Source: an optimization exercise on an open RTL-to-GDS flow (aim: small area). Production flows keep margins and buffers that such runs may drop.
At most, simulation tests tie the RTL to the original design; equivalence was not proved.
Not every run is shown, and edits may drop behaviour that the tests do not exercise.
The RTL of run 9 was laid out without a check of its function.
Power and IR drop assume default switching activity.

### flow/design.v
module iq_core #(
    parameter N       = 8,       
    parameter PW      = 37,      
    parameter INORDER = 0        
) (
    input                   clk,
    input                   rst_n,
    input                   flush,
    input                   wr_pause,
    input       [3:0]       en,          
    input       [4*PW-1:0]  pay_in,      
    input       [23:0]      s1_in,       
    input       [23:0]      s2_in,
    input       [3:0]       r1_in,       
    input       [3:0]       r2_in,
    input       [23:0]      wb,          
    input                   head_ok,     
    output      [PW-1:0]    head_pay,
    output                  pause,
    output                  granted,
    output  reg             sel_vld,
    output  reg [5:0]       sel_s1,
    output  reg [5:0]       sel_s2,
    output  reg [PW-1:0]    sel_pay
);
    reg  [N-1:0]    vld;
    reg  [N-1:0]    rdy1;
    reg  [N-1:0]    rdy2;
    reg  [6*N-1:0]  src1;
    reg  [6*N-1:0]  src2;
    reg  [PW*N-1:0] pay;
    function wake;
        input [5:0]  s;
        input [23:0] b;
        wake = (s == b[5:0]) | (s == b[11:6]) | (s == b[17:12]) | (s == b[23:18]);
    endfunction
    assign head_pay = pay[PW-1:0];
    wire [N-1:0] req = vld & rdy1 & rdy2;
    wire [N-1:0] grant;
    wire [N-1:0] shift;          
    genvar e;
    generate
        if (INORDER) begin : g_ino
            assign grant = {{(N-1){1'b0}}, req[0] & head_ok};
            assign shift = {N{req[0] & head_ok}};
        end else begin : g_ooo
            for (e = 0; e < N; e = e + 1) begin : g_gr
                if (e == 0) begin : g0
                    assign grant[0] = req[0];
                    assign shift[0] = req[0];
                end else begin : gn
                    assign grant[e] = req[e] & ~(|req[e-1:0]);
                    assign shift[e] = |req[e:0];
                end
            end
        end
    endgenerate
    assign granted = shift[N-1];
    wire [N:0] vnext;
    wire [N:0] vup = {1'b0, vld};
    assign vnext[N] = 1'b0;
    generate
        for (e = 0; e < N; e = e + 1) begin : g_vn
            assign vnext[e] = shift[e] ? vup[e+1] : vld[e];
        end
    endgenerate
    wire [N:0] first = {vnext[N-1:0], 1'b1} & ~vnext;
    wire ge1 = |en;
    wire ge2 = (en[0] & (en[1] | en[2] | en[3])) | (en[1] & (en[2] | en[3])) | (en[2] & en[3]);
    wire ge3 = (en[0] & en[1] & (en[2] | en[3])) | (en[2] & en[3] & (en[0] | en[1]));
    wire ge4 = &en;
    assign pause = (ge1 & vnext[N-1]) | (ge2 & vnext[N-2]) | (ge3 & vnext[N-3]) | (ge4 & vnext[N-4]);
    wire wr = ~wr_pause & ~pause;
    wire [1:0] c2 = en[0] + en[1];
    wire [1:0] c3 = en[0] + en[1] + en[2];
    wire [3:0] rk0 = 4'b0001;
    wire [3:0] rk1 = en[0] ? 4'b0010 : 4'b0001;
    wire [3:0] rk2 = 4'b0001 << c2;
    wire [3:0] rk3 = 4'b0001 << c3;
    wire [15:0] rk = {rk3, rk2, rk1, rk0};
    generate
        for (e = 0; e < N; e = e + 1) begin : g_ent
            wire [3:0] ws;
            genvar k;
            for (k = 0; k < 4; k = k + 1) begin : g_ws
                wire [3:0] at;
                genvar j;
                for (j = 0; j < 4; j = j + 1) begin : g_j
                    if (e - j >= 0) begin : g_ok
                        assign at[j] = rk[4*k+j] & first[e-j];
                    end else begin : g_no
                        assign at[j] = 1'b0;
                    end
                end
                assign ws[k] = wr & en[k] & (|at);
            end
            wire nw   = |ws;
            wire sh   = ~nw & shift[e];
            wire hold = ~nw & ~shift[e];
            wire [5:0]    a1 = src1[6*e +: 6];
            wire [5:0]    a2 = src2[6*e +: 6];
            wire [PW-1:0] ap = pay[PW*e +: PW];
            wire          w1 = rdy1[e] | wake(a1, wb);
            wire          w2 = rdy2[e] | wake(a2, wb);
            wire [5:0]    b1;
            wire [5:0]    b2;
            wire [PW-1:0] bp;
            wire          x1;
            wire          x2;
            if (e < N-1) begin : g_up
                assign b1 = src1[6*(e+1) +: 6];
                assign b2 = src2[6*(e+1) +: 6];
                assign bp = pay[PW*(e+1) +: PW];
                assign x1 = rdy1[e+1] | wake(b1, wb);
                assign x2 = rdy2[e+1] | wake(b2, wb);
            end else begin : g_top
                assign b1 = 6'd0;
                assign b2 = 6'd0;
                assign bp = {PW{1'b0}};
                assign x1 = 1'b0;
                assign x2 = 1'b0;
            end
            always @(posedge clk or negedge rst_n) begin
                if (!rst_n)
                    vld[e] <= 1'b0;
                else
                    vld[e] <= ~flush & (nw | vnext[e]);
            end
            always @(posedge clk) begin
                rdy1[e] <= (ws[0] & r1_in[0]) | (ws[1] & r1_in[1]) | (ws[2] & r1_in[2]) | (ws[3] & r1_in[3]) |
                           (sh & x1) | (hold & w1);
                rdy2[e] <= (ws[0] & r2_in[0]) | (ws[1] & r2_in[1]) | (ws[2] & r2_in[2]) | (ws[3] & r2_in[3]) |
                           (sh & x2) | (hold & w2);
                src1[6*e +: 6] <= ({6{ws[0]}} & s1_in[5:0]) | ({6{ws[1]}} & s1_in[11:6]) |
                                  ({6{ws[2]}} & s1_in[17:12]) | ({6{ws[3]}} & s1_in[23:18]) |
                                  ({6{sh}} & b1) | ({6{hold}} & a1);
                src2[6*e +: 6] <= ({6{ws[0]}} & s2_in[5:0]) | ({6{ws[1]}} & s2_in[11:6]) |
                                  ({6{ws[2]}} & s2_in[17:12]) | ({6{ws[3]}} & s2_in[23:18]) |
                                  ({6{sh}} & b2) | ({6{hold}} & a2);
                pay[PW*e +: PW] <= ({PW{ws[0]}} & pay_in[0*PW +: PW]) | ({PW{ws[1]}} & pay_in[1*PW +: PW]) |
                                   ({PW{ws[2]}} & pay_in[2*PW +: PW]) | ({PW{ws[3]}} & pay_in[3*PW +: PW]) |
                                   ({PW{sh}} & bp) | ({PW{hold}} & ap);
            end
        end
    endgenerate
    reg [5:0]    o1;
    reg [5:0]    o2;
    reg [PW-1:0] op;
    integer i;
    always @(*) begin
        if (INORDER) begin
            o1 = src1[5:0];
            o2 = src2[5:0];
            op = pay[PW-1:0];
        end else begin
            o1 = 6'd0;
            o2 = 6'd0;
            op = {PW{1'b0}};
            for (i = 0; i < N; i = i + 1) begin
                o1 = o1 | ({6{grant[i]}} & src1[6*i +: 6]);
                o2 = o2 | ({6{grant[i]}} & src2[6*i +: 6]);
                op = op | ({PW{grant[i]}} & pay[PW*i +: PW]);
            end
        end
    end
    always @(posedge clk or negedge rst_n) begin
        if (!rst_n)
            sel_vld <= 1'b0;
        else
            sel_vld <= ~flush & granted;
    end
    always @(posedge clk) begin
        sel_s1  <= o1;
        sel_s2  <= o2;
        sel_pay <= op;
    end
endmodule
module issue_queues (
    input clk,
    input rst_n,
    input flush,
    input wr_pause,
    input CACOP_already,
    input INVTLB_already,
    input AGU_busy,
    input inst0_PR_dest_en,
    input inst0_PR_source1_en,
    input inst0_PR_source2_en,
    input inst0_PR_source1_rdy,
    input inst0_PR_source2_rdy,
    input [5:0] inst0_PR_dest,
    input [5:0] inst0_PR_source1,
    input [5:0] inst0_PR_source2,
    input [5:0] inst0_ROB_ID,
    input inst0_ALU0_en,
    input [4:0] inst0_ALU0_op,
    input [19:0] inst0_ALU0_imm,
    input inst0_ALU1_en,
    input [2:0] inst0_ALU1_op,
    input inst0_AGU_en,
    input [3:0] inst0_AGU_op,
    input [16:0] inst0_AGU_imm,
    input inst0_BRU_en,
    input [3:0] inst0_BRU_op,
    input [25:0] inst0_BRU_imm,
    input [31:0] inst0_PC,
    input [31:0] inst0_target_PC,
    input inst1_PR_dest_en,
    input inst1_PR_source1_en,
    input inst1_PR_source2_en,
    input inst1_PR_source1_rdy,
    input inst1_PR_source2_rdy,
    input [5:0] inst1_PR_dest,
    input [5:0] inst1_PR_source1,
    input [5:0] inst1_PR_source2,
    input [5:0] inst1_ROB_ID,
    input inst1_ALU0_en,
    input [4:0] inst1_ALU0_op,
    input [19:0] inst1_ALU0_imm,
    input inst1_ALU1_en,
    input [2:0] inst1_ALU1_op,
    input inst1_AGU_en,
    input [3:0] inst1_AGU_op,
    input [16:0] inst1_AGU_imm,
    input inst1_BRU_en,
    input [3:0] inst1_BRU_op,
    input [25:0] inst1_BRU_imm,
    input [31:0] inst1_PC,
    input [31:0] inst1_target_PC,
    input inst2_PR_dest_en,
    input inst2_PR_source1_en,
    input inst2_PR_source2_en,
    input inst2_PR_source1_rdy,
    input inst2_PR_source2_rdy,
    input [5:0] inst2_PR_dest,
    input [5:0] inst2_PR_source1,
    input [5:0] inst2_PR_source2,
    input [5:0] inst2_ROB_ID,
    input inst2_ALU0_en,
    input [4:0] inst2_ALU0_op,
    input [19:0] inst2_ALU0_imm,
    input inst2_ALU1_en,
    input [2:0] inst2_ALU1_op,
    input inst2_AGU_en,
    input [3:0] inst2_AGU_op,
    input [16:0] inst2_AGU_imm,
    input inst2_BRU_en,
    input [3:0] inst2_BRU_op,
    input [25:0] inst2_BRU_imm,
    input [31:0] inst2_PC,
    input [31:0] inst2_target_PC,
    input inst3_PR_dest_en,
    input inst3_PR_source1_en,
    input inst3_PR_source2_en,
    input inst3_PR_source1_rdy,
    input inst3_PR_source2_rdy,
    input [5:0] inst3_PR_dest,
    input [5:0] inst3_PR_source1,
    input [5:0] inst3_PR_source2,
    input [5:0] inst3_ROB_ID,
    input inst3_ALU0_en,
    input [4:0] inst3_ALU0_op,
    input [19:0] inst3_ALU0_imm,
    input inst3_ALU1_en,
    input [2:0] inst3_ALU1_op,
    input inst3_AGU_en,
    input [3:0] inst3_AGU_op,
    input [16:0] inst3_AGU_imm,
    input inst3_BRU_en,
    input [3:0] inst3_BRU_op,
    input [25:0] inst3_BRU_imm,
    input [31:0] inst3_PC,
    input [31:0] inst3_target_PC,
    input [5:0] dest_ALU0,
    input [5:0] dest_ALU1,
    input [5:0] dest_AGU,
    input [5:0] dest_BRU,
    output wr_ALU0_IQ_pause,
    output wr_ALU1_IQ_pause,
    output wr_AGU_IQ_pause,
    output wr_BRU_IQ_pause,
    output ALU0_selected_vld,
    output ALU0_select_vld,
    output [4:0] ALU0_select_op,
    output [19:0] ALU0_select_imm,
    output [5:0] ALU0_select_dest,
    output [5:0] ALU0_select_source1,
    output [5:0] ALU0_select_source2,
    output [5:0] ALU0_select_ROB_ID,
    output ALU1_select_vld,
    output [2:0] ALU1_select_op,
    output [5:0] ALU1_select_dest,
    output [5:0] ALU1_select_source1,
    output [5:0] ALU1_select_source2,
    output [5:0] ALU1_select_ROB_ID,
    output AGU_select_vld,
    output [3:0] AGU_select_op,
    output [16:0] AGU_select_imm,
    output AGU_select_dest_en,
    output [5:0] AGU_select_dest,
    output [5:0] AGU_select_source1,
    output [5:0] AGU_select_source2,
    output [5:0] AGU_select_ROB_ID,
    output BRU_selected_vld,
    output BRU_select_vld,
    output BRU_select_dest_en,
    output [31:0] BRU_select_PC,
    output [31:0] BRU_select_target_PC,
    output [25:0] BRU_select_imm,
    output [3:0] BRU_select_op,
    output [5:0] BRU_select_dest,
    output [5:0] BRU_select_source1,
    output [5:0] BRU_select_source2,
    output [5:0] BRU_select_ROB_ID
);
    wire [23:0] wb = {dest_BRU, dest_AGU, dest_ALU1, dest_ALU0};
    wire [23:0] s1 = {inst3_PR_source1, inst2_PR_source1, inst1_PR_source1, inst0_PR_source1};
    wire [23:0] s2 = {inst3_PR_source2, inst2_PR_source2, inst1_PR_source2, inst0_PR_source2};
    wire [3:0]  r1 = {(~inst3_PR_source1_en | inst3_PR_source1_rdy), (~inst2_PR_source1_en | inst2_PR_source1_rdy), (~inst1_PR_source1_en | inst1_PR_source1_rdy), (~inst0_PR_source1_en | inst0_PR_source1_rdy)};
    wire [3:0]  r2 = {(~inst3_PR_source2_en | inst3_PR_source2_rdy), (~inst2_PR_source2_en | inst2_PR_source2_rdy), (~inst1_PR_source2_en | inst1_PR_source2_rdy), (~inst0_PR_source2_en | inst0_PR_source2_rdy)};
    wire [3:0]  q1 = {inst3_PR_source1_rdy, inst2_PR_source1_rdy, inst1_PR_source1_rdy, inst0_PR_source1_rdy};
    wire [3:0]  q2 = {inst3_PR_source2_rdy, inst2_PR_source2_rdy, inst1_PR_source2_rdy, inst0_PR_source2_rdy};
    wire [36:0] alu0_pay;
    iq_core #(.N(8), .PW(37), .INORDER(0)) u_alu0 (
        .clk(clk), .rst_n(rst_n), .flush(flush), .wr_pause(wr_pause),
        .en({inst3_ALU0_en, inst2_ALU0_en, inst1_ALU0_en, inst0_ALU0_en}),
        .pay_in({inst3_ALU0_op, inst3_ALU0_imm, inst3_PR_dest, inst3_ROB_ID, inst2_ALU0_op, inst2_ALU0_imm, inst2_PR_dest, inst2_ROB_ID, inst1_ALU0_op, inst1_ALU0_imm, inst1_PR_dest, inst1_ROB_ID, inst0_ALU0_op, inst0_ALU0_imm, inst0_PR_dest, inst0_ROB_ID}),
        .s1_in(s1), .s2_in(s2), .r1_in(r1), .r2_in(r2), .wb(wb),
        .head_ok(1'b1), .head_pay(),
        .pause(wr_ALU0_IQ_pause), .granted(ALU0_selected_vld),
        .sel_vld(ALU0_select_vld), .sel_s1(ALU0_select_source1), .sel_s2(ALU0_select_source2),
        .sel_pay(alu0_pay)
    );
    assign {ALU0_select_op, ALU0_select_imm, ALU0_select_dest, ALU0_select_ROB_ID} = alu0_pay;
    wire [14:0] alu1_pay;
    iq_core #(.N(4), .PW(15), .INORDER(0)) u_alu1 (
        .clk(clk), .rst_n(rst_n), .flush(flush), .wr_pause(wr_pause),
        .en({inst3_ALU1_en, inst2_ALU1_en, inst1_ALU1_en, inst0_ALU1_en}),
        .pay_in({inst3_ALU1_op, inst3_PR_dest, inst3_ROB_ID, inst2_ALU1_op, inst2_PR_dest, inst2_ROB_ID, inst1_ALU1_op, inst1_PR_dest, inst1_ROB_ID, inst0_ALU1_op, inst0_PR_dest, inst0_ROB_ID}),
        .s1_in(s1), .s2_in(s2), .r1_in(q1), .r2_in(q2), .wb(wb),
        .head_ok(1'b1), .head_pay(),
        .pause(wr_ALU1_IQ_pause), .granted(),
        .sel_vld(ALU1_select_vld), .sel_s1(ALU1_select_source1), .sel_s2(ALU1_select_source2),
        .sel_pay(alu1_pay)
    );
    assign {ALU1_select_op, ALU1_select_dest, ALU1_select_ROB_ID} = alu1_pay;
    wire [33:0] agu_pay;
    wire [33:0] agu_head;
    wire [3:0]  agu_head_op = agu_head[32:29];
    wire        agu_ok = ~AGU_busy & ~((agu_head_op == 4'b0000) & INVTLB_already)
                                   & ~((agu_head_op == 4'b0001) & CACOP_already);
    iq_core #(.N(8), .PW(34), .INORDER(1)) u_agu (
        .clk(clk), .rst_n(rst_n), .flush(flush), .wr_pause(wr_pause),
        .en({inst3_AGU_en, inst2_AGU_en, inst1_AGU_en, inst0_AGU_en}),
        .pay_in({inst3_PR_dest_en, inst3_AGU_op, inst3_AGU_imm, inst3_PR_dest, inst3_ROB_ID, inst2_PR_dest_en, inst2_AGU_op, inst2_AGU_imm, inst2_PR_dest, inst2_ROB_ID, inst1_PR_dest_en, inst1_AGU_op, inst1_AGU_imm, inst1_PR_dest, inst1_ROB_ID, inst0_PR_dest_en, inst0_AGU_op, inst0_AGU_imm, inst0_PR_dest, inst0_ROB_ID}),
        .s1_in(s1), .s2_in(s2), .r1_in(r1), .r2_in(r2), .wb(wb),
        .head_ok(agu_ok), .head_pay(agu_head),
        .pause(wr_AGU_IQ_pause), .granted(),
        .sel_vld(AGU_select_vld), .sel_s1(AGU_select_source1), .sel_s2(AGU_select_source2),
        .sel_pay(agu_pay)
    );
    assign {AGU_select_dest_en, AGU_select_op, AGU_select_imm, AGU_select_dest, AGU_select_ROB_ID} = agu_pay;
    wire [106:0] bru_pay;
    iq_core #(.N(4), .PW(107), .INORDER(0)) u_bru (
        .clk(clk), .rst_n(rst_n), .flush(flush), .wr_pause(wr_pause),
        .en({inst3_BRU_en, inst2_BRU_en, inst1_BRU_en, inst0_BRU_en}),
        .pay_in({inst3_PR_dest_en, inst3_PC, inst3_target_PC, inst3_BRU_imm, inst3_BRU_op, inst3_PR_dest, inst3_ROB_ID, inst2_PR_dest_en, inst2_PC, inst2_target_PC, inst2_BRU_imm, inst2_BRU_op, inst2_PR_dest, inst2_ROB_ID, inst1_PR_dest_en, inst1_PC, inst1_target_PC, inst1_BRU_imm, inst1_BRU_op, inst1_PR_dest, inst1_ROB_ID, inst0_PR_dest_en, inst0_PC, inst0_target_PC, inst0_BRU_imm, inst0_BRU_op, inst0_PR_dest, inst0_ROB_ID}),
        .s1_in(s1), .s2_in(s2), .r1_in(r1), .r2_in(r2), .wb(wb),
        .head_ok(1'b1), .head_pay(),
        .pause(wr_BRU_IQ_pause), .granted(BRU_selected_vld),
        .sel_vld(BRU_select_vld), .sel_s1(BRU_select_source1), .sel_s2(BRU_select_source2),
        .sel_pay(bru_pay)
    );
    assign {BRU_select_dest_en, BRU_select_PC, BRU_select_target_PC, BRU_select_imm, BRU_select_op,
            BRU_select_dest, BRU_select_ROB_ID} = bru_pay;
endmodule
### flow/run.sh
#!/bin/bash
# synth_recipe.tcl (not shown) runs the flow's synth.tcl, then flattens the netlist and writes it again
# the make line also repeats each setting of config.mk as NAME=value (left out here)
make -C /OpenROAD-flow-scripts/flow DESIGN_CONFIG=/design/flow/config.mk WORK_HOME=/design/flow/orfs CLKGATE_MAP_FILE= SYNTH_SCRIPT=/design/flow/synth_recipe.tcl finish
### flow/config.mk
export PLATFORM = sky130hd
export DESIGN_NAME = issue_queues
export DESIGN_NICKNAME = issue_queues
export VERILOG_FILES = /design/flow/design.v
export SDC_FILE = /design/flow/constraint.sdc
export NUM_CORES = 4
export LEC_CHECK = 0
export CAP_MARGIN = 20
export CORE_MARGIN = 2
export CORE_UTILIZATION = 30
export PLACE_DENSITY = 0.38
export SLEW_MARGIN = 20
### flow/constraint.sdc
create_clock -name core_clock -period 10.0 [get_ports {clk}]
set_input_delay 2.0000 -clock core_clock [delete_from_list [all_inputs] [get_ports {clk}]]
set_output_delay 2.0000 -clock core_clock [all_outputs]
set_load 0.01 [all_outputs]
run_1/clk_routes.png
Scale bar: 200 um.
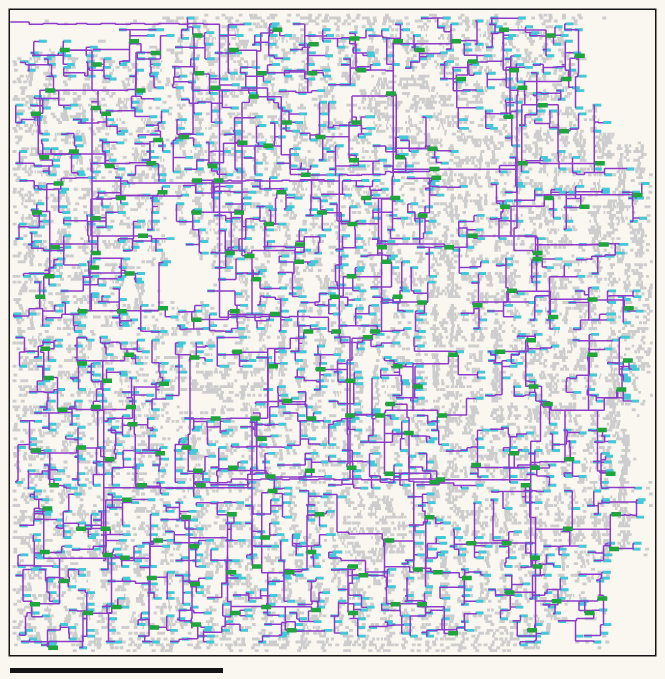
Key: flip-flops = cyan [count 1,661]; clock drivers = green [count 225]; clock wires = purple [length 32.1 mm]
There are 226 routed clock nets. Position of the flops: spread over the die.

run_1/flops_by_reg.png
Other sequential cells in the stronger grey, the rest of the logic in the fainter grey.
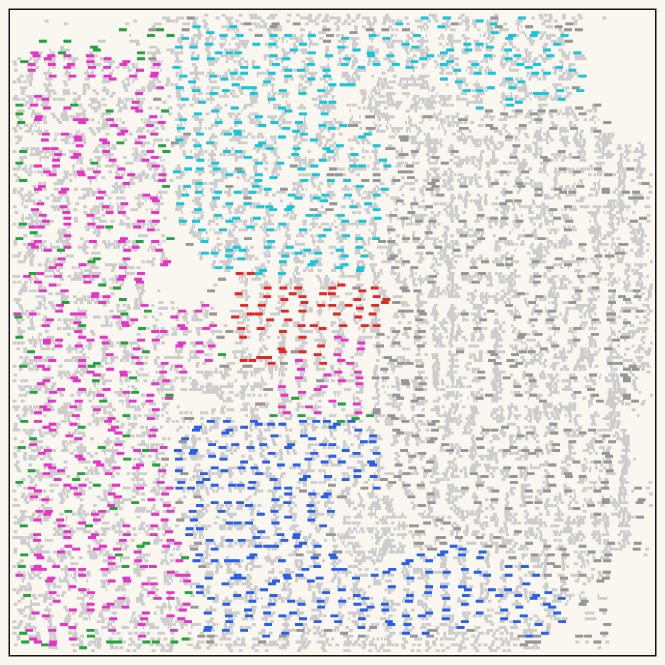
Key: u_alu0.pay = cyan [placed flops 296]; u_alu1.pay = red [placed flops 60, where centre]; u_agu.pay = blue [placed flops 272]; u_bru.sel_pay = green [placed flops 107, where a column on the left]; u_bru.pay = magenta [placed flops 428, where a column on the left]
Another 498 sequential cells are not coloured.
seq pwr: 0.0136 W
register fraction of the total cell area: 0.262

run_1/cell_density.png
Scale bar: 200 um. 30 x 30 tiles, from white (low) to dark blue (high), 0 to 100% covered.
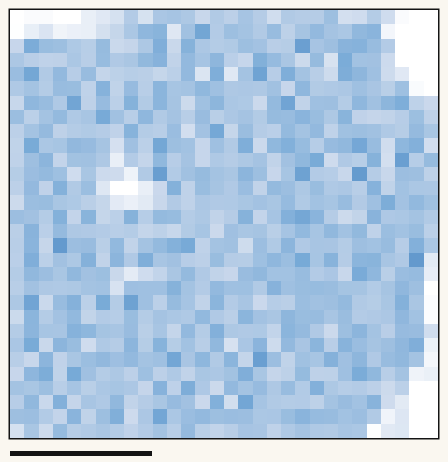
3.6% of the tiles are nearly empty. The fullest tile reaches 57%. The mean over all tiles is 33%.

==> flow_summary.toml, run 1 <==
[timing]
finalWorstSetupSlack_ns = 1.82
fin_skew_ns = 0.0622
period_share = 0.818
slew_violations = 0
setup_viol = 0
worst_slew_pin_slew_ns = 1.26

[routing]
drt-initial-drc-count = 18371
via_per_inst = 6.87
dr_wl_met3_mm = 74.9
dr.pass1.iters = 13
wirelength_mm = 693
wl_per_cell_um = 40.2
vias = 118482
postRouteAntennaNets = 0
drc_errors = 0
wl_met1_mm = 272
top_layer = "met5"

[layout]
syn2layout_area_growth_pct = 18.0
final_common_cell = "dfxtp_1"
regArea_sq_um = 33400
multi_input_area_sq_um = 67600
fin_nets = 12965
n_fill_cell = 36204

[yosys]
syn-num-nets = 13405
syn_avg_cell_area_sq_um = 8.55
ys_warn_count = 4
synth_most_common_cell = "dfxtp_1"
synth.top_cells.by_count = "dfxtp_1 (1,633), nand2_1 (1,466), clkbuf_1 (1,437), mux2i_1 (1,040), a32oi_1 (881)"
synthDistinctLibCells = 97
syn-cell-area_sq_um = 108000
synth-edff-count = 0
syn_inst = 12656
ys_seq_area_frac = 0.309
yosys.area.top_type = "dfxtp_1"
ys.flop_type = "dfxtp_1"
synth.top_cell.area_share = 0.302

[grt]
antenna_found_initial = 180
grt_usage = 0.359
met1_usage = 0.448
grt_pass1_wl_mm = 951
groute.layer.met2.usage = 0.557
gr-total-overflow = 0
grt_pass1_vias = 116653

[placement]
dpl.hpwl_mm = 394
place_area_sq_um = 120000
place_ws_ns = 1.95
dp_cells = 16760

[clock_tree]
cts_tree = "yes"
cts_root_buf = "clkbuf_16"
post_cts_buffers = 0
cts-buffers-inserted = 225
htree_levels = 4
clk_latency_ns = 0.96

[min_path]
hp-class = "register to register"
whs_endpoint = "u_agu.sel_pay[7]$_DFF_P_"
holdPathStages = 0

[critical_path]
cp-endpoint = "wr_AGU_IQ_pause"
critPathMaxFanout = 16
r2r_setup_slack_ns = 3.36
crit_type = "primary input to output port"
end_kind = "output port"
critPathRequiredTime_ns = 8.00
cp_top_family = "buffers and inverters"
reg2reg_from = "u_alu0.rdy1[0]$_DFF_P_"
worst_path_max_delay_cell = "clkdlybuf4s50_1"

[die]
die_width_um = 605
dieArea_sq_um = 366000
ios = 986
die_y_um = 605

[power]
finalPower_w = 0.0433
max-vdd-ir-drop_v = 0.000324
power.density_nw_per_um2 = 339

[flow_run]
maxCapViolations = 0

[outcome]
status = "timing/DRC/antenna clean"
[run 1: cell families after synthesis]
| family | count (synthesis) | synth area share |
|---|---|---|
| fa+ha+maj | 17 | 0.00217 |
| simple gates | 2352 | 0.0949 |
| compound gates | 4329 | 0.327 |
| buf+inv | 2093 | 0.0760 |
| mux | 1051 | 0.0980 |
| xor+xnor | 1153 | 0.0933 |
| flops | 1661 | 0.309 |
[run 1: registers in the layout, indices dropped and copies added, names as in the netlist, 34 cells and up]
register	flops
u_agu.src1	48
u_alu0.src1	48
u_bru.sel_pay	107
u_agu.sel_pay	34
u_bru.pay	428
u_alu0.src2	48
u_agu.src2	48
u_alu1.pay	60
u_agu.pay	272
u_alu0.pay	296
u_alu0.sel_pay	37
[run 1: power by group]
group | switching [W] | internal, W
clock network | 0.00357 | 0.00509
registers | 0.00374 | 0.00990
logic | 0.0132 | 0.00784
total | 0.0205 | 0.0228
[run 1: area by class of cell]
cell class	instances	area share
multi-input cells	8902	0.530
clock buffers	343	0.0532
flip-flops and latches	1661	0.262
inverters	110	0.00323
diodes	74	0.00145
repair buffers	1316	0.0979
clock inverters	58	0.00616
well taps	4773	0.0468
## Run 2: what changed since run 1
==> flow/flow/run.sh (new file) <==
#!/bin/bash
# Layout flow: the standard flow (standard.sh) with three changes:
#  - synthesis is synth_recipe.tcl with ABC using an area script (flow/area.abc),
#  - each port gets the smallest buffer (buf_1) instead of clkdlybuf4s50_1,
#  - clock tree synthesis inserts no dummy loads.
# Each step's full log is in orfs/logs/; make's own output is in flow_make.log.
set -euo pipefail
W=$PWD
{ head -n 1 synth_recipe.tcl; cat flow/abc_area.tcl; tail -n +2 synth_recipe.tcl; } > flow_synth.tcl
export AREA_ABC_SCRIPT=$W/flow/area.abc
bash standard.sh \
  SYNTH_SCRIPT=$W/flow_synth.tcl \
  "BUFFER_PORTS_ARGS=-buffer_cell sky130_fd_sc_hd__buf_1" \
  "CTS_ARGS=-sink_clustering_enable -repair_clock_nets -dont_use_dummy_load" \
  finish > flow_make.log 2>&1
==> flow/flow/abc_area.tcl (new file) <==
# Inserted into synth_recipe.tcl after its first line: ABC maps the logic with
# the area-oriented script flow/area.abc instead of ORFS's speed script.
# Registers are mapped before ABC runs and are left as they are.
proc abc {args} {
  set i [lsearch -exact $args -script]
  if { $i >= 0 } { lset args [expr { $i + 1 }] $::env(AREA_ABC_SCRIPT) }
  yosys abc {*}$args
}
==> flow/flow/area.abc (new file) <==
&get -n
&st
&dch
&nf -a -R 1000
&put
topo
==> flow/standard.sh (new file) <==
#!/bin/bash
# synth_recipe.tcl (not shown) runs the flow's synth.tcl, then flattens the netlist and writes it again
# the make line also repeats each setting of config.mk as NAME=value (left out here)
make -C /OpenROAD-flow-scripts/flow DESIGN_CONFIG=/design/flow/config.mk WORK_HOME=/design/flow/orfs CLKGATE_MAP_FILE= SYNTH_SCRIPT=/design/flow/synth_recipe.tcl "${@:-finish}"
removed: flow/run.sh
run_2/clk_routes.png
Scale bar: 200 um.
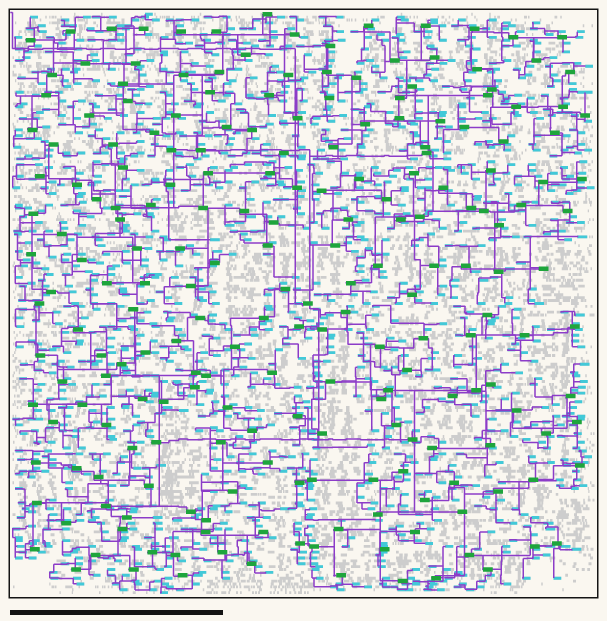
Key: flip-flops = cyan [count 1,661]; clock wires = purple [length 28.9 mm]; clock drivers = green [count 215]
There are 216 routed clock nets. Position of the flops: spread over the die.
Clock net power: 0.00686 W
Clock Latency Late Sink: 0.96 ns
Clk network pwr share: 0.183

run_2/flops_by_reg.png
Other sequential cells in the stronger grey, the rest of the logic in the fainter grey.
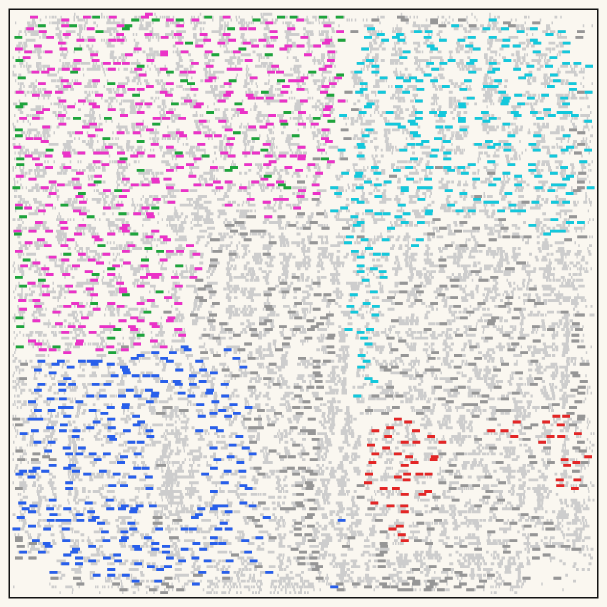
Key: u_alu1.pay = red [placed flops 60]; u_agu.pay = blue [placed flops 272, where south-west]; u_alu0.pay = cyan [placed flops 296]; u_bru.sel_pay = green [placed flops 107]; u_bru.pay = magenta [placed flops 428]

==> flow_summary.toml, run 2 <==
[critical_path]
worst_path_max_delay_cell = "nor2_4"
cp_top_family = "simple AND/OR/NAND/NOR gates"
critPathRequiredTime_ns = 10.84
crit_type = "register to register"
end_kind = "register"
critPathMaxFanout = 52

[power]
pg_seq_w = 0.0136
swShare = 0.474
maxPowerGroup = "combinational cells"
powerComb_w = 0.0171
p_int_w = 0.0198
finalPower_w = 0.0376
p_sw_w = 0.0178
comb_power_share = 0.455
max-vdd-ir-drop_v = 0.000348
power.density_nw_per_um2 = 346

[timing]
finalWorstSetupSlack_ns = 2.94
period_share = 0.706
worst_slew_pin_slew_ns = 1.28
min_period_ns = 7.06
slew_violations = 0
setup_viol = 0
fin_skew_ns = 0.0808

[grt]
grt_pass1_vias = 105906
antenna_found_initial = 171
gr-total-overflow = 0
groute.layer.met2.usage = 0.604
met1_usage = 0.490
grt_pass1_wl_mm = 873
grt_usage = 0.395

[routing]
top_layer = "met5"
vias = 112289
wl_per_cell_um = 40.7
postRouteAntennaNets = 0
wirelength_mm = 640
dr.pass1.iters = 17
wl_met1_mm = 243
dr_wl_met3_mm = 77.7
drc_errors = 0
drt-initial-drc-count = 26409

[layout]
multi_input_cells = 8463
drive_gt1_frac = 0.0693
syn2layout_area_growth_pct = 20.6
largestClassByArea = "multi-input combinational cells"
reg.largest.list = "u_bru.pay x428, u_alu0.pay x296, u_agu.pay x272"
inverters = 10
seq_cells = 1661
multi_input_area_share = 0.533
clock_area_frac = 0.0495
n_fill_cell = 30725
nClkBuffers = 215
multi_input_area_sq_um = 57900
largest_register = "u_bru.pay"
final_common_cell = "nand2_1"
bufAreaShareNonClock = 0.0619
buffers = 1302
fin_nets = 12402
diodes = 108
sh_seq_area = 0.307
regArea_sq_um = 33400
largest_reg_flops = 428

[flow_run]
maxCapViolations = 0

[clock_tree]
cts_tree = "yes"
post_cts_buffers = 0
cts_root_buf = "clkbuf_16"
cts-buffers-inserted = 215
htree_levels = 4

[die]
ios = 986
die_y_um = 552
fp.coreArea_sq_um = 299000
tapcell.inserted = 3958
dieArea_sq_um = 305000
die_width_um = 552

[placement]
place_area_sq_um = 103000
dpl.hpwl_mm = 356
dp_cells = 15391
place_ws_ns = 2.73

[yosys]
syn-cell-area_sq_um = 90100
ys.flop_type = "dfxtp_1"
synth.top_cells.by_count = "nand2_1 (2,938), a222oi_1 (1,643), dfxtp_1 (1,633), nand3_1 (761), a221o_1 (752)"
ys_warn_count = 4
synth-edff-count = 0
syn_inst = 10134
synth_most_common_cell = "nand2_1"
syn_avg_cell_area_sq_um = 8.89
ys_seq_area_frac = 0.371
synth.top_cell.area_share = 0.363
synthDistinctLibCells = 39
syn-num-nets = 10883

[min_path]
hp-class = "register to register"

[outcome]
status = "timing/DRC/antenna clean"
run_2/worst_path.png
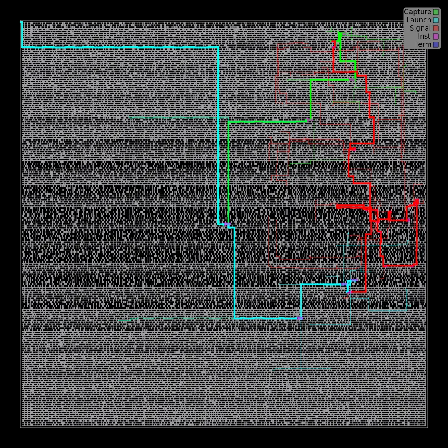
fin cells: 15,717
final core occ: 0.363

run 2: kinds of logic (layout without fill, tap and decap cells):
family | after synthesis | count (layout) | share of synthesized area
muxes | 14 | 14 | 0.00156
adders and majority gates | 14 | 14 | 0.00228
and+or+nand+nor | 4263 | 4263 | 0.199
xor gates and xnor gates | 1152 | 1152 | 0.112
AOI/OAI and AO/OA | 3020 | 3020 | 0.314
buffers and inverters | 10 | 1527 | 0.000417
DFF | 1661 | 1661 | 0.371
other | 0 | 108 | 0
run 2: final timing paths:
check	end	startpoint	slack, ns	cells past startpoint
max	u_alu0.pay[212]$_DFF_P_	u_alu0.rdy1[0]$_DFF_P_	2.94	18
max in group asynchronous	u_bru.sel_vld$_DFF_PN0_	rst_n	8.04	2
min in group asynchronous	u_alu0.vld[7]$_DFF_PN0_	rst_n	1.33	2
min	u_agu.sel_pay[12]$_DFF_P_	u_agu.pay[12]$_DFF_P_	0.35	0
min reg2reg	u_agu.sel_pay[12]$_DFF_P_	u_agu.pay[12]$_DFF_P_	0.35	0
max reg2reg	u_alu0.pay[212]$_DFF_P_	u_alu0.rdy1[0]$_DFF_P_	2.94	18
## Run 3: what changed since run 2
--- a/flow/design.v
+++ b/flow/design.v
@@ -176,4 +176,170 @@
     end
 endmodule
+module iq_nc #(
+    parameter N       = 4,
+    parameter PW      = 107,
+    parameter INORDER = 0        
+) (
+    input                   clk,
+    input                   rst_n,
+    input                   flush,
+    input                   wr_pause,
+    input       [3:0]       en,
+    input       [4*PW-1:0]  pay_in,
+    input       [23:0]      s1_in,
+    input       [23:0]      s2_in,
+    input       [3:0]       r1_in,
+    input       [3:0]       r2_in,
+    input       [23:0]      wb,
+    input                   head_ok,
+    output      [PW-1:0]    head_pay,
+    output                  pause,
+    output                  granted,
+    output  reg             sel_vld,
+    output  reg [5:0]       sel_s1,
+    output  reg [5:0]       sel_s2,
+    output  reg [PW-1:0]    sel_pay
+);
+    reg  [N-1:0]    vld;
+    reg  [N-1:0]    rdy1;
+    reg  [N-1:0]    rdy2;
+    reg  [6*N-1:0]  src1;
+    reg  [6*N-1:0]  src2;
+    reg  [PW*N-1:0] pay;
+    reg  [N*N-1:0]  old_;        
+    function wake;
+        input [5:0]  s;
+        input [23:0] b;
+        wake = (s == b[5:0]) | (s == b[11:6]) | (s == b[17:12]) | (s == b[23:18]);
+    endfunction
+    wire [N-1:0] req = vld & rdy1 & rdy2;
+    wire [N-1:0] grant;
+    wire [N-1:0] head;           
+    genvar e, j;
+    generate
+        for (e = 0; e < N; e = e + 1) begin : g_gr
+            wire [N-1:0] older;  
+            for (j = 0; j < N; j = j + 1) begin : g_b
+                if (j < e) begin : g_lo
+                    assign older[j] = old_[j*N+e];
+                end else if (j > e) begin : g_hi
+                    assign older[j] = ~old_[e*N+j];
+                end else begin : g_eq
+                    assign older[j] = 1'b0;
+                end
+            end
+            if (INORDER) begin : g_ino
+                assign head[e]  = vld[e] & ~(|(vld & older));
+                assign grant[e] = head[e] & req[e] & head_ok;
+            end else begin : g_ooo
+                assign head[e]  = 1'b0;
+                assign grant[e] = req[e] & ~(|(req & older));
+            end
+        end
+    endgenerate
+    assign granted = INORDER ? |grant : |req;
+    reg [PW-1:0] hp;
+    integer h;
+    always @(*) begin
+        hp = {PW{1'b0}};
+        for (h = 0; h < N; h = h + 1)
+            hp = hp | ({PW{head[h]}} & pay[PW*h +: PW]);
+    end
+    assign head_pay = hp;
+    wire [N-1:0] fr = ~vld | grant;
+    integer c;
+    reg [3:0] nfree;
+    reg [2:0] need;
+    always @(*) begin
+        nfree = 3'd0;
+        for (c = 0; c < N; c = c + 1)
+            nfree = nfree + fr[c];
+        need = en[0] + en[1] + en[2] + en[3];
+    end
+    assign pause = {1'b0, need} > nfree;
+    wire wr = ~wr_pause & ~pause;
+    wire [1:0] c2 = en[0] + en[1];
+    wire [1:0] c3 = en[0] + en[1] + en[2];
+    wire [3:0] rk0 = 4'b0001;
+    wire [3:0] rk1 = en[0] ? 4'b0010 : 4'b0001;
+    wire [3:0] rk2 = 4'b0001 << c2;
+    wire [3:0] rk3 = 4'b0001 << c3;
+    wire [15:0] rk = {rk3, rk2, rk1, rk0};
+    wire [N-1:0] nwv;
+    generate
+        for (e = 0; e < N; e = e + 1) begin : g_ent
+            reg [3:0] below;
+            always @(*) begin
+                below = 3'd0;
+                for (c = 0; c < e; c = c + 1)
+                    below = below + fr[c];
+            end
+            wire [3:0] at = (below < 4'd4) ? (4'b0001 << below[1:0]) : 4'b0000;
+            wire [3:0] ws;
+            genvar k;
+            for (k = 0; k < 4; k = k + 1) begin : g_ws
+                assign ws[k] = wr & fr[e] & en[k] & (|(rk[4*k +: 4] & at));
+            end
+            wire nw   = |ws;
+            wire hold = ~nw;
+            assign nwv[e] = nw;
+            wire [5:0]    a1 = src1[6*e +: 6];
+            wire [5:0]    a2 = src2[6*e +: 6];
+            wire [PW-1:0] ap = pay[PW*e +: PW];
+            always @(posedge clk or negedge rst_n) begin
+                if (!rst_n)
+                    vld[e] <= 1'b0;
+                else
+                    vld[e] <= ~flush & (nw | (vld[e] & ~grant[e]));
+            end
+            always @(posedge clk) begin
+                rdy1[e] <= (ws[0] & r1_in[0]) | (ws[1] & r1_in[1]) | (ws[2] & r1_in[2]) | (ws[3] & r1_in[3]) |
+                           (hold & (rdy1[e] | wake(a1, wb)));
+                rdy2[e] <= (ws[0] & r2_in[0]) | (ws[1] & r2_in[1]) | (ws[2] & r2_in[2]) | (ws[3] & r2_in[3]) |
+                           (hold & (rdy2[e] | wake(a2, wb)));
+                src1[6*e +: 6] <= ({6{ws[0]}} & s1_in[5:0]) | ({6{ws[1]}} & s1_in[11:6]) |
+                                  ({6{ws[2]}} & s1_in[17:12]) | ({6{ws[3]}} & s1_in[23:18]) |
+                                  ({6{hold}} & a1);
+                src2[6*e +: 6] <= ({6{ws[0]}} & s2_in[5:0]) | ({6{ws[1]}} & s2_in[11:6]) |
+                                  ({6{ws[2]}} & s2_in[17:12]) | ({6{ws[3]}} & s2_in[23:18]) |
+                                  ({6{hold}} & a2);
+                pay[PW*e +: PW] <= ({PW{ws[0]}} & pay_in[0*PW +: PW]) | ({PW{ws[1]}} & pay_in[1*PW +: PW]) |
+                                   ({PW{ws[2]}} & pay_in[2*PW +: PW]) | ({PW{ws[3]}} & pay_in[3*PW +: PW]) |
+                                   ({PW{hold}} & ap);
+            end
+        end
+        for (e = 0; e < N; e = e + 1) begin : g_age
+            for (j = e + 1; j < N; j = j + 1) begin : g_aj
+                always @(posedge clk)
+                    old_[e*N+j] <= nwv[j] | (~nwv[e] & old_[e*N+j]);
+            end
+        end
+    endgenerate
+    reg [5:0]    o1;
+    reg [5:0]    o2;
+    reg [PW-1:0] op;
+    integer i;
+    always @(*) begin
+        o1 = 6'd0;
+        o2 = 6'd0;
+        op = {PW{1'b0}};
+        for (i = 0; i < N; i = i + 1) begin
+            o1 = o1 | ({6{grant[i]}} & src1[6*i +: 6]);
+            o2 = o2 | ({6{grant[i]}} & src2[6*i +: 6]);
+            op = op | ({PW{grant[i]}} & pay[PW*i +: PW]);
+        end
+    end
+    always @(posedge clk or negedge rst_n) begin
+        if (!rst_n)
+            sel_vld <= 1'b0;
+        else
+            sel_vld <= ~flush & granted;
+    end
+    always @(posedge clk) begin
+        sel_s1  <= o1;
+        sel_s2  <= o2;
+        sel_pay <= op;
+    end
+endmodule
 module issue_queues (
     input clk,
@@ -334,5 +500,5 @@
     assign {ALU0_select_op, ALU0_select_imm, ALU0_select_dest, ALU0_select_ROB_ID} = alu0_pay;
     wire [14:0] alu1_pay;
-    iq_core #(.N(4), .PW(15), .INORDER(0)) u_alu1 (
+    iq_nc #(.N(4), .PW(15), .INORDER(0)) u_alu1 (
         .clk(clk), .rst_n(rst_n), .flush(flush), .wr_pause(wr_pause),
         .en({inst3_ALU1_en, inst2_ALU1_en, inst1_ALU1_en, inst0_ALU1_en}),
@@ -362,5 +528,5 @@
     assign {AGU_select_dest_en, AGU_select_op, AGU_select_imm, AGU_select_dest, AGU_select_ROB_ID} = agu_pay;
     wire [106:0] bru_pay;
-    iq_core #(.N(4), .PW(107), .INORDER(0)) u_bru (
+    iq_nc #(.N(4), .PW(107), .INORDER(0)) u_bru (
         .clk(clk), .rst_n(rst_n), .flush(flush), .wr_pause(wr_pause),
         .en({inst3_BRU_en, inst2_BRU_en, inst1_BRU_en, inst0_BRU_en}),
--- a/flow/flow/run.sh
+++ b/flow/flow/run.sh
@@ -3,5 +3,6 @@
 #  - synthesis is synth_recipe.tcl with ABC using an area script (flow/area.abc),
 #  - each port gets the smallest buffer (buf_1) instead of clkdlybuf4s50_1,
-#  - clock tree synthesis inserts no dummy loads.
+#  - clock tree synthesis uses clkbuf_8 on clusters of at most 14 flip-flops
+#    and inserts no dummy loads.
 # Each step's full log is in orfs/logs/; make's own output is in flow_make.log.
 set -euo pipefail
@@ -12,4 +13,4 @@
   SYNTH_SCRIPT=$W/flow_synth.tcl \
   "BUFFER_PORTS_ARGS=-buffer_cell sky130_fd_sc_hd__buf_1" \
-  "CTS_ARGS=-sink_clustering_enable -repair_clock_nets -dont_use_dummy_load" \
+  "CTS_ARGS=-sink_clustering_enable -repair_clock_nets -dont_use_dummy_load -buf_list sky130_fd_sc_hd__clkbuf_8 -sink_clustering_size 14 -sink_clustering_max_diameter 50" \
   finish > flow_make.log 2>&1
==> flow/flow/area.abc (replaced) <==
&get -n
&st
&dch
&nf -a -R 1000
&put
strash
&get -n
&st
&dch
&nf -a -R 1000
&put
strash
&get -n
&st
&dch
&nf -a -R 1000
&put
strash
&get -n
&st
&dch
&nf -a -R 1000
&put
strash
&get -n
&st
&dch
&nf -a -R 1000
&put
strash
&get -n
&st
&dch
&nf -a -R 1000
&put
strash
&get -n
&st
&dch
&nf -a -R 1000
&put
strash
&get -n
&st
&dch
&nf -a -R 1000
&put
strash
&get -n
&st
&dch
&nf -a -R 1000
&put
topo
--- a/flow/config.mk
+++ b/flow/config.mk
@@ -6,7 +6,8 @@
 export NUM_CORES = 4
 export LEC_CHECK = 0
-export CAP_MARGIN = 20
+export CAP_MARGIN = 10
+export CELL_PAD_IN_SITES_DETAIL_PLACEMENT = 1
 export CORE_MARGIN = 2
-export CORE_UTILIZATION = 30
-export PLACE_DENSITY = 0.38
-export SLEW_MARGIN = 20
+export CORE_UTILIZATION = 36
+export PLACE_DENSITY = 0.45
+export SLEW_MARGIN = 10
run_3/flops_by_reg.png
Other sequential cells in the stronger grey, the rest of the logic in the fainter grey.
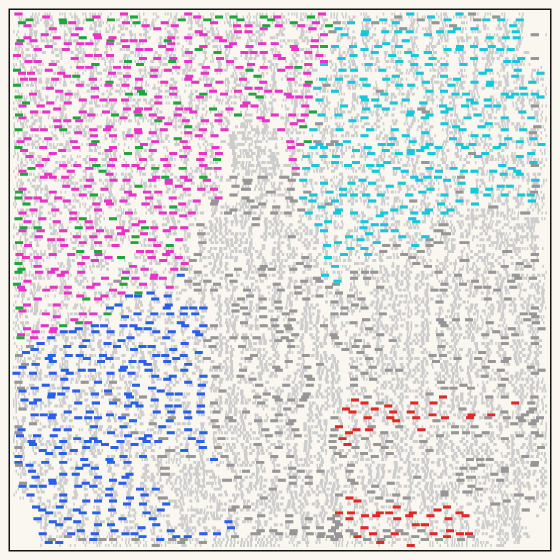
Key: u_bru.pay = magenta [placed flops 428]; u_agu.pay = blue [placed flops 272]; u_bru.sel_pay = green [placed flops 107]; u_alu0.pay = cyan [placed flops 296]; u_alu1.pay = red [placed flops 60]

run_3/clk_routes.png
Scale bar: 100 um.
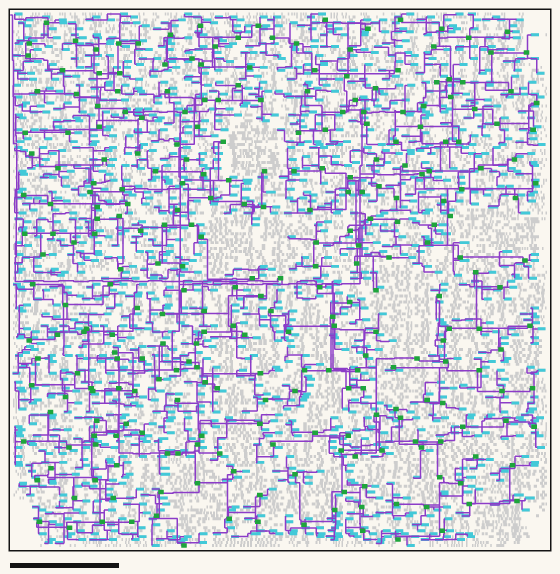
Key: flip-flops = cyan [count 1,673]; clock drivers = green [count 278]; clock wires = purple [length 27.0 mm]
There are 279 routed clock nets. Position of the flops: spread over the die.

==> flow_summary.toml, run 3 <==
[outcome]
status = "timing/DRC/antenna clean"

[grt]
groute.layer.met2.usage = 0.666
gr-total-overflow = 0
antenna_found_initial = 164
met1_usage = 0.542
grt_pass1_wl_mm = 803

[yosys]
ys.flop_type = "dfxtp_1"
syn_inst = 9270
syn_avg_cell_area_sq_um = 9.35
synthMuxAreaShare = 0.00104
synthDistinctLibCells = 39
synth-edff-count = 0
synth.top_cells.by_count = "nand2_1 (1,931), a222oi_1 (1,858), dfxtp_1 (1,645), a22oi_1 (1,171), xor2_1 (709)"
synth.top_cell.area_share = 0.380
synth-compound-area-share = 0.333
syn-cell-area_sq_um = 86600
synthAdderAreaFrac = 0.00601
synth_top_family_by_area = "compound AO/OA/AOI/OAI gates"
ys_seq_area_frac = 0.388
synth_most_common_cell = "nand2_1"
synthXorXnorAreaFrac = 0.117
ys_warn_count = 4
synthSimpleGateAreaFrac = 0.154
syn-num-nets = 10041

[power]
p_int_w = 0.0186
max-vdd-ir-drop_v = 0.000336
maxPowerGroup = "combinational cells"
pg_seq_w = 0.0135
p_clk_w = 0.00534
p_clk_frac = 0.148
p_sw_w = 0.0174
comb_power_share = 0.477
power.density_nw_per_um2 = 354
finalPower_w = 0.0361
swShare = 0.484
powerComb_w = 0.0172

[timing]
slew_violations = 0
min_period_ns = 7.48
worst_slew_pin_slew_ns = 1.38

[routing]
wl_per_cell_um = 40.6
dr_wl_met3_mm = 74.5
vias = 107373
dr.pass1.iters = 17
drc_errors = 0
wl_met1_mm = 209
postRouteAntennaNets = 0
top_layer = "met5"

[layout]
reg.largest.list = "u_bru.pay x428, u_alu0.pay x296, u_agu.pay x272"
largest_reg_flops = 428
n_fill_cell = 28010
final_common_cell = "nand2_1"
drive_gt1_frac = 0.0737

[clock_tree]
htree_levels = 5
cts_tree = "yes"
post_cts_buffers = 0
cts-buffers-inserted = 278

[critical_path]
reg2reg_to = "u_alu0.pay[50]$_DFF_P_"
r2r_setup_slack_ns = 2.92
crit_start = "u_alu1.rdy2[1]$_DFF_P_"
end_kind = "output port"
reg2reg_from = "u_alu0.vld[1]$_DFF_PN0_"
crit_type = "register to output port"
cp-endpoint = "wr_ALU1_IQ_pause"

[flow_run]
maxCapViolations = 0

[die]
ios = 986
fp.coreArea_sq_um = 240000

[min_path]
hold_path.startpoint = "u_agu.pay[6]$_DFF_P_"
holdPathStages = 0
whs_endpoint = "u_agu.sel_pay[6]$_DFF_P_"

[placement]
place_area_sq_um = 97800
run_3/io_placement.png
Pins as bars across the die edge, other pins in grey.
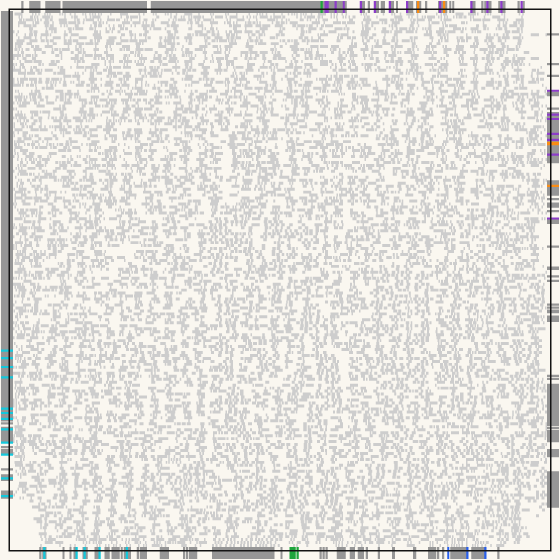
Key: ALU1_select_op = blue [pins 3, direction output, edge south]; inst1_ALU0_op = orange [pins 5, direction input, edge 3 east, 2 north]; inst3_ALU0_imm = purple [pins 20, direction input, edge 13 north, 7 east]; BRU_select_source1 = green [pins 6, direction output, edge 5 south, 1 north]; inst2_AGU_imm = cyan [pins 17, direction input, edge 12 west, 5 south]
All pins by edge: 355 north, 303 west, 186 south, 142 east.
PortBufs: 985
Die H: 495 um
die width: 495 um

run 3: worst max-delay path, cell delays in order (launching register included):
cell	delay [ns]
dfxtp_1	0.36
and3_1	0.24
o21ai_0	0.17
a211oi_4	0.25
nand2b_1	0.32
clkinv_1	0.19
fa_1	0.68
clkinv_1	0.17
ha_1	0.24
ha_1	0.28
clkinv_1	0.06
ha_1	0.30
a21o_1	0.11
a21oi_1	0.06
a311oi_1	0.70
buf_1	0.24
run 3: cell type report:
class / instances / area [sq um] / area share
diodes: 97 / 243 / 0.00238
clock buffers: 278 / 3830 / 0.0376
inverters: 38 / 144 / 0.00141
multi-input cells: 7559 / 54200 / 0.532
flip-flops and latches: 1673 / 33600 / 0.330
well taps: 3185 / 3990 / 0.0391
repair buffers: 1219 / 5840 / 0.0574
run 3: stage by stage:
stage / instances / setup WS [ns] / utilization
floorplan: 9270 / -6.26 / -
global placement: 13674 / 2.43 / 0.408
detailed placement: 13674 / 2.36 / 0.408
CTS: 13952 / 2.47 / 0.424
global route: 14026 / 2.18 / 0.424
finish: 14049 / 2.52 / 0.425
## Run 4: what changed since run 3
--- a/flow/config.mk
+++ b/flow/config.mk
@@ -7,7 +7,6 @@
 export LEC_CHECK = 0
 export CAP_MARGIN = 10
-export CELL_PAD_IN_SITES_DETAIL_PLACEMENT = 1
 export CORE_MARGIN = 2
-export CORE_UTILIZATION = 36
-export PLACE_DENSITY = 0.45
+export CORE_UTILIZATION = 30
+export PLACE_DENSITY = 0.38
 export SLEW_MARGIN = 10
run_4/cell_density.png
Scale bar: 200 um. 27 x 27 tiles, from white (low) to dark blue (high), 0 to 100% covered.
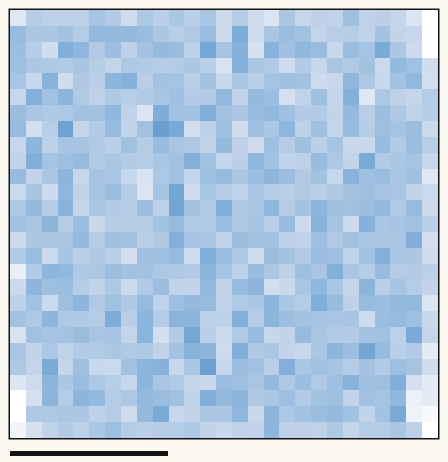
0.80% of the tiles are nearly empty. The fullest tile reaches 55%. The mean over all tiles is 33%.
final core occ: 0.358
placeable core area: 288,000 sq um

run_4/io_placement.png
Pins as bars across the die edge, other pins in grey.
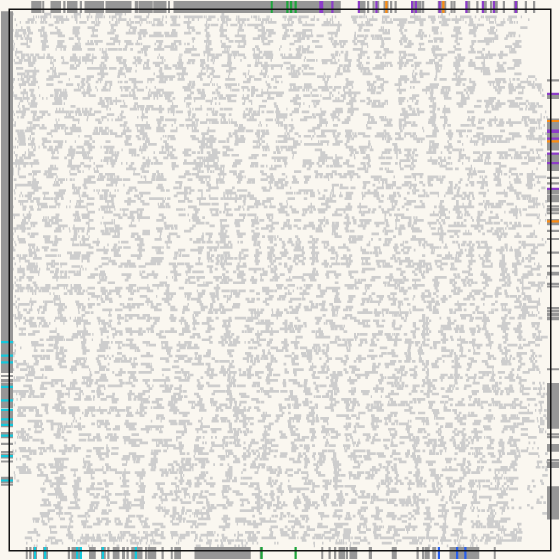
Key: inst2_AGU_imm = cyan [pins 17, direction input, edge 11 west, 6 south]; inst1_ALU0_op = orange [pins 5, direction input, edge 3 east, 2 north]; BRU_select_source1 = green [pins 6, direction output, edge 4 north, 2 south]; ALU1_select_op = blue [pins 3, direction output, edge south]; inst3_ALU0_imm = purple [pins 20, direction input, edge 13 north, 7 east]
All pins by edge: 343 north, 315 west, 184 south, 144 east.

==> flow_summary.toml, run 4 <==
[power]
power.density_nw_per_um2 = 354
finalPower_w = 0.0364
max-vdd-ir-drop_v = 0.000413
cellLeakagePower_nw = 40.0

[critical_path]
cpMostUsedCell = "ha_1"
slowest_delay_ns = 0.71
critPathRequiredTime_ns = 8.00
path_cells = "and3_1 -> o21ai_0 -> nor2_2 -> buf_4 -> nor2b_1 -> fa_1 -> clkinv_1 -> ha_1 -> ha_1 -> clkinv_1 -> ha_1 -> a21o_1 -> a21oi_1 -> a311oi_1 -> buf_4 -> buf_1"
worst_path_max_delay_cell = "fa_1"
cp_top_family = "adder cells"
critPathMaxFanout = 28
crit_start = "u_alu1.rdy2[0]$_DFF_P_"
reg2reg_from = "u_alu0.vld[1]$_DFF_PN0_"
worstPathArrival_ns = 5.44
r2r_setup_slack_ns = 3.01
crit_type = "register to output port"
startpoint_type = "register"
end_kind = "output port"
rr_worst_depth = 16
path_buf_inv = 5
worst-path-stages = 16

[yosys]
synthSimpleGateAreaFrac = 0.154
syn_inst = 9270
synth_top_family_by_area = "compound AO/OA/AOI/OAI gates"
syn-cell-area_sq_um = 86600
synth_most_common_cell = "nand2_1"
synthDistinctLibCells = 39
synth-async-reset-ratio = 0.0167
syn_avg_cell_area_sq_um = 9.35
synthAdderAreaFrac = 0.00601
ys_seq_elements = 1673
synth.top_cell.area_share = 0.380
ys.flop_type = "dfxtp_1"
synth-edff-count = 0
synthXorXnorAreaFrac = 0.117
ys_warn_count = 4
syn-num-nets = 10041
synth-compound-area-share = 0.333
synth.top_cells.by_count = "nand2_1 (1,931), a222oi_1 (1,858), dfxtp_1 (1,645), a22oi_1 (1,171), xor2_1 (709)"
ys_seq_area_frac = 0.388
yosys-top-cells-area = "dfxtp_1 (38%), a222oi_1 (21%), a22oi_1 (10%)"
yosys.area.top_type = "dfxtp_1"
synthMuxAreaShare = 0.00104

[layout]
syn2layout_area_growth_pct = 18.7
final_area_sq_um = 103000
multi_input_area_sq_um = 54200
regArea_sq_um = 33600
reg.largest.list = "u_bru.pay x428, u_alu0.pay x296, u_agu.pay x272"
largest_register = "u_bru.pay"
largest_reg_flops = 428
drive_gt1_frac = 0.0748
final_common_cell = "nand2_1"
final_cell_mix = "nand2_1 (1,928), a222oi_1 (1,858), dfxtp_1 (1,645)"
fin_nets = 11553
n_fill_cell = 29479

[placement]
portBuffers = 985
gp_congestion = 0.873
place_area_sq_um = 98600
dp_cells = 14269
place_ws_ns = 2.14
dpl.hpwl_mm = 317

[die]
dieArea_sq_um = 293000
die_y_um = 541
rows = 197
ios = 986
start_util = 0.301
die_width_um = 541

[routing]
vias = 105663
wl_per_cell_um = 40.8
via_per_inst = 7.21
drc_errors = 0
dr.pass1.iters = 17
postRouteAntennaNets = 0
drt-initial-drc-count = 26545
wirelength_mm = 599

[flow_run]
maxCapViolations = 0

[clock_tree]
cts_tree = "yes"
cts_resized = 0
cts_root_buf = "clkbuf_8"
cts.clk_slew.worst_paths_ns = 0.08
cts_buffer_depth = 4
clk_latency_ns = 1.08
cts-buffers-inserted = 292
holdBufCountCts = 0
htree_levels = 5
clock_sinks = 1673
post_cts_buffers = 0

[timing]
worst_slew_pin_slew_ns = 1.41
whs_ns = 0.283
rsz0062_at_grt = "no"
hold_viol_final = 0
setup_viol = 0
fmax_ghz = 0.134
slew-limit-headroom = 0.0622
slew_violations = 0
fin_skew_ns = 0.116
period_share = 0.744
min_period_ns = 7.44

[grt]
grt_max_degree = 126
grt_usage = 0.384
antenna_found_initial = 184
grt_pass1_wl_mm = 822
gr-total-overflow = 0
grt_pass1_vias = 102957

[outcome]
status = "timing/DRC/antenna clean"

[min_path]
hold_path.startpoint = "u_agu.pay[6]$_DFF_P_"
holdPathStages = 0
hp-class = "register to register"
run_4/worst_path.png
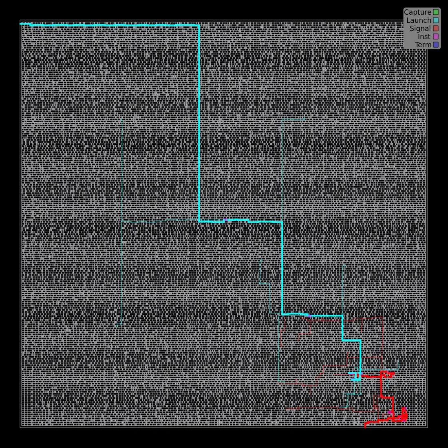
fin cells: 14,657
post-route setup TNS: 0 ns
final worst slack: 2.56 ns

==> run 4: worst paths after layout <==
path                                             to
hold / removal             u_agu.sel_pay[6]$_DFF_P_
max in group asynchronous   u_alu0.vld[6]$_DFF_PN0_
min in group asynchronous    u_bru.vld[3]$_DFF_PN0_
hold reg to reg            u_agu.sel_pay[6]$_DFF_P_
setup / recovery                   wr_ALU1_IQ_pause
setup reg to reg            u_alu0.pay[184]$_DFF_P_
==> run 4: per-layer routing <==
metal / vias up / global-route usage / routed length [um]
met5: - / 0.000658 / 837
met4: 132 / 0.233 / 35800
met3: 1753 / 0.114 / 72600
met2: 8440 / 0.588 / 262000
met1: 52826 / 0.474 / 227000
li1: 42512 / - / -
==> run 4: power breakdown <==
| part | total [W] | switching (W) | internal [W] |
|---|---|---|---|
| combinational | 0.0174 | 0.0112 | 0.00615 |
| sequential | 0.0134 | 0.00337 | 0.0101 |
| clock | 0.00557 | 0.00300 | 0.00257 |
| total | 0.0364 | 0.0176 | 0.0188 |
==> run 4: layout make-up <==
type                       instances  share of cell area
antenna                           96             0.00234
tap                             3781              0.0460
clock buffer                     292              0.0391
multi-input combinational       7559               0.527
timing repair buffer            1218              0.0574
sequential                      1673               0.327
inverter                          38             0.00140
## Run 5: what changed since run 4
==> flow/flow/run.sh (replaced) <==
#!/bin/bash
# Layout flow: the standard flow (standard.sh) with three changes:
#  - synthesis is synth_recipe.tcl with ABC using an area script (flow/area.abc),
#  - each port gets the smallest buffer (buf_1) instead of clkdlybuf4s50_1,
#  - clock tree synthesis uses clkbuf_8 on clusters of at most 16 flip-flops
#    and inserts no dummy loads.
# Each step's full log is in orfs/logs/; make's own output is in flow_make.log.
set -euo pipefail
W=$PWD
{ head -n 1 synth_recipe.tcl; cat flow/abc_area.tcl; tail -n +2 synth_recipe.tcl; } > flow_synth.tcl
export AREA_ABC_SCRIPT=$W/flow/area.abc
bash standard.sh \
  SYNTH_SCRIPT=$W/flow_synth.tcl \
  "BUFFER_PORTS_ARGS=-buffer_cell sky130_fd_sc_hd__buf_1" \
  "CTS_ARGS=-sink_clustering_enable -repair_clock_nets -dont_use_dummy_load -buf_list sky130_fd_sc_hd__clkbuf_8 -sink_clustering_size 16 -sink_clustering_max_diameter 55" \
  finish > flow_make.log 2>&1
--- a/flow/config.mk
+++ b/flow/config.mk
@@ -7,6 +7,7 @@
 export LEC_CHECK = 0
 export CAP_MARGIN = 10
+export CELL_PAD_IN_SITES_DETAIL_PLACEMENT = 1
 export CORE_MARGIN = 2
-export CORE_UTILIZATION = 30
-export PLACE_DENSITY = 0.38
+export CORE_UTILIZATION = 36
+export PLACE_DENSITY = 0.45
 export SLEW_MARGIN = 10
run_5/cell_density.png
Scale bar: 100 um. 25 x 25 tiles, from white (low) to dark blue (high), 0 to 100% covered.
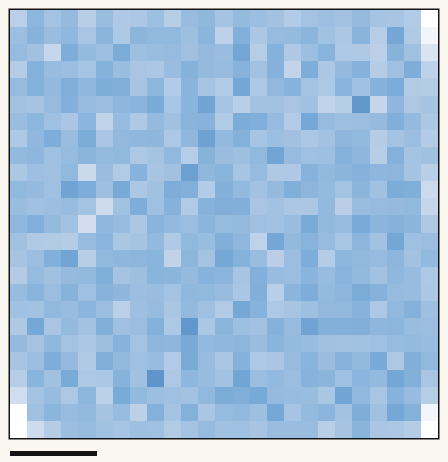
0.60% of the tiles are nearly empty. The mean over all tiles is 40%. The fullest tile reaches 59%.
final core occ: 0.420
initial core utilization: 0.361
placeable core area: 240,000 sq um

run_5/flops_by_reg.png
Other sequential cells in the stronger grey, the rest of the logic in the fainter grey.
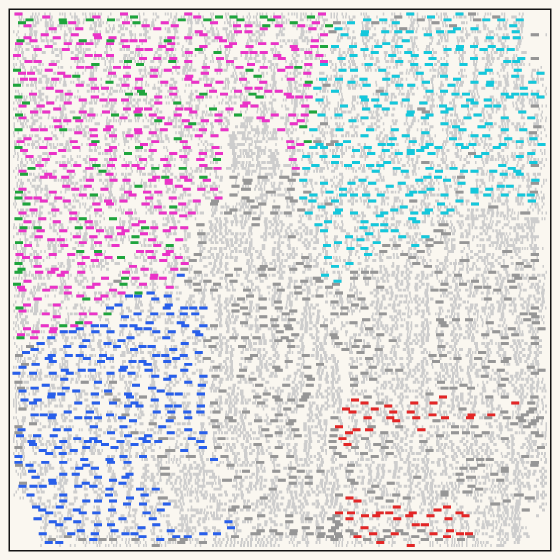
Key: u_agu.pay = blue [placed flops 272]; u_bru.pay = magenta [placed flops 428]; u_bru.sel_pay = green [placed flops 107]; u_alu0.pay = cyan [placed flops 296]; u_alu1.pay = red [placed flops 60]
register fraction of the total cell area: 0.333
seq pwr: 0.0135 W

==> flow_summary.toml, run 5 <==
[outcome]
status = "timing/DRC/antenna clean"

[clock_tree]
cts_resized = 0
holdBufCountCts = 0
clk_latency_ns = 1.09
cts_root_buf = "clkbuf_8"
cts-buffers-inserted = 204
cts_tree = "yes"
post_cts_buffers = 0

[critical_path]
cp_top_family = "adder cells"
end_kind = "output port"
crit_start = "u_alu1.vld[1]$_DFF_PN0_"
rr_worst_depth = 16
cp-endpoint = "wr_ALU1_IQ_pause"
r2r_setup_slack_ns = 2.86
worst_path_max_delay_cell = "a311oi_1"
reg2reg_from = "u_alu0.vld[1]$_DFF_PN0_"
worst-path-stages = 15
critPathRequiredTime_ns = 8.00
worstPathArrival_ns = 5.41

[grt]
grt_max_degree = 126
antenna_found_initial = 164

[min_path]
hp-class = "register to register"
holdPathStages = 2

[yosys]
syn-cell-area_sq_um = 86600
synthDistinctLibCells = 39
syn_inst = 9270
synth-edff-count = 0
synth_most_common_cell = "nand2_1"
ys_seq_elements = 1673
yosys-top-cells-area = "dfxtp_1 (38%), a222oi_1 (21%), a22oi_1 (10%)"
ys_seq_area_frac = 0.388

[routing]
drc_errors = 0
via_per_inst = 7.66
dr.pass1.iters = 14

[timing]
finalSetupTns_ns = 0
rsz0062_at_grt = "no"
fin_skew_ns = 0.141
slew_violations = 0
min_period_ns = 7.41
whs_ns = 0.338
period_share = 0.741
setup_viol = 0

[placement]
dp_cells = 13674
portBuffers = 985
gp_congestion = 0.912

[layout]
final_area_sq_um = 101000
final_common_cell = "nand2_1"
reg.largest.list = "u_bru.pay x428, u_alu0.pay x296, u_agu.pay x272"
syn2layout_area_growth_pct = 16.4
final_cell_mix = "nand2_1 (1,928), a222oi_1 (1,858), dfxtp_1 (1,645)"
regArea_sq_um = 33600
largest_reg_flops = 428
drive_gt1_frac = 0.0672
fin_cells = 13986

[power]
cellLeakagePower_nw = 39.4
max-vdd-ir-drop_v = 0.000338
finalPower_w = 0.0352

[die]
ios = 986
die_y_um = 495
dieArea_sq_um = 245000
run_5/io_placement.png
Pins as bars across the die edge, other pins in grey.
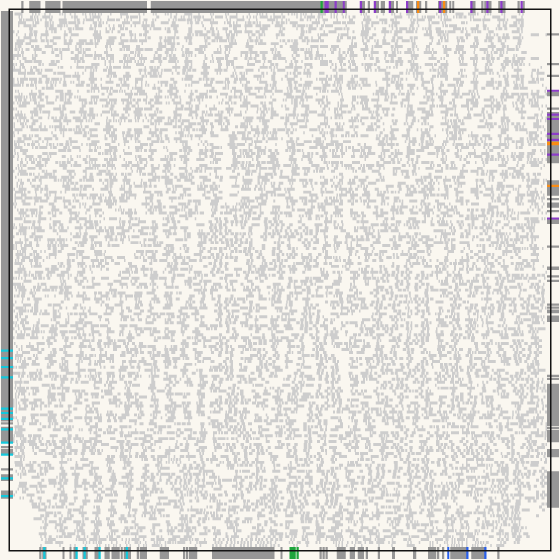
Key: BRU_select_source1 = green [pins 6, direction output, edge 5 south, 1 north]; inst3_ALU0_imm = purple [pins 20, direction input, edge 13 north, 7 east]; ALU1_select_op = blue [pins 3, direction output, edge south]; inst2_AGU_imm = cyan [pins 17, direction input, edge 12 west, 5 south]; inst1_ALU0_op = orange [pins 5, direction input, edge 3 east, 2 north]

[run 5: cell count changes in the layout (fill, tap and decap cells not counted), sizes merged]
cell and change:
clkbuf -89, diode +12, buf +2
[run 5: logic make-up after synthesis]
logic type	after synthesis	share of synthesized area
AND/OR/NAND/NOR	3087	0.154
XOR/XNOR	1157	0.117
buffers and inverters	38	0.00165
multiplexers	9	0.00104
AO/OA/AOI/OAI	3269	0.333
flip-flops	1673	0.388
adder cells (fa/ha/maj)	37	0.00601
[run 5: per-layer routing]
layer / wire, um / track usage / vias to the layer above
met5: 721 / 0 / -
met4: 40600 / 0.301 / 104
met3: 73100 / 0.130 / 2094
met2: 247000 / 0.668 / 8779
met1: 208000 / 0.540 / 53855
li1: - / - / 42364
[run 5: cell type report]
type	count	area share
Multi-Input combinational cell	7559	0.537
Antenna cell	108	0.00268
Inverter	38	0.00143
Tap cell	3185	0.0395
Clock buffer	204	0.0278
Timing Repair Buffer	1219	0.0579
Sequential cell	1673	0.333
[run 5: power breakdown]
group | leakage (nW) | internal, W | total, W | switching (W)
Sequential | 14.1 | 0.0100 | 0.0135 | 0.00347
Combinational | 23.8 | 0.00610 | 0.0172 | 0.0111
Clock | 1.47 | 0.00179 | 0.00447 | 0.00268
## Run 6: what changed since run 5
--- a/flow/config.mk
+++ b/flow/config.mk
@@ -9,5 +9,5 @@
 export CELL_PAD_IN_SITES_DETAIL_PLACEMENT = 1
 export CORE_MARGIN = 2
-export CORE_UTILIZATION = 36
-export PLACE_DENSITY = 0.45
+export CORE_UTILIZATION = 42
+export PLACE_DENSITY = 0.52
 export SLEW_MARGIN = 10
run_6/worst_path.png
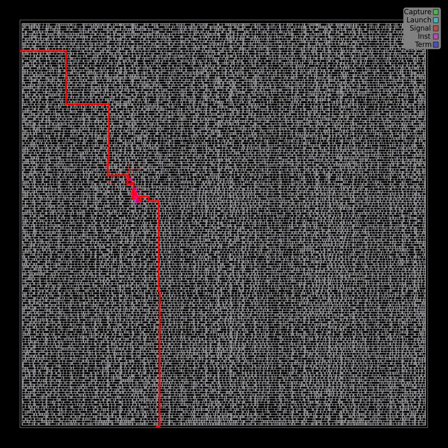
Period minus WS final: 7.56 ns
final core occ: 0.487
fin cells: 13,465

run_6/io_placement.png
Pins as bars across the die edge, other pins in grey.
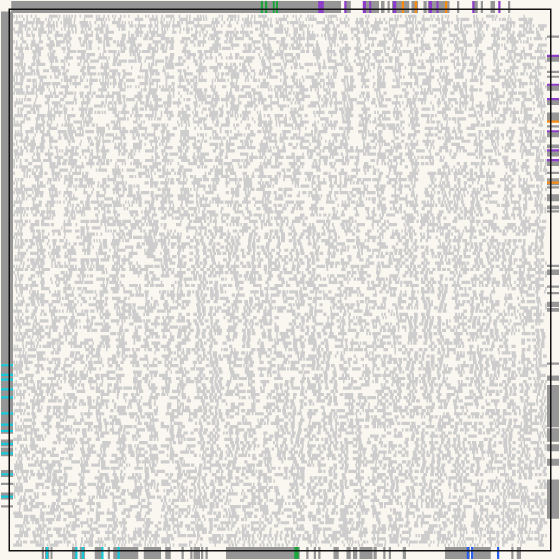
Key: BRU_select_source1 = green [pins 6, direction output, edge 4 north, 2 south]; inst2_AGU_imm = cyan [pins 17, direction input, edge 12 west, 5 south]; inst1_ALU0_op = orange [pins 5, direction input, edge 3 north, 2 east]; ALU1_select_op = blue [pins 3, direction output, edge south]; inst3_ALU0_imm = purple [pins 20, direction input, edge 14 north, 6 east]
All pins by edge: 376 north, 282 west, 198 south, 130 east.
die width: 458 um
Die H: 458 um

==> flow_summary.toml, run 6 <==
[outcome]
status = "timing/DRC/antenna clean"

[layout]
diodes = 117
inverters = 38
reg.largest.list = "u_bru.pay x428, u_alu0.pay x296, u_agu.pay x272"
seq_cells = 1673
buffers = 1208
multi_input_cells = 7559
drive_gt1_frac = 0.0630
multi_input_area_share = 0.543
regArea_sq_um = 33600
sh_seq_area = 0.337
final_area_sq_um = 99800
syn2layout_area_growth_pct = 15.2
nClkBuffers = 182
bufAreaShareNonClock = 0.0569
final_common_cell = "nand2_1"
largestClassByArea = "multi-input combinational cells"
final_cell_mix = "nand2_1 (1,928), a222oi_1 (1,858), dfxtp_1 (1,645)"

[yosys]
syn-cell-area_sq_um = 86600
synth_most_common_cell = "nand2_1"
synth-compound-area-share = 0.333
synthDistinctLibCells = 39
syn_inst = 9270
ys_seq_elements = 1673
synthSimpleGateAreaFrac = 0.154
synthXorXnorAreaFrac = 0.117
synthMuxAreaShare = 0.00104
synth.top_cell.area_share = 0.380
synthAdderAreaFrac = 0.00601
ys_seq_area_frac = 0.388
yosys-top-cells-area = "dfxtp_1 (38%), a222oi_1 (21%), a22oi_1 (10%)"
synth_top_family_by_area = "compound AO/OA/AOI/OAI gates"
synth-edff-count = 0

[timing]
hold_viol_final = 0
rsz0062_at_grt = "no"
slew_violations = 0
period_share = 0.756
finalSetupTns_ns = 0
fin_skew_ns = 0.103
whs_ns = 0.323

[grt]
antenna_found_initial = 159
groute.layer.met2.usage = 0.728
busiest_layer = "met2"
use_met3 = 0.165
grt_max_degree = 122
met1_usage = 0.588

[clock_tree]
cts_tree = "yes"
holdBufCountCts = 0
cts_root_buf = "clkbuf_8"
clk_latency_ns = 1.06
cts-buffers-inserted = 182
cts_resized = 0
post_cts_buffers = 0

[critical_path]
worstPathArrival_ns = 5.56
r2r_setup_slack_ns = 2.66
critPathRequiredTime_ns = 8.00
worst_path_max_delay_cell = "buf_1"
reg2reg_from = "u_alu0.vld[1]$_DFF_PN0_"
cp_top_family = "buffers and inverters"

[power]
cellLeakagePower_nw = 39.1
max-vdd-ir-drop_v = 0.000375
finalPower_w = 0.0349

[die]
ios = 986
dieArea_sq_um = 210000
tapcell.inserted = 2688

[routing]
dr_wl_met3_mm = 81.1
via_per_inst = 8.09
top_layer = "met5"
drc_errors = 0

[placement]
portBuffers = 985
gp_congestion = 0.938

[min_path]
hp-class = "register to register"
run_6/cell_density.png
Scale bar: 100 um. 23 x 23 tiles, from white (low) to dark blue (high), 0 to 100% covered.
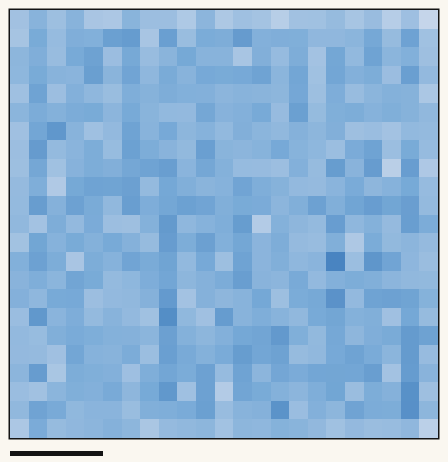
The mean over all tiles is 46%. The fullest tile reaches 66%.
placeable core area: 205,000 sq um
initial core utilization: 0.423

run 6: cell counts after synthesis:
No cell type changed its count.
run 6: worst max-delay path by stage:
stage | startpoint | end | slack, ns | cells past startpoint
3_3_place_gp | inst0_BRU_en | u_bru.pay[96]$_DFF_P_ | 2.38 | 20
5_1_grt | u_alu1.vld[3]$_DFF_PN0_ | wr_ALU1_IQ_pause | 2.23 | 13
2_1_floorplan | u_bru.vld[1]$_DFF_PN0_ | u_bru.rdy1[2]$_DFF_P_ | -6.26 | 22
3_5_place_dp | inst0_BRU_en | u_bru.pay[29]$_DFF_P_ | 2.20 | 20
6_report | inst0_BRU_en | wr_BRU_IQ_pause | 2.44 | 13
4_1_cts | inst0_BRU_en | wr_BRU_IQ_pause | 2.45 | 13
run 6: where the power goes:
group / internal (W) / total (W) / leakage [nW] / switching (W)
Clock: 0.00161 / 0.00422 / 1.31 / 0.00261
Combinational: 0.00610 / 0.0173 / 23.6 / 0.0112
Sequential: 0.0100 / 0.0134 / 14.1 / 0.00337
## Run 7: what changed since run 6
--- a/flow/design.v
+++ b/flow/design.v
@@ -488,5 +488,5 @@
     wire [3:0]  q2 = {inst3_PR_source2_rdy, inst2_PR_source2_rdy, inst1_PR_source2_rdy, inst0_PR_source2_rdy};
     wire [36:0] alu0_pay;
-    iq_core #(.N(8), .PW(37), .INORDER(0)) u_alu0 (
+    iq_nc #(.N(8), .PW(37), .INORDER(0)) u_alu0 (
         .clk(clk), .rst_n(rst_n), .flush(flush), .wr_pause(wr_pause),
         .en({inst3_ALU0_en, inst2_ALU0_en, inst1_ALU0_en, inst0_ALU0_en}),
run_7/worst_path.png
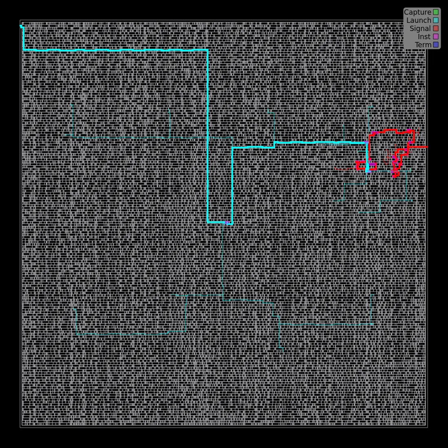
final worst slack: 0.847 ns
Period minus WS final: 9.15 ns
fin cells: 13,188
final core occ: 0.486

run_7/cell_density.png
Scale bar: 100 um. 23 x 23 tiles, from white (low) to dark blue (high), 0 to 100% covered.
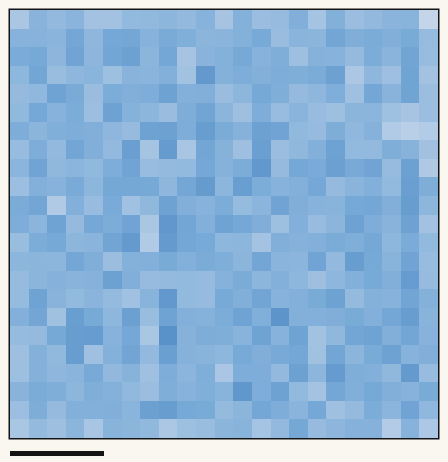
The mean over all tiles is 46%. The fullest tile reaches 60%.
initial core utilization: 0.422
placeable core area: 204,000 sq um

==> flow_summary.toml, run 7 <==
[clock_tree]
clk_latency_ns = 1.05
holdBufCountCts = 0
cts_buffer_depth = 3
post_cts_buffers = 0
cts_root_buf = "clkbuf_8"
htree_levels = 4
clock_sinks = 1701
cts_tree = "yes"
cts_resized = 0
cts-buffers-inserted = 179
cts.clk_slew.worst_paths_ns = 0.11

[critical_path]
cpMostUsedCell = "ha_1"
r2r_setup_slack_ns = 1.46
rr_worst_depth = 30
cp-endpoint = "wr_ALU0_IQ_pause"
path_cells = "and3_1 -> a21oi_1 -> o21ai_0 -> a21oi_1 -> o221ai_1 -> nor2_4 -> nand2b_1 -> clkinv_1 -> fa_1 -> clkinv_1 -> ha_1 -> ha_1 -> ha_1 -> ha_1 -> xor2_1 -> ha_1 -> clkinv_1 -> ha_1 -> a21o_1 -> a21oi_1 -> a31oi_1 -> o21ai_0 -> a21oi_1 -> buf_1"
worst-path-stages = 24
critPathRequiredTime_ns = 8.00
reg2reg_to = "u_alu0.src2[47]$_DFF_P_"
worstPathArrival_ns = 7.15
cp_top_family = "adder cells"
slowest_delay_ns = 0.68
critPathMaxFanout = 9
path_buf_inv = 4
crit_start = "u_alu0.vld[1]$_DFF_PN0_"
crit_type = "register to output port"
reg2reg_from = "u_alu0.vld[1]$_DFF_PN0_"
worst_path_max_delay_cell = "xor2_1"
startpoint_type = "register"
end_kind = "output port"

[die]
dieArea_sq_um = 209000
tapcell.inserted = 2688
die_y_um = 457
die_width_um = 457
ios = 986
rows = 166

[power]
p_int_w = 0.0204
cellLeakagePower_nw = 39.5
finalPower_w = 0.0423
max-vdd-ir-drop_v = 0.000931
power.density_nw_per_um2 = 426
p_clk_frac = 0.099
swShare = 0.518
comb_power_share = 0.572
seqPwrFrac = 0.328
p_sw_w = 0.0219

[layout]
reg.largest.list = "u_bru.pay x428, u_alu0.pay x296, u_agu.pay x272"
drive_gt1_frac = 0.0661
final_cell_mix = "a222oi_1 (1,865), nand2_1 (1,834), dfxtp_1 (1,673)"
seq_cells = 1701
largest_reg_flops = 428
buffers = 1231
largest_register = "u_bru.pay"
final_common_cell = "a222oi_1"
final_area_sq_um = 99200
multi_input_cells = 7227
syn2layout_area_growth_pct = 15.2
inverters = 53
diodes = 109
bufAreaShareNonClock = 0.0589
largestClassByArea = "multi-input combinational cells"
clock_area_frac = 0.0248
multi_input_area_share = 0.533
nClkBuffers = 179
multi_input_area_sq_um = 52900
fin_nets = 11183
n_fill_cell = 23639

[yosys]
synthMuxAreaShare = 0.000828
syn-cell-area_sq_um = 86100
ys_warn_count = 4
syn-num-nets = 9771
synth-async-reset-ratio = 0.0165
synthXorXnorAreaFrac = 0.119
synth_most_common_cell = "a222oi_1"
synth-edff-count = 0
syn_avg_cell_area_sq_um = 9.59
syn_inst = 8981
synth.top_cell.area_share = 0.389
synth.top_cells.by_count = "a222oi_1 (1,865), nand2_1 (1,837), dfxtp_1 (1,673), a22oi_1 (1,195), xor2_1 (699)"
synth_top_family_by_area = "compound AO/OA/AOI/OAI gates"
synthSimpleGateAreaFrac = 0.133
ys_seq_area_frac = 0.397
synth-compound-area-share = 0.339
synthAdderAreaFrac = 0.00904
ys_seq_elements = 1701
synthDistinctLibCells = 48
yosys-top-cells-area = "dfxtp_1 (39%), a222oi_1 (22%), a22oi_1 (10%)"
ys.flop_type = "dfxtp_1"
yosys.area.top_type = "dfxtp_1"

[timing]
slew-limit-headroom = 0.0182
rsz0062_at_grt = "no"
slew_violations = 0
hold_viol_final = 0
fmax_ghz = 0.109
setup_viol = 0
worst_slew_pin_slew_ns = 1.47
fin_skew_ns = 0.0867
whs_ns = 0.306
period_share = 0.915
finalSetupTns_ns = 0

[routing]
wl_per_cell_um = 41.2
via_per_inst = 8.11
postRouteAntennaNets = 0
vias = 106960
drc_errors = 0
drt-initial-drc-count = 28499
wirelength_mm = 543
dr.pass1.iters = 17

[grt]
gr-total-overflow = 0
grt_pass1_vias = 105504
grt_usage = 0.490
antenna_found_initial = 145
grt_max_degree = 123
grt_pass1_wl_mm = 767

[placement]
portBuffers = 985
dpl.hpwl_mm = 301
dp_cells = 12899
place_area_sq_um = 96500
place_ws_ns = 1.68
gp_congestion = 0.939

[outcome]
status = "timing/DRC/antenna clean"

[min_path]
holdPathStages = 0
hold_path.startpoint = "u_agu.pay[1]$_DFF_P_"
hp-class = "register to register"
whs_endpoint = "u_agu.sel_pay[1]$_DFF_P_"

[flow_run]
maxCapViolations = 0
run_7/flops_by_reg.png
Other sequential cells in the stronger grey, the rest of the logic in the fainter grey.
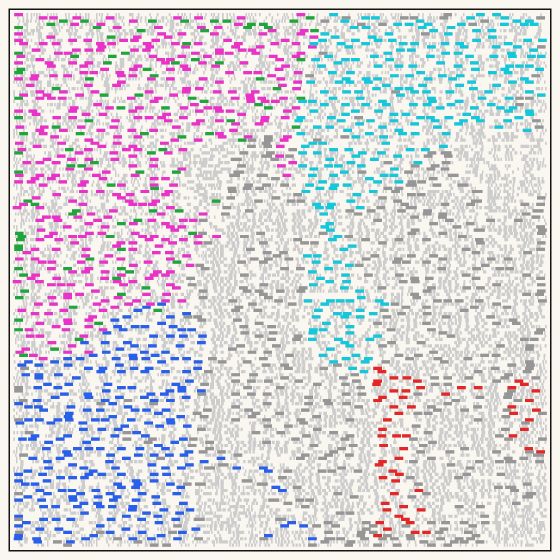
Key: u_agu.pay = blue [placed flops 272, where south-west]; u_bru.pay = magenta [placed flops 428]; u_bru.sel_pay = green [placed flops 107]; u_alu0.pay = cyan [placed flops 296]; u_alu1.pay = red [placed flops 60]
Another 538 sequential cells are not coloured.
seq pwr: 0.0139 W
register fraction of the total cell area: 0.345
FF+latch area: 34,200 sq um

## run 7: changes by cell type in the layout (fill, tap and decap cells not counted), moves of 22 or more
| cell | previous run | this run |
|---|---|---|
| xnor2_1 | 448 | 471 |
| buf_4 | 214 | 236 |
| a21oi_1 | 85 | 53 |
| a22oi_1 | 1171 | 1195 |
| nand3_1 | 636 | 338 |
| dfxtp_1 | 1645 | 1673 |
| nor2_4 | 61 | 31 |
| nand2_1 | 1928 | 1834 |
## run 7: power by group through the flow
| stage | clock [W] | combinational [W] | sequential [W] |
|---|---|---|---|
| 2_1_floorplan | 0 | 0.0145 | 0.0127 |
| 3_3_place_gp | 0 | 0.0224 | 0.0136 |
| 3_5_place_dp | 0 | 0.0233 | 0.0137 |
| 4_1_cts | 0.00419 | 0.0233 | 0.0136 |
| 5_1_grt | 0.00443 | 0.0256 | 0.0140 |
| 6_report | 0.00419 | 0.0242 | 0.0139 |
## run 7: routing by layer
metal | vias up | routed length [um] | GRT usage
met5 | - | 774 | 0.00850
met4 | 84 | 41600 | 0.340
met3 | 2338 | 83100 | 0.165
met2 | 10152 | 226000 | 0.715
met1 | 53137 | 192000 | 0.605
li1 | 41249 | - | -
## Run 8: what changed since run 7
--- a/flow/config.mk
+++ b/flow/config.mk
@@ -9,5 +9,5 @@
 export CELL_PAD_IN_SITES_DETAIL_PLACEMENT = 1
 export CORE_MARGIN = 2
-export CORE_UTILIZATION = 42
-export PLACE_DENSITY = 0.52
+export CORE_UTILIZATION = 36
+export PLACE_DENSITY = 0.45
 export SLEW_MARGIN = 10
run_8/clk_routes.png
Scale bar: 100 um.
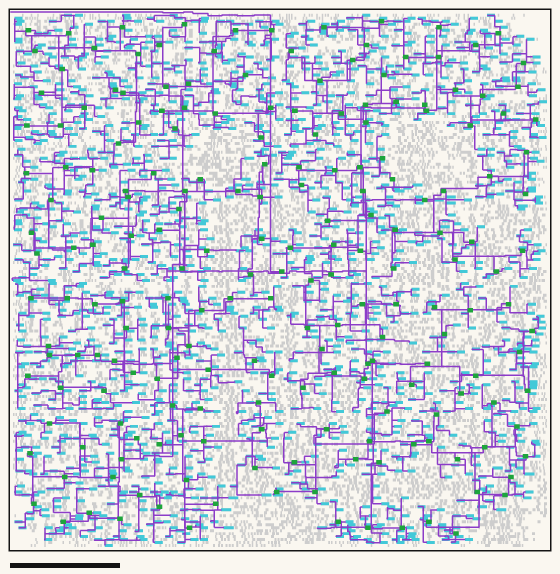
Key: clock drivers = green [count 204]; flip-flops = cyan [count 1,701]; clock wires = purple [length 25.3 mm]
There are 205 routed clock nets. Position of the flops: spread over the die.
Clock Latency Late Sink: 1.09 ns
Clk network pwr share: 0.106
Clock net power: 0.00449 W
clk_skew: 0.118 ns

run_8/flops_by_reg.png
Other sequential cells in the stronger grey, the rest of the logic in the fainter grey.
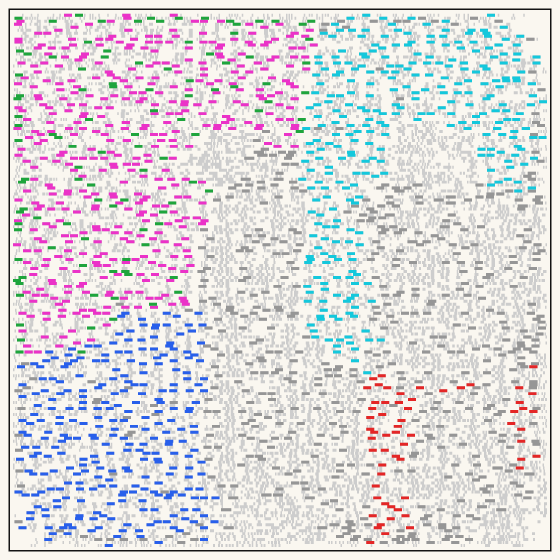
Key: u_bru.sel_pay = green [placed flops 107]; u_alu1.pay = red [placed flops 60]; u_alu0.pay = cyan [placed flops 296]; u_agu.pay = blue [placed flops 272, where south-west]; u_bru.pay = magenta [placed flops 428]
final core occ: 0.422
seq pwr: 0.0138 W
register fraction of the total cell area: 0.341

==> flow_summary.toml, run 8 <==
[power]
p_sw_w = 0.0219
maxPowerGroup = "combinational cells"
p_int_w = 0.0206
swShare = 0.515
finalPower_w = 0.0425
seqPwrFrac = 0.325
comb_power_share = 0.569
powerComb_w = 0.0242
power.density_nw_per_um2 = 423
cellLeakagePower_nw = 39.7
max-vdd-ir-drop_v = 0.000732

[placement]
dpl.hpwl_mm = 308
dp_cells = 13376
gp_congestion = 0.921
portBuffers = 985

[timing]
slew_violations = 0
worst_slew_pin_slew_ns = 1.36
period_share = 0.949
slew-limit-headroom = 0.0955
hold_viol_final = 0
rsz0062_at_grt = "no"
whs_ns = 0.340
fmax_ghz = 0.105
min_period_ns = 9.49
setup_viol = 0
finalSetupTns_ns = 0

[routing]
wirelength_mm = 563
wl_met2_mm = 241
via_per_inst = 7.69
vias = 105283
postRouteAntennaNets = 0
wl_per_cell_um = 41.2
dr.pass1.iters = 27
drc_errors = 0
wl_met1_mm = 209
top_layer = "met5"
drt-initial-drc-count = 24747
dr_wl_met3_mm = 76.4

[yosys]
synth_most_common_cell = "a222oi_1"
ys_seq_elements = 1701
syn_avg_cell_area_sq_um = 9.59
ys_warn_count = 4
ys_seq_area_frac = 0.397
synth-edff-count = 0
ys.flop_type = "dfxtp_1"
synth.top_cells.by_count = "a222oi_1 (1,865), nand2_1 (1,837), dfxtp_1 (1,673), a22oi_1 (1,195), xor2_1 (699)"
synthDistinctLibCells = 48
synth-async-reset-ratio = 0.0165
yosys-top-cells-area = "dfxtp_1 (39%), a222oi_1 (22%), a22oi_1 (10%)"
synth.top_cell.area_share = 0.389
yosys.area.top_type = "dfxtp_1"
syn_inst = 8981
syn-num-nets = 9771
syn-cell-area_sq_um = 86100

[layout]
syn2layout_area_growth_pct = 16.4
drive_gt1_frac = 0.0699
inverters = 53
final_common_cell = "a222oi_1"
seq_cells = 1701
clock_area_frac = 0.0280
multi_input_area_sq_um = 52900
n_fill_cell = 27391
reg.largest.list = "u_bru.pay x428, u_alu0.pay x296, u_agu.pay x272"
regArea_sq_um = 34200
diodes = 104
fin_nets = 11205
buffers = 1228
fin_cells = 13684
final_cell_mix = "a222oi_1 (1,865), nand2_1 (1,834), dfxtp_1 (1,673)"
bufAreaShareNonClock = 0.0592
largestClassByArea = "multi-input combinational cells"
largest_reg_flops = 428
largest_register = "u_bru.pay"
multi_input_area_share = 0.528
multi_input_cells = 7227
nClkBuffers = 204

[clock_tree]
holdBufCountCts = 0
cts-buffers-inserted = 204
cts_tree = "yes"
cts_root_buf = "clkbuf_8"
cts_buffer_depth = 3
cts_resized = 0
cts.clk_slew.worst_paths_ns = 0.09
post_cts_buffers = 0
htree_levels = 4
clock_sinks = 1701

[die]
start_util = 0.362
ios = 986
fp.coreArea_sq_um = 238000
rows = 179
dieArea_sq_um = 243000
die_width_um = 493
die_y_um = 493
tapcell.inserted = 3167

[grt]
gr-total-overflow = 0
grt_pass1_vias = 104962
grt_pass1_wl_mm = 786
grt_max_degree = 126
antenna_found_initial = 165
grt_usage = 0.436

[critical_path]
reg2reg_to = "u_alu0.rdy2[2]$_DFF_P_"
slowest_delay_ns = 0.70
critPathRequiredTime_ns = 8.00
worst_path_max_delay_cell = "xor2_1"
cpMostUsedCell = "ha_1"
reg2reg_from = "u_alu0.vld[1]$_DFF_PN0_"
crit_start = "u_alu0.vld[1]$_DFF_PN0_"
cp-endpoint = "wr_ALU0_IQ_pause"
r2r_setup_slack_ns = 1.31
path_cells = "and3_1 -> a21oi_1 -> o21ai_0 -> a21oi_1 -> o221ai_1 -> nor2_4 -> nand2b_1 -> clkinv_1 -> fa_1 -> clkinv_1 -> ha_1 -> ha_1 -> ha_1 -> ha_1 -> xor2_1 -> ha_1 -> clkinv_1 -> ha_1 -> a21o_1 -> a21oi_1 -> a31oi_1 -> o21ai_0 -> a21oi_1 -> buf_1"
crit_type = "register to output port"
rr_worst_depth = 29
worstPathArrival_ns = 7.49
startpoint_type = "register"
critPathMaxFanout = 9
end_kind = "output port"

[min_path]
hp-class = "register to register"
hold_path.startpoint = "u_agu.pay[8]$_DFF_P_"
holdPathStages = 0
whs_endpoint = "u_agu.sel_pay[8]$_DFF_P_"

[flow_run]
maxCapViolations = 0

[outcome]
status = "timing/DRC/antenna clean"
run_8/cell_density.png
Scale bar: 100 um. 25 x 25 tiles, from white (low) to dark blue (high), 0 to 100% covered.
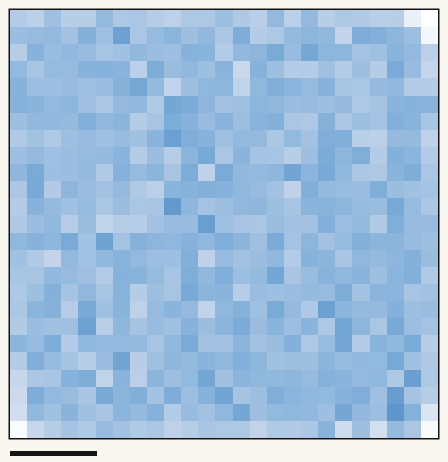
0.20% of the tiles are nearly empty. The mean over all tiles is 40%. The fullest tile reaches 59%.

-- run 8: per-stage QoR --
step | utilization | worst slack, ns | area, sq um
6_report | 0.422 | 0.507 | 100000
5_1_grt | 0.421 | 0.189 | 100000
4_1_cts | 0.421 | 0.581 | 100000
3_5_place_dp | 0.409 | 1.60 | 97200
3_3_place_gp | 0.409 | 1.84 | 97200
2_1_floorplan | - | -6.06 | 86400
-- run 8: cells by family (layout without fill, tap and decap cells) --
group / count (synthesis) / after routing / synth area share
compound gates: 3316 / 3316 / 0.339
other cells: 0 / 104 / 0
fa+ha+maj: 55 / 55 / 0.00904
xor+xnor: 1170 / 1170 / 0.119
simple gates: 2679 / 2679 / 0.133
flops: 1701 / 1701 / 0.397
buf+inv: 53 / 1485 / 0.00231
mux: 7 / 7 / 0.000828
-- run 8: layer usage --
layer / up-vias / track usage
li1: 41304 / -
met1: 53177 / 0.547
met2: 8796 / 0.650
met3: 1904 / 0.132
met4: 102 / 0.276
met5: - / 0
-- run 8: worst max-delay path: cells and delay by family, from the launching register on --
family / cells / cell delay [ns]
fa+ha+maj: 7 / 2.76
compound gates: 9 / 1.28
xor+xnor: 1 / 0.70
buf+inv: 4 / 0.67
flops: 1 / 0.40
simple gates: 3 / 0.63
## Run 9: large edit since run 8, in outline
flow/design.v: 542 -> 4429 lines; modules unchanged: 0
  ALU0_IQ: new, 1326 lines
  ALU1_IQ: new, 590 lines
  AGU: new, 1331 lines
  BRU_IQ: new, 782 lines
  issue_queues: edited, 199 -> 400 lines
  removed: iq_core, iq_nc
==> flow/run.sh (new file) <==
#!/bin/bash
# synth_recipe.tcl (not shown) runs the flow's synth.tcl, then flattens the netlist and writes it again
# the make line also repeats each setting of config.mk as NAME=value (left out here)
make -C /OpenROAD-flow-scripts/flow DESIGN_CONFIG=/design/flow/config.mk WORK_HOME=/design/flow/orfs CLKGATE_MAP_FILE= SYNTH_SCRIPT=/design/flow/synth_recipe.tcl finish
==> flow/config.mk (replaced) <==
export PLATFORM = sky130hd
export DESIGN_NAME = issue_queues
export DESIGN_NICKNAME = issue_queues
export VERILOG_FILES = /design/flow/design.v
export SDC_FILE = /design/flow/constraint.sdc
export NUM_CORES = 4
export LEC_CHECK = 0
export CAP_MARGIN = 20
export CORE_MARGIN = 2
export CORE_UTILIZATION = 30
export PLACE_DENSITY = 0.38
export SLEW_MARGIN = 20
removed: flow/flow/run.sh
removed: flow/flow/abc_area.tcl
removed: flow/flow/area.abc
removed: flow/standard.sh
run_9/flops_by_reg.png
Other sequential cells in the stronger grey, the rest of the logic in the fainter grey.
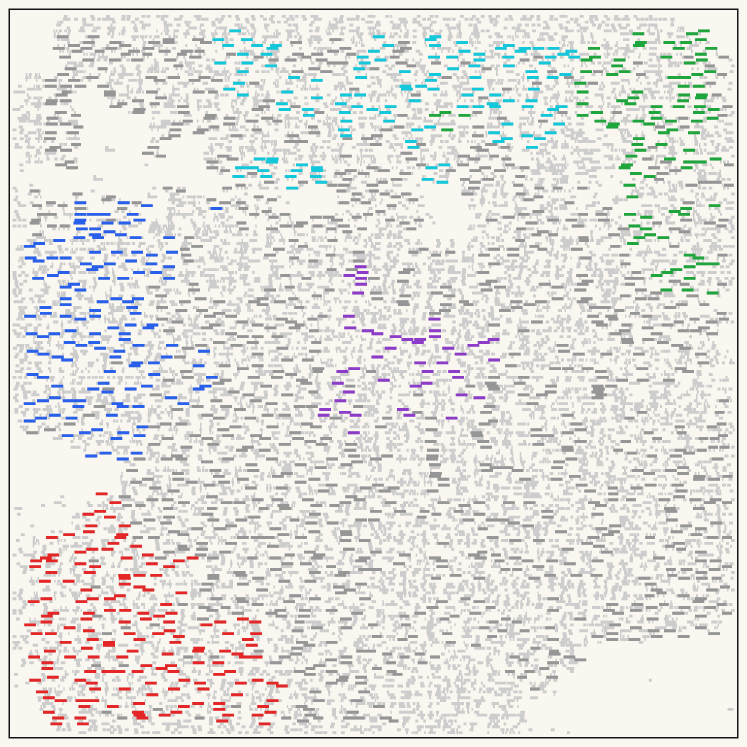
Key: u_agu_iq.AGU_IQ_source1 = purple [placed flops 48, where centre]; u_alu0_iq.ALU0_IQ_imm = red [placed flops 160, where south-west]; u_bru_iq.BRU_IQ_imm = green [placed flops 104, where north-east]; u_agu_iq.AGU_IQ_imm = blue [placed flops 136, where west]; u_bru_iq.BRU_IQ_target_PC = cyan [placed flops 128]
Another 1,125 sequential cells are not coloured.
register fraction of the total cell area: 0.313
seq pwr: 0.0104 W

run_9/io_placement.png
Pins as bars across the die edge, other pins in grey.
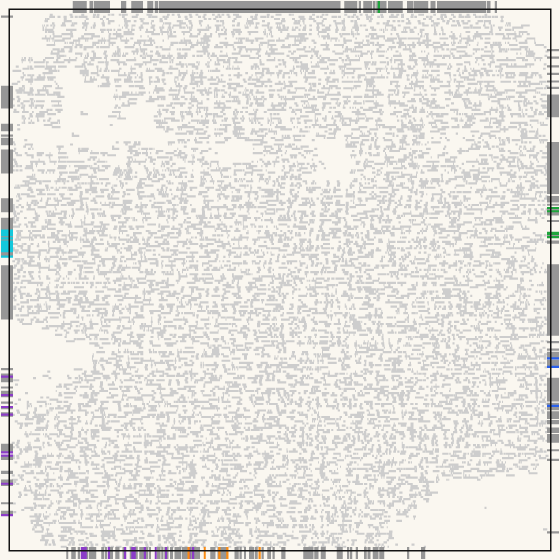
Key: ALU1_select_op = blue [pins 3, direction output, edge east]; inst3_ALU0_imm = purple [pins 20, direction input, edge 12 south, 8 west]; inst1_ALU0_op = orange [pins 5, direction input, edge south]; BRU_select_source1 = green [pins 6, direction output, edge 5 east, 1 north]; inst2_AGU_imm = cyan [pins 17, direction input, edge west]
All pins by edge: 431 north, 213 east, 187 west, 155 south.
Die H: 679 um
die width: 679 um

==> flow_summary.toml, run 9 <==
[outcome]
status = "timing/DRC/antenna clean"

[die]
tapcell.inserted = 5976
rows = 247

[yosys]
synthDistinctLibCells = 105
synth-edff-count = 1340
ys_warn_count = 33
syn_inst = 15711
synthXorXnorAreaFrac = 0.0741
yosys.area.top_type = "edfxtp_1"
yosys-top-cells-area = "edfxtp_1 (29%), nand2_1 (9.1%), mux2i_1 (8.7%)"
synthAdderAreaFrac = 0.00739
synthMuxAreaShare = 0.144
syn-cell-area_sq_um = 137000
synth.top_cells.by_count = "nand2_1 (3,326), clkbuf_1 (1,475), edfxtp_1 (1,340), mux2i_1 (1,182), o21ai_0 (882)"
synth-compound-area-share = 0.173
syn_avg_cell_area_sq_um = 8.70
synthSimpleGateAreaFrac = 0.177
syn-num-nets = 16516

[critical_path]
critPathRequiredTime_ns = 8.00
worst_path_max_delay_cell = "nor2_4"
cp_top_family = "adder cells"
end_kind = "output port"
worstPathArrival_ns = 6.68
slowest_delay_ns = 0.71
critPathMaxFanout = 32

[grt]
use_met3 = 0.0581
antenna_found_initial = 142
busiest_layer = "met2"
grt_pass1_wl_mm = 1070
met1_usage = 0.455
groute.layer.met2.usage = 0.493
grt_pass1_vias = 124007

[layout]
final_cell_mix = "nand2_1 (3,316), edfxtp_1 (1,340), mux2i_1 (1,182)"
multi_input_area_share = 0.507
fin_nets = 16056
largest_register = "u_alu0_iq.ALU0_IQ_imm"
regArea_sq_um = 49300
nClkBuffers = 368
utilization = 0.347
inverters = 106
reg.largest.list = "u_alu0_iq.ALU0_IQ_imm x160, u_agu_iq.AGU_IQ_imm x136"
multi_input_area_sq_um = 79900
multi_input_cells = 11834

[timing]
rsz0062_at_grt = "no"
period_share = 0.868
setup_viol = 0
slew_violations = 0
hold_viol_final = 0
min_period_ns = 8.68

[power]
finalPower_w = 0.0446
cellLeakagePower_nw = 63.6
power.density_nw_per_um2 = 283
max-vdd-ir-drop_v = 0.000556

[placement]
gp_congestion = 0.879
dp_cells = 20989
dpl.hpwl_mm = 459
portBuffers = 985

[routing]
via_per_inst = 6.14
top_layer = "met5"
drt-initial-drc-count = 17496

[clock_tree]
cts_tree = "yes"
clock_sinks = 1701
holdBufCountCts = 0
cts_resized = 0
post_cts_buffers = 0
cts.clk_slew.worst_paths_ns = 0.06

[min_path]
hold_path.startpoint = "u_agu_iq.AGU_IQ_dest[0][1]$_DFFE_PP_"
run_9/worst_path.png
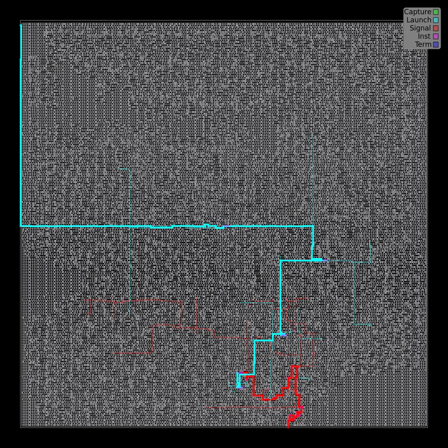
final worst slack: 1.32 ns
fin cells: 21,495

[run 9: cell count changes after synthesis, sizes merged, moves of 1092 or more]
cell,change
mux2i,+1176
dfxtp,-1673
edfxtp,+1340
a22oi,-1092
clkbuf,+1499
nand2,+1490
a222oi,-1745
[run 9: path summary, 6_finish.rpt]
| path | end | slack [ns] | depth (start not counted) |
|---|---|---|---|
| worst min-delay path | u_agu_iq.AGU_select_dest[1]$_DFFE_PN0P_ | 0.49 | 2 |
| worst max register to register | u_alu0_iq.ALU0_IQ_dest[3][1]$_DFFE_PP_ | 3.18 | 11 |
| worst max-delay path | wr_ALU0_IQ_pause | 1.32 | 13 |
| min in group asynchronous | u_alu1_iq.ALU1_select_dest[0]$_DFFE_PN0P_ | 0.88 | 1 |
| max in group asynchronous | u_bru_iq.BRU_select_PC[17]$_DFFE_PN0P_ | 5.96 | 5 |
| worst min register to register | u_agu_iq.AGU_select_dest[1]$_DFFE_PN0P_ | 0.49 | 2 |
[run 9: where the power goes]
part	internal, W	switching [W]	leakage [nW]
clock network	0.00491	0.00381	3.66
logic	0.00866	0.0168	42.9
registers	0.00937	0.00108	17.1

==> notes/layouts.md <==
Pictures saved along the way, in no particular order.

Pin placement.
Pins as bars across the die edge, other pins in grey.
(a)
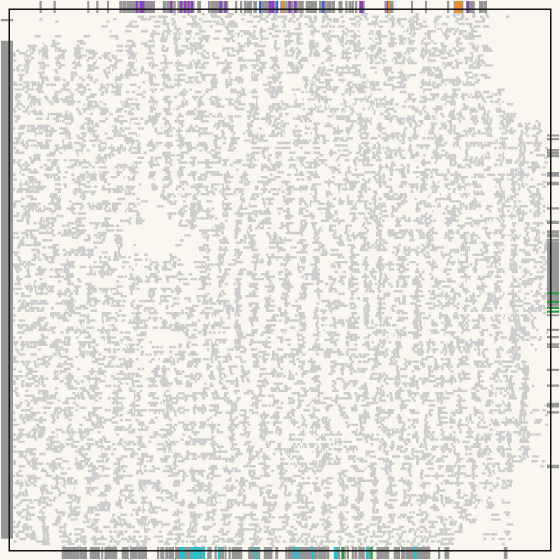
(b)
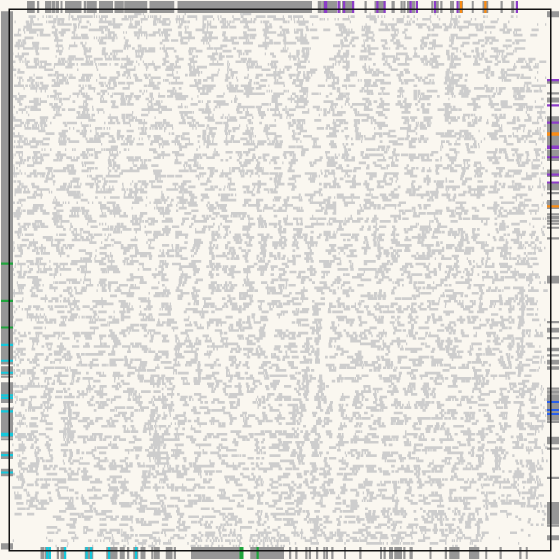
| picture | from |
|---|---|
| (b) | run 2 |
| (a) | run 1 |


==> screenshots <==
Path with the least slack.
Plate I
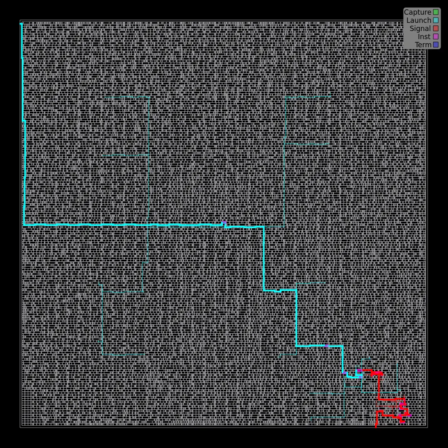
Plate II
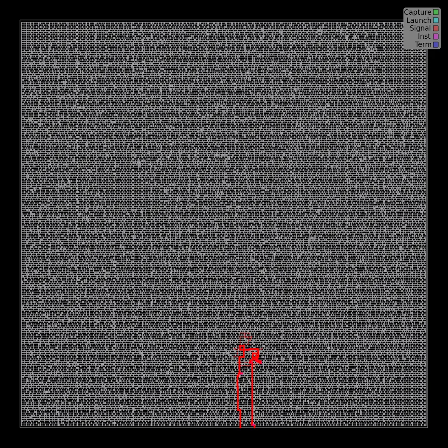
Plate II -> run 1
Plate I -> run 3

re-timing with driven ports:
No port has a modelled driver above. Below, the same layouts with a new extraction and two added sets of constraints. Step 1 (the two cells are an assumption about what drives the block):
set clk [get_ports {clk}]
set_driving_cell -lib_cell sky130_fd_sc_hd__clkbuf_16 $clk
set_driving_cell -lib_cell sky130_fd_sc_hd__buf_2 [delete_from_list [all_inputs] $clk]
Step 2 also shifts input and output timing later by t, the mid clock arrival at the registers, as if the neighbouring blocks saw the same clock. Three values: no drivers, after step 1, after step 2; two values: the first two.
run | t, ns | setup WS [ns] | clock arrival spread, ns
run 1 | 1.058 | 1.825 / 1.735 / 1.735 | 0.072 / 0.072
run 2 | 1.030 | 2.940 / 2.940 / 2.398 | 0.096 / 0.097
run 3 | 1.182 | 2.516 / 2.412 / 2.093 | 0.102 / 0.102
run 4 | 1.141 | 2.555 / 2.446 / 2.003 | 0.144 / 0.144
run 5 | 1.129 | 2.593 / 2.479 / 2.120 | 0.149 / 0.150
run 6 | 1.122 | 2.441 / 2.223 / 1.917 | 0.114 / 0.114
run 7 | 1.115 | 0.847 / 0.736 / 1.460 | 0.101 / 0.101
run 8 | 1.139 | 0.507 / 0.399 / 1.307 | 0.119 / 0.119
run 9 | 1.090 | 1.324 / 1.201 / 1.315 | 0.064 / 0.064
After both steps every run listed still meets setup and hold. For run 4, which loses most, drivers alone change the setup slack by -0.109 ns; drivers and shift together by -0.552 ns.
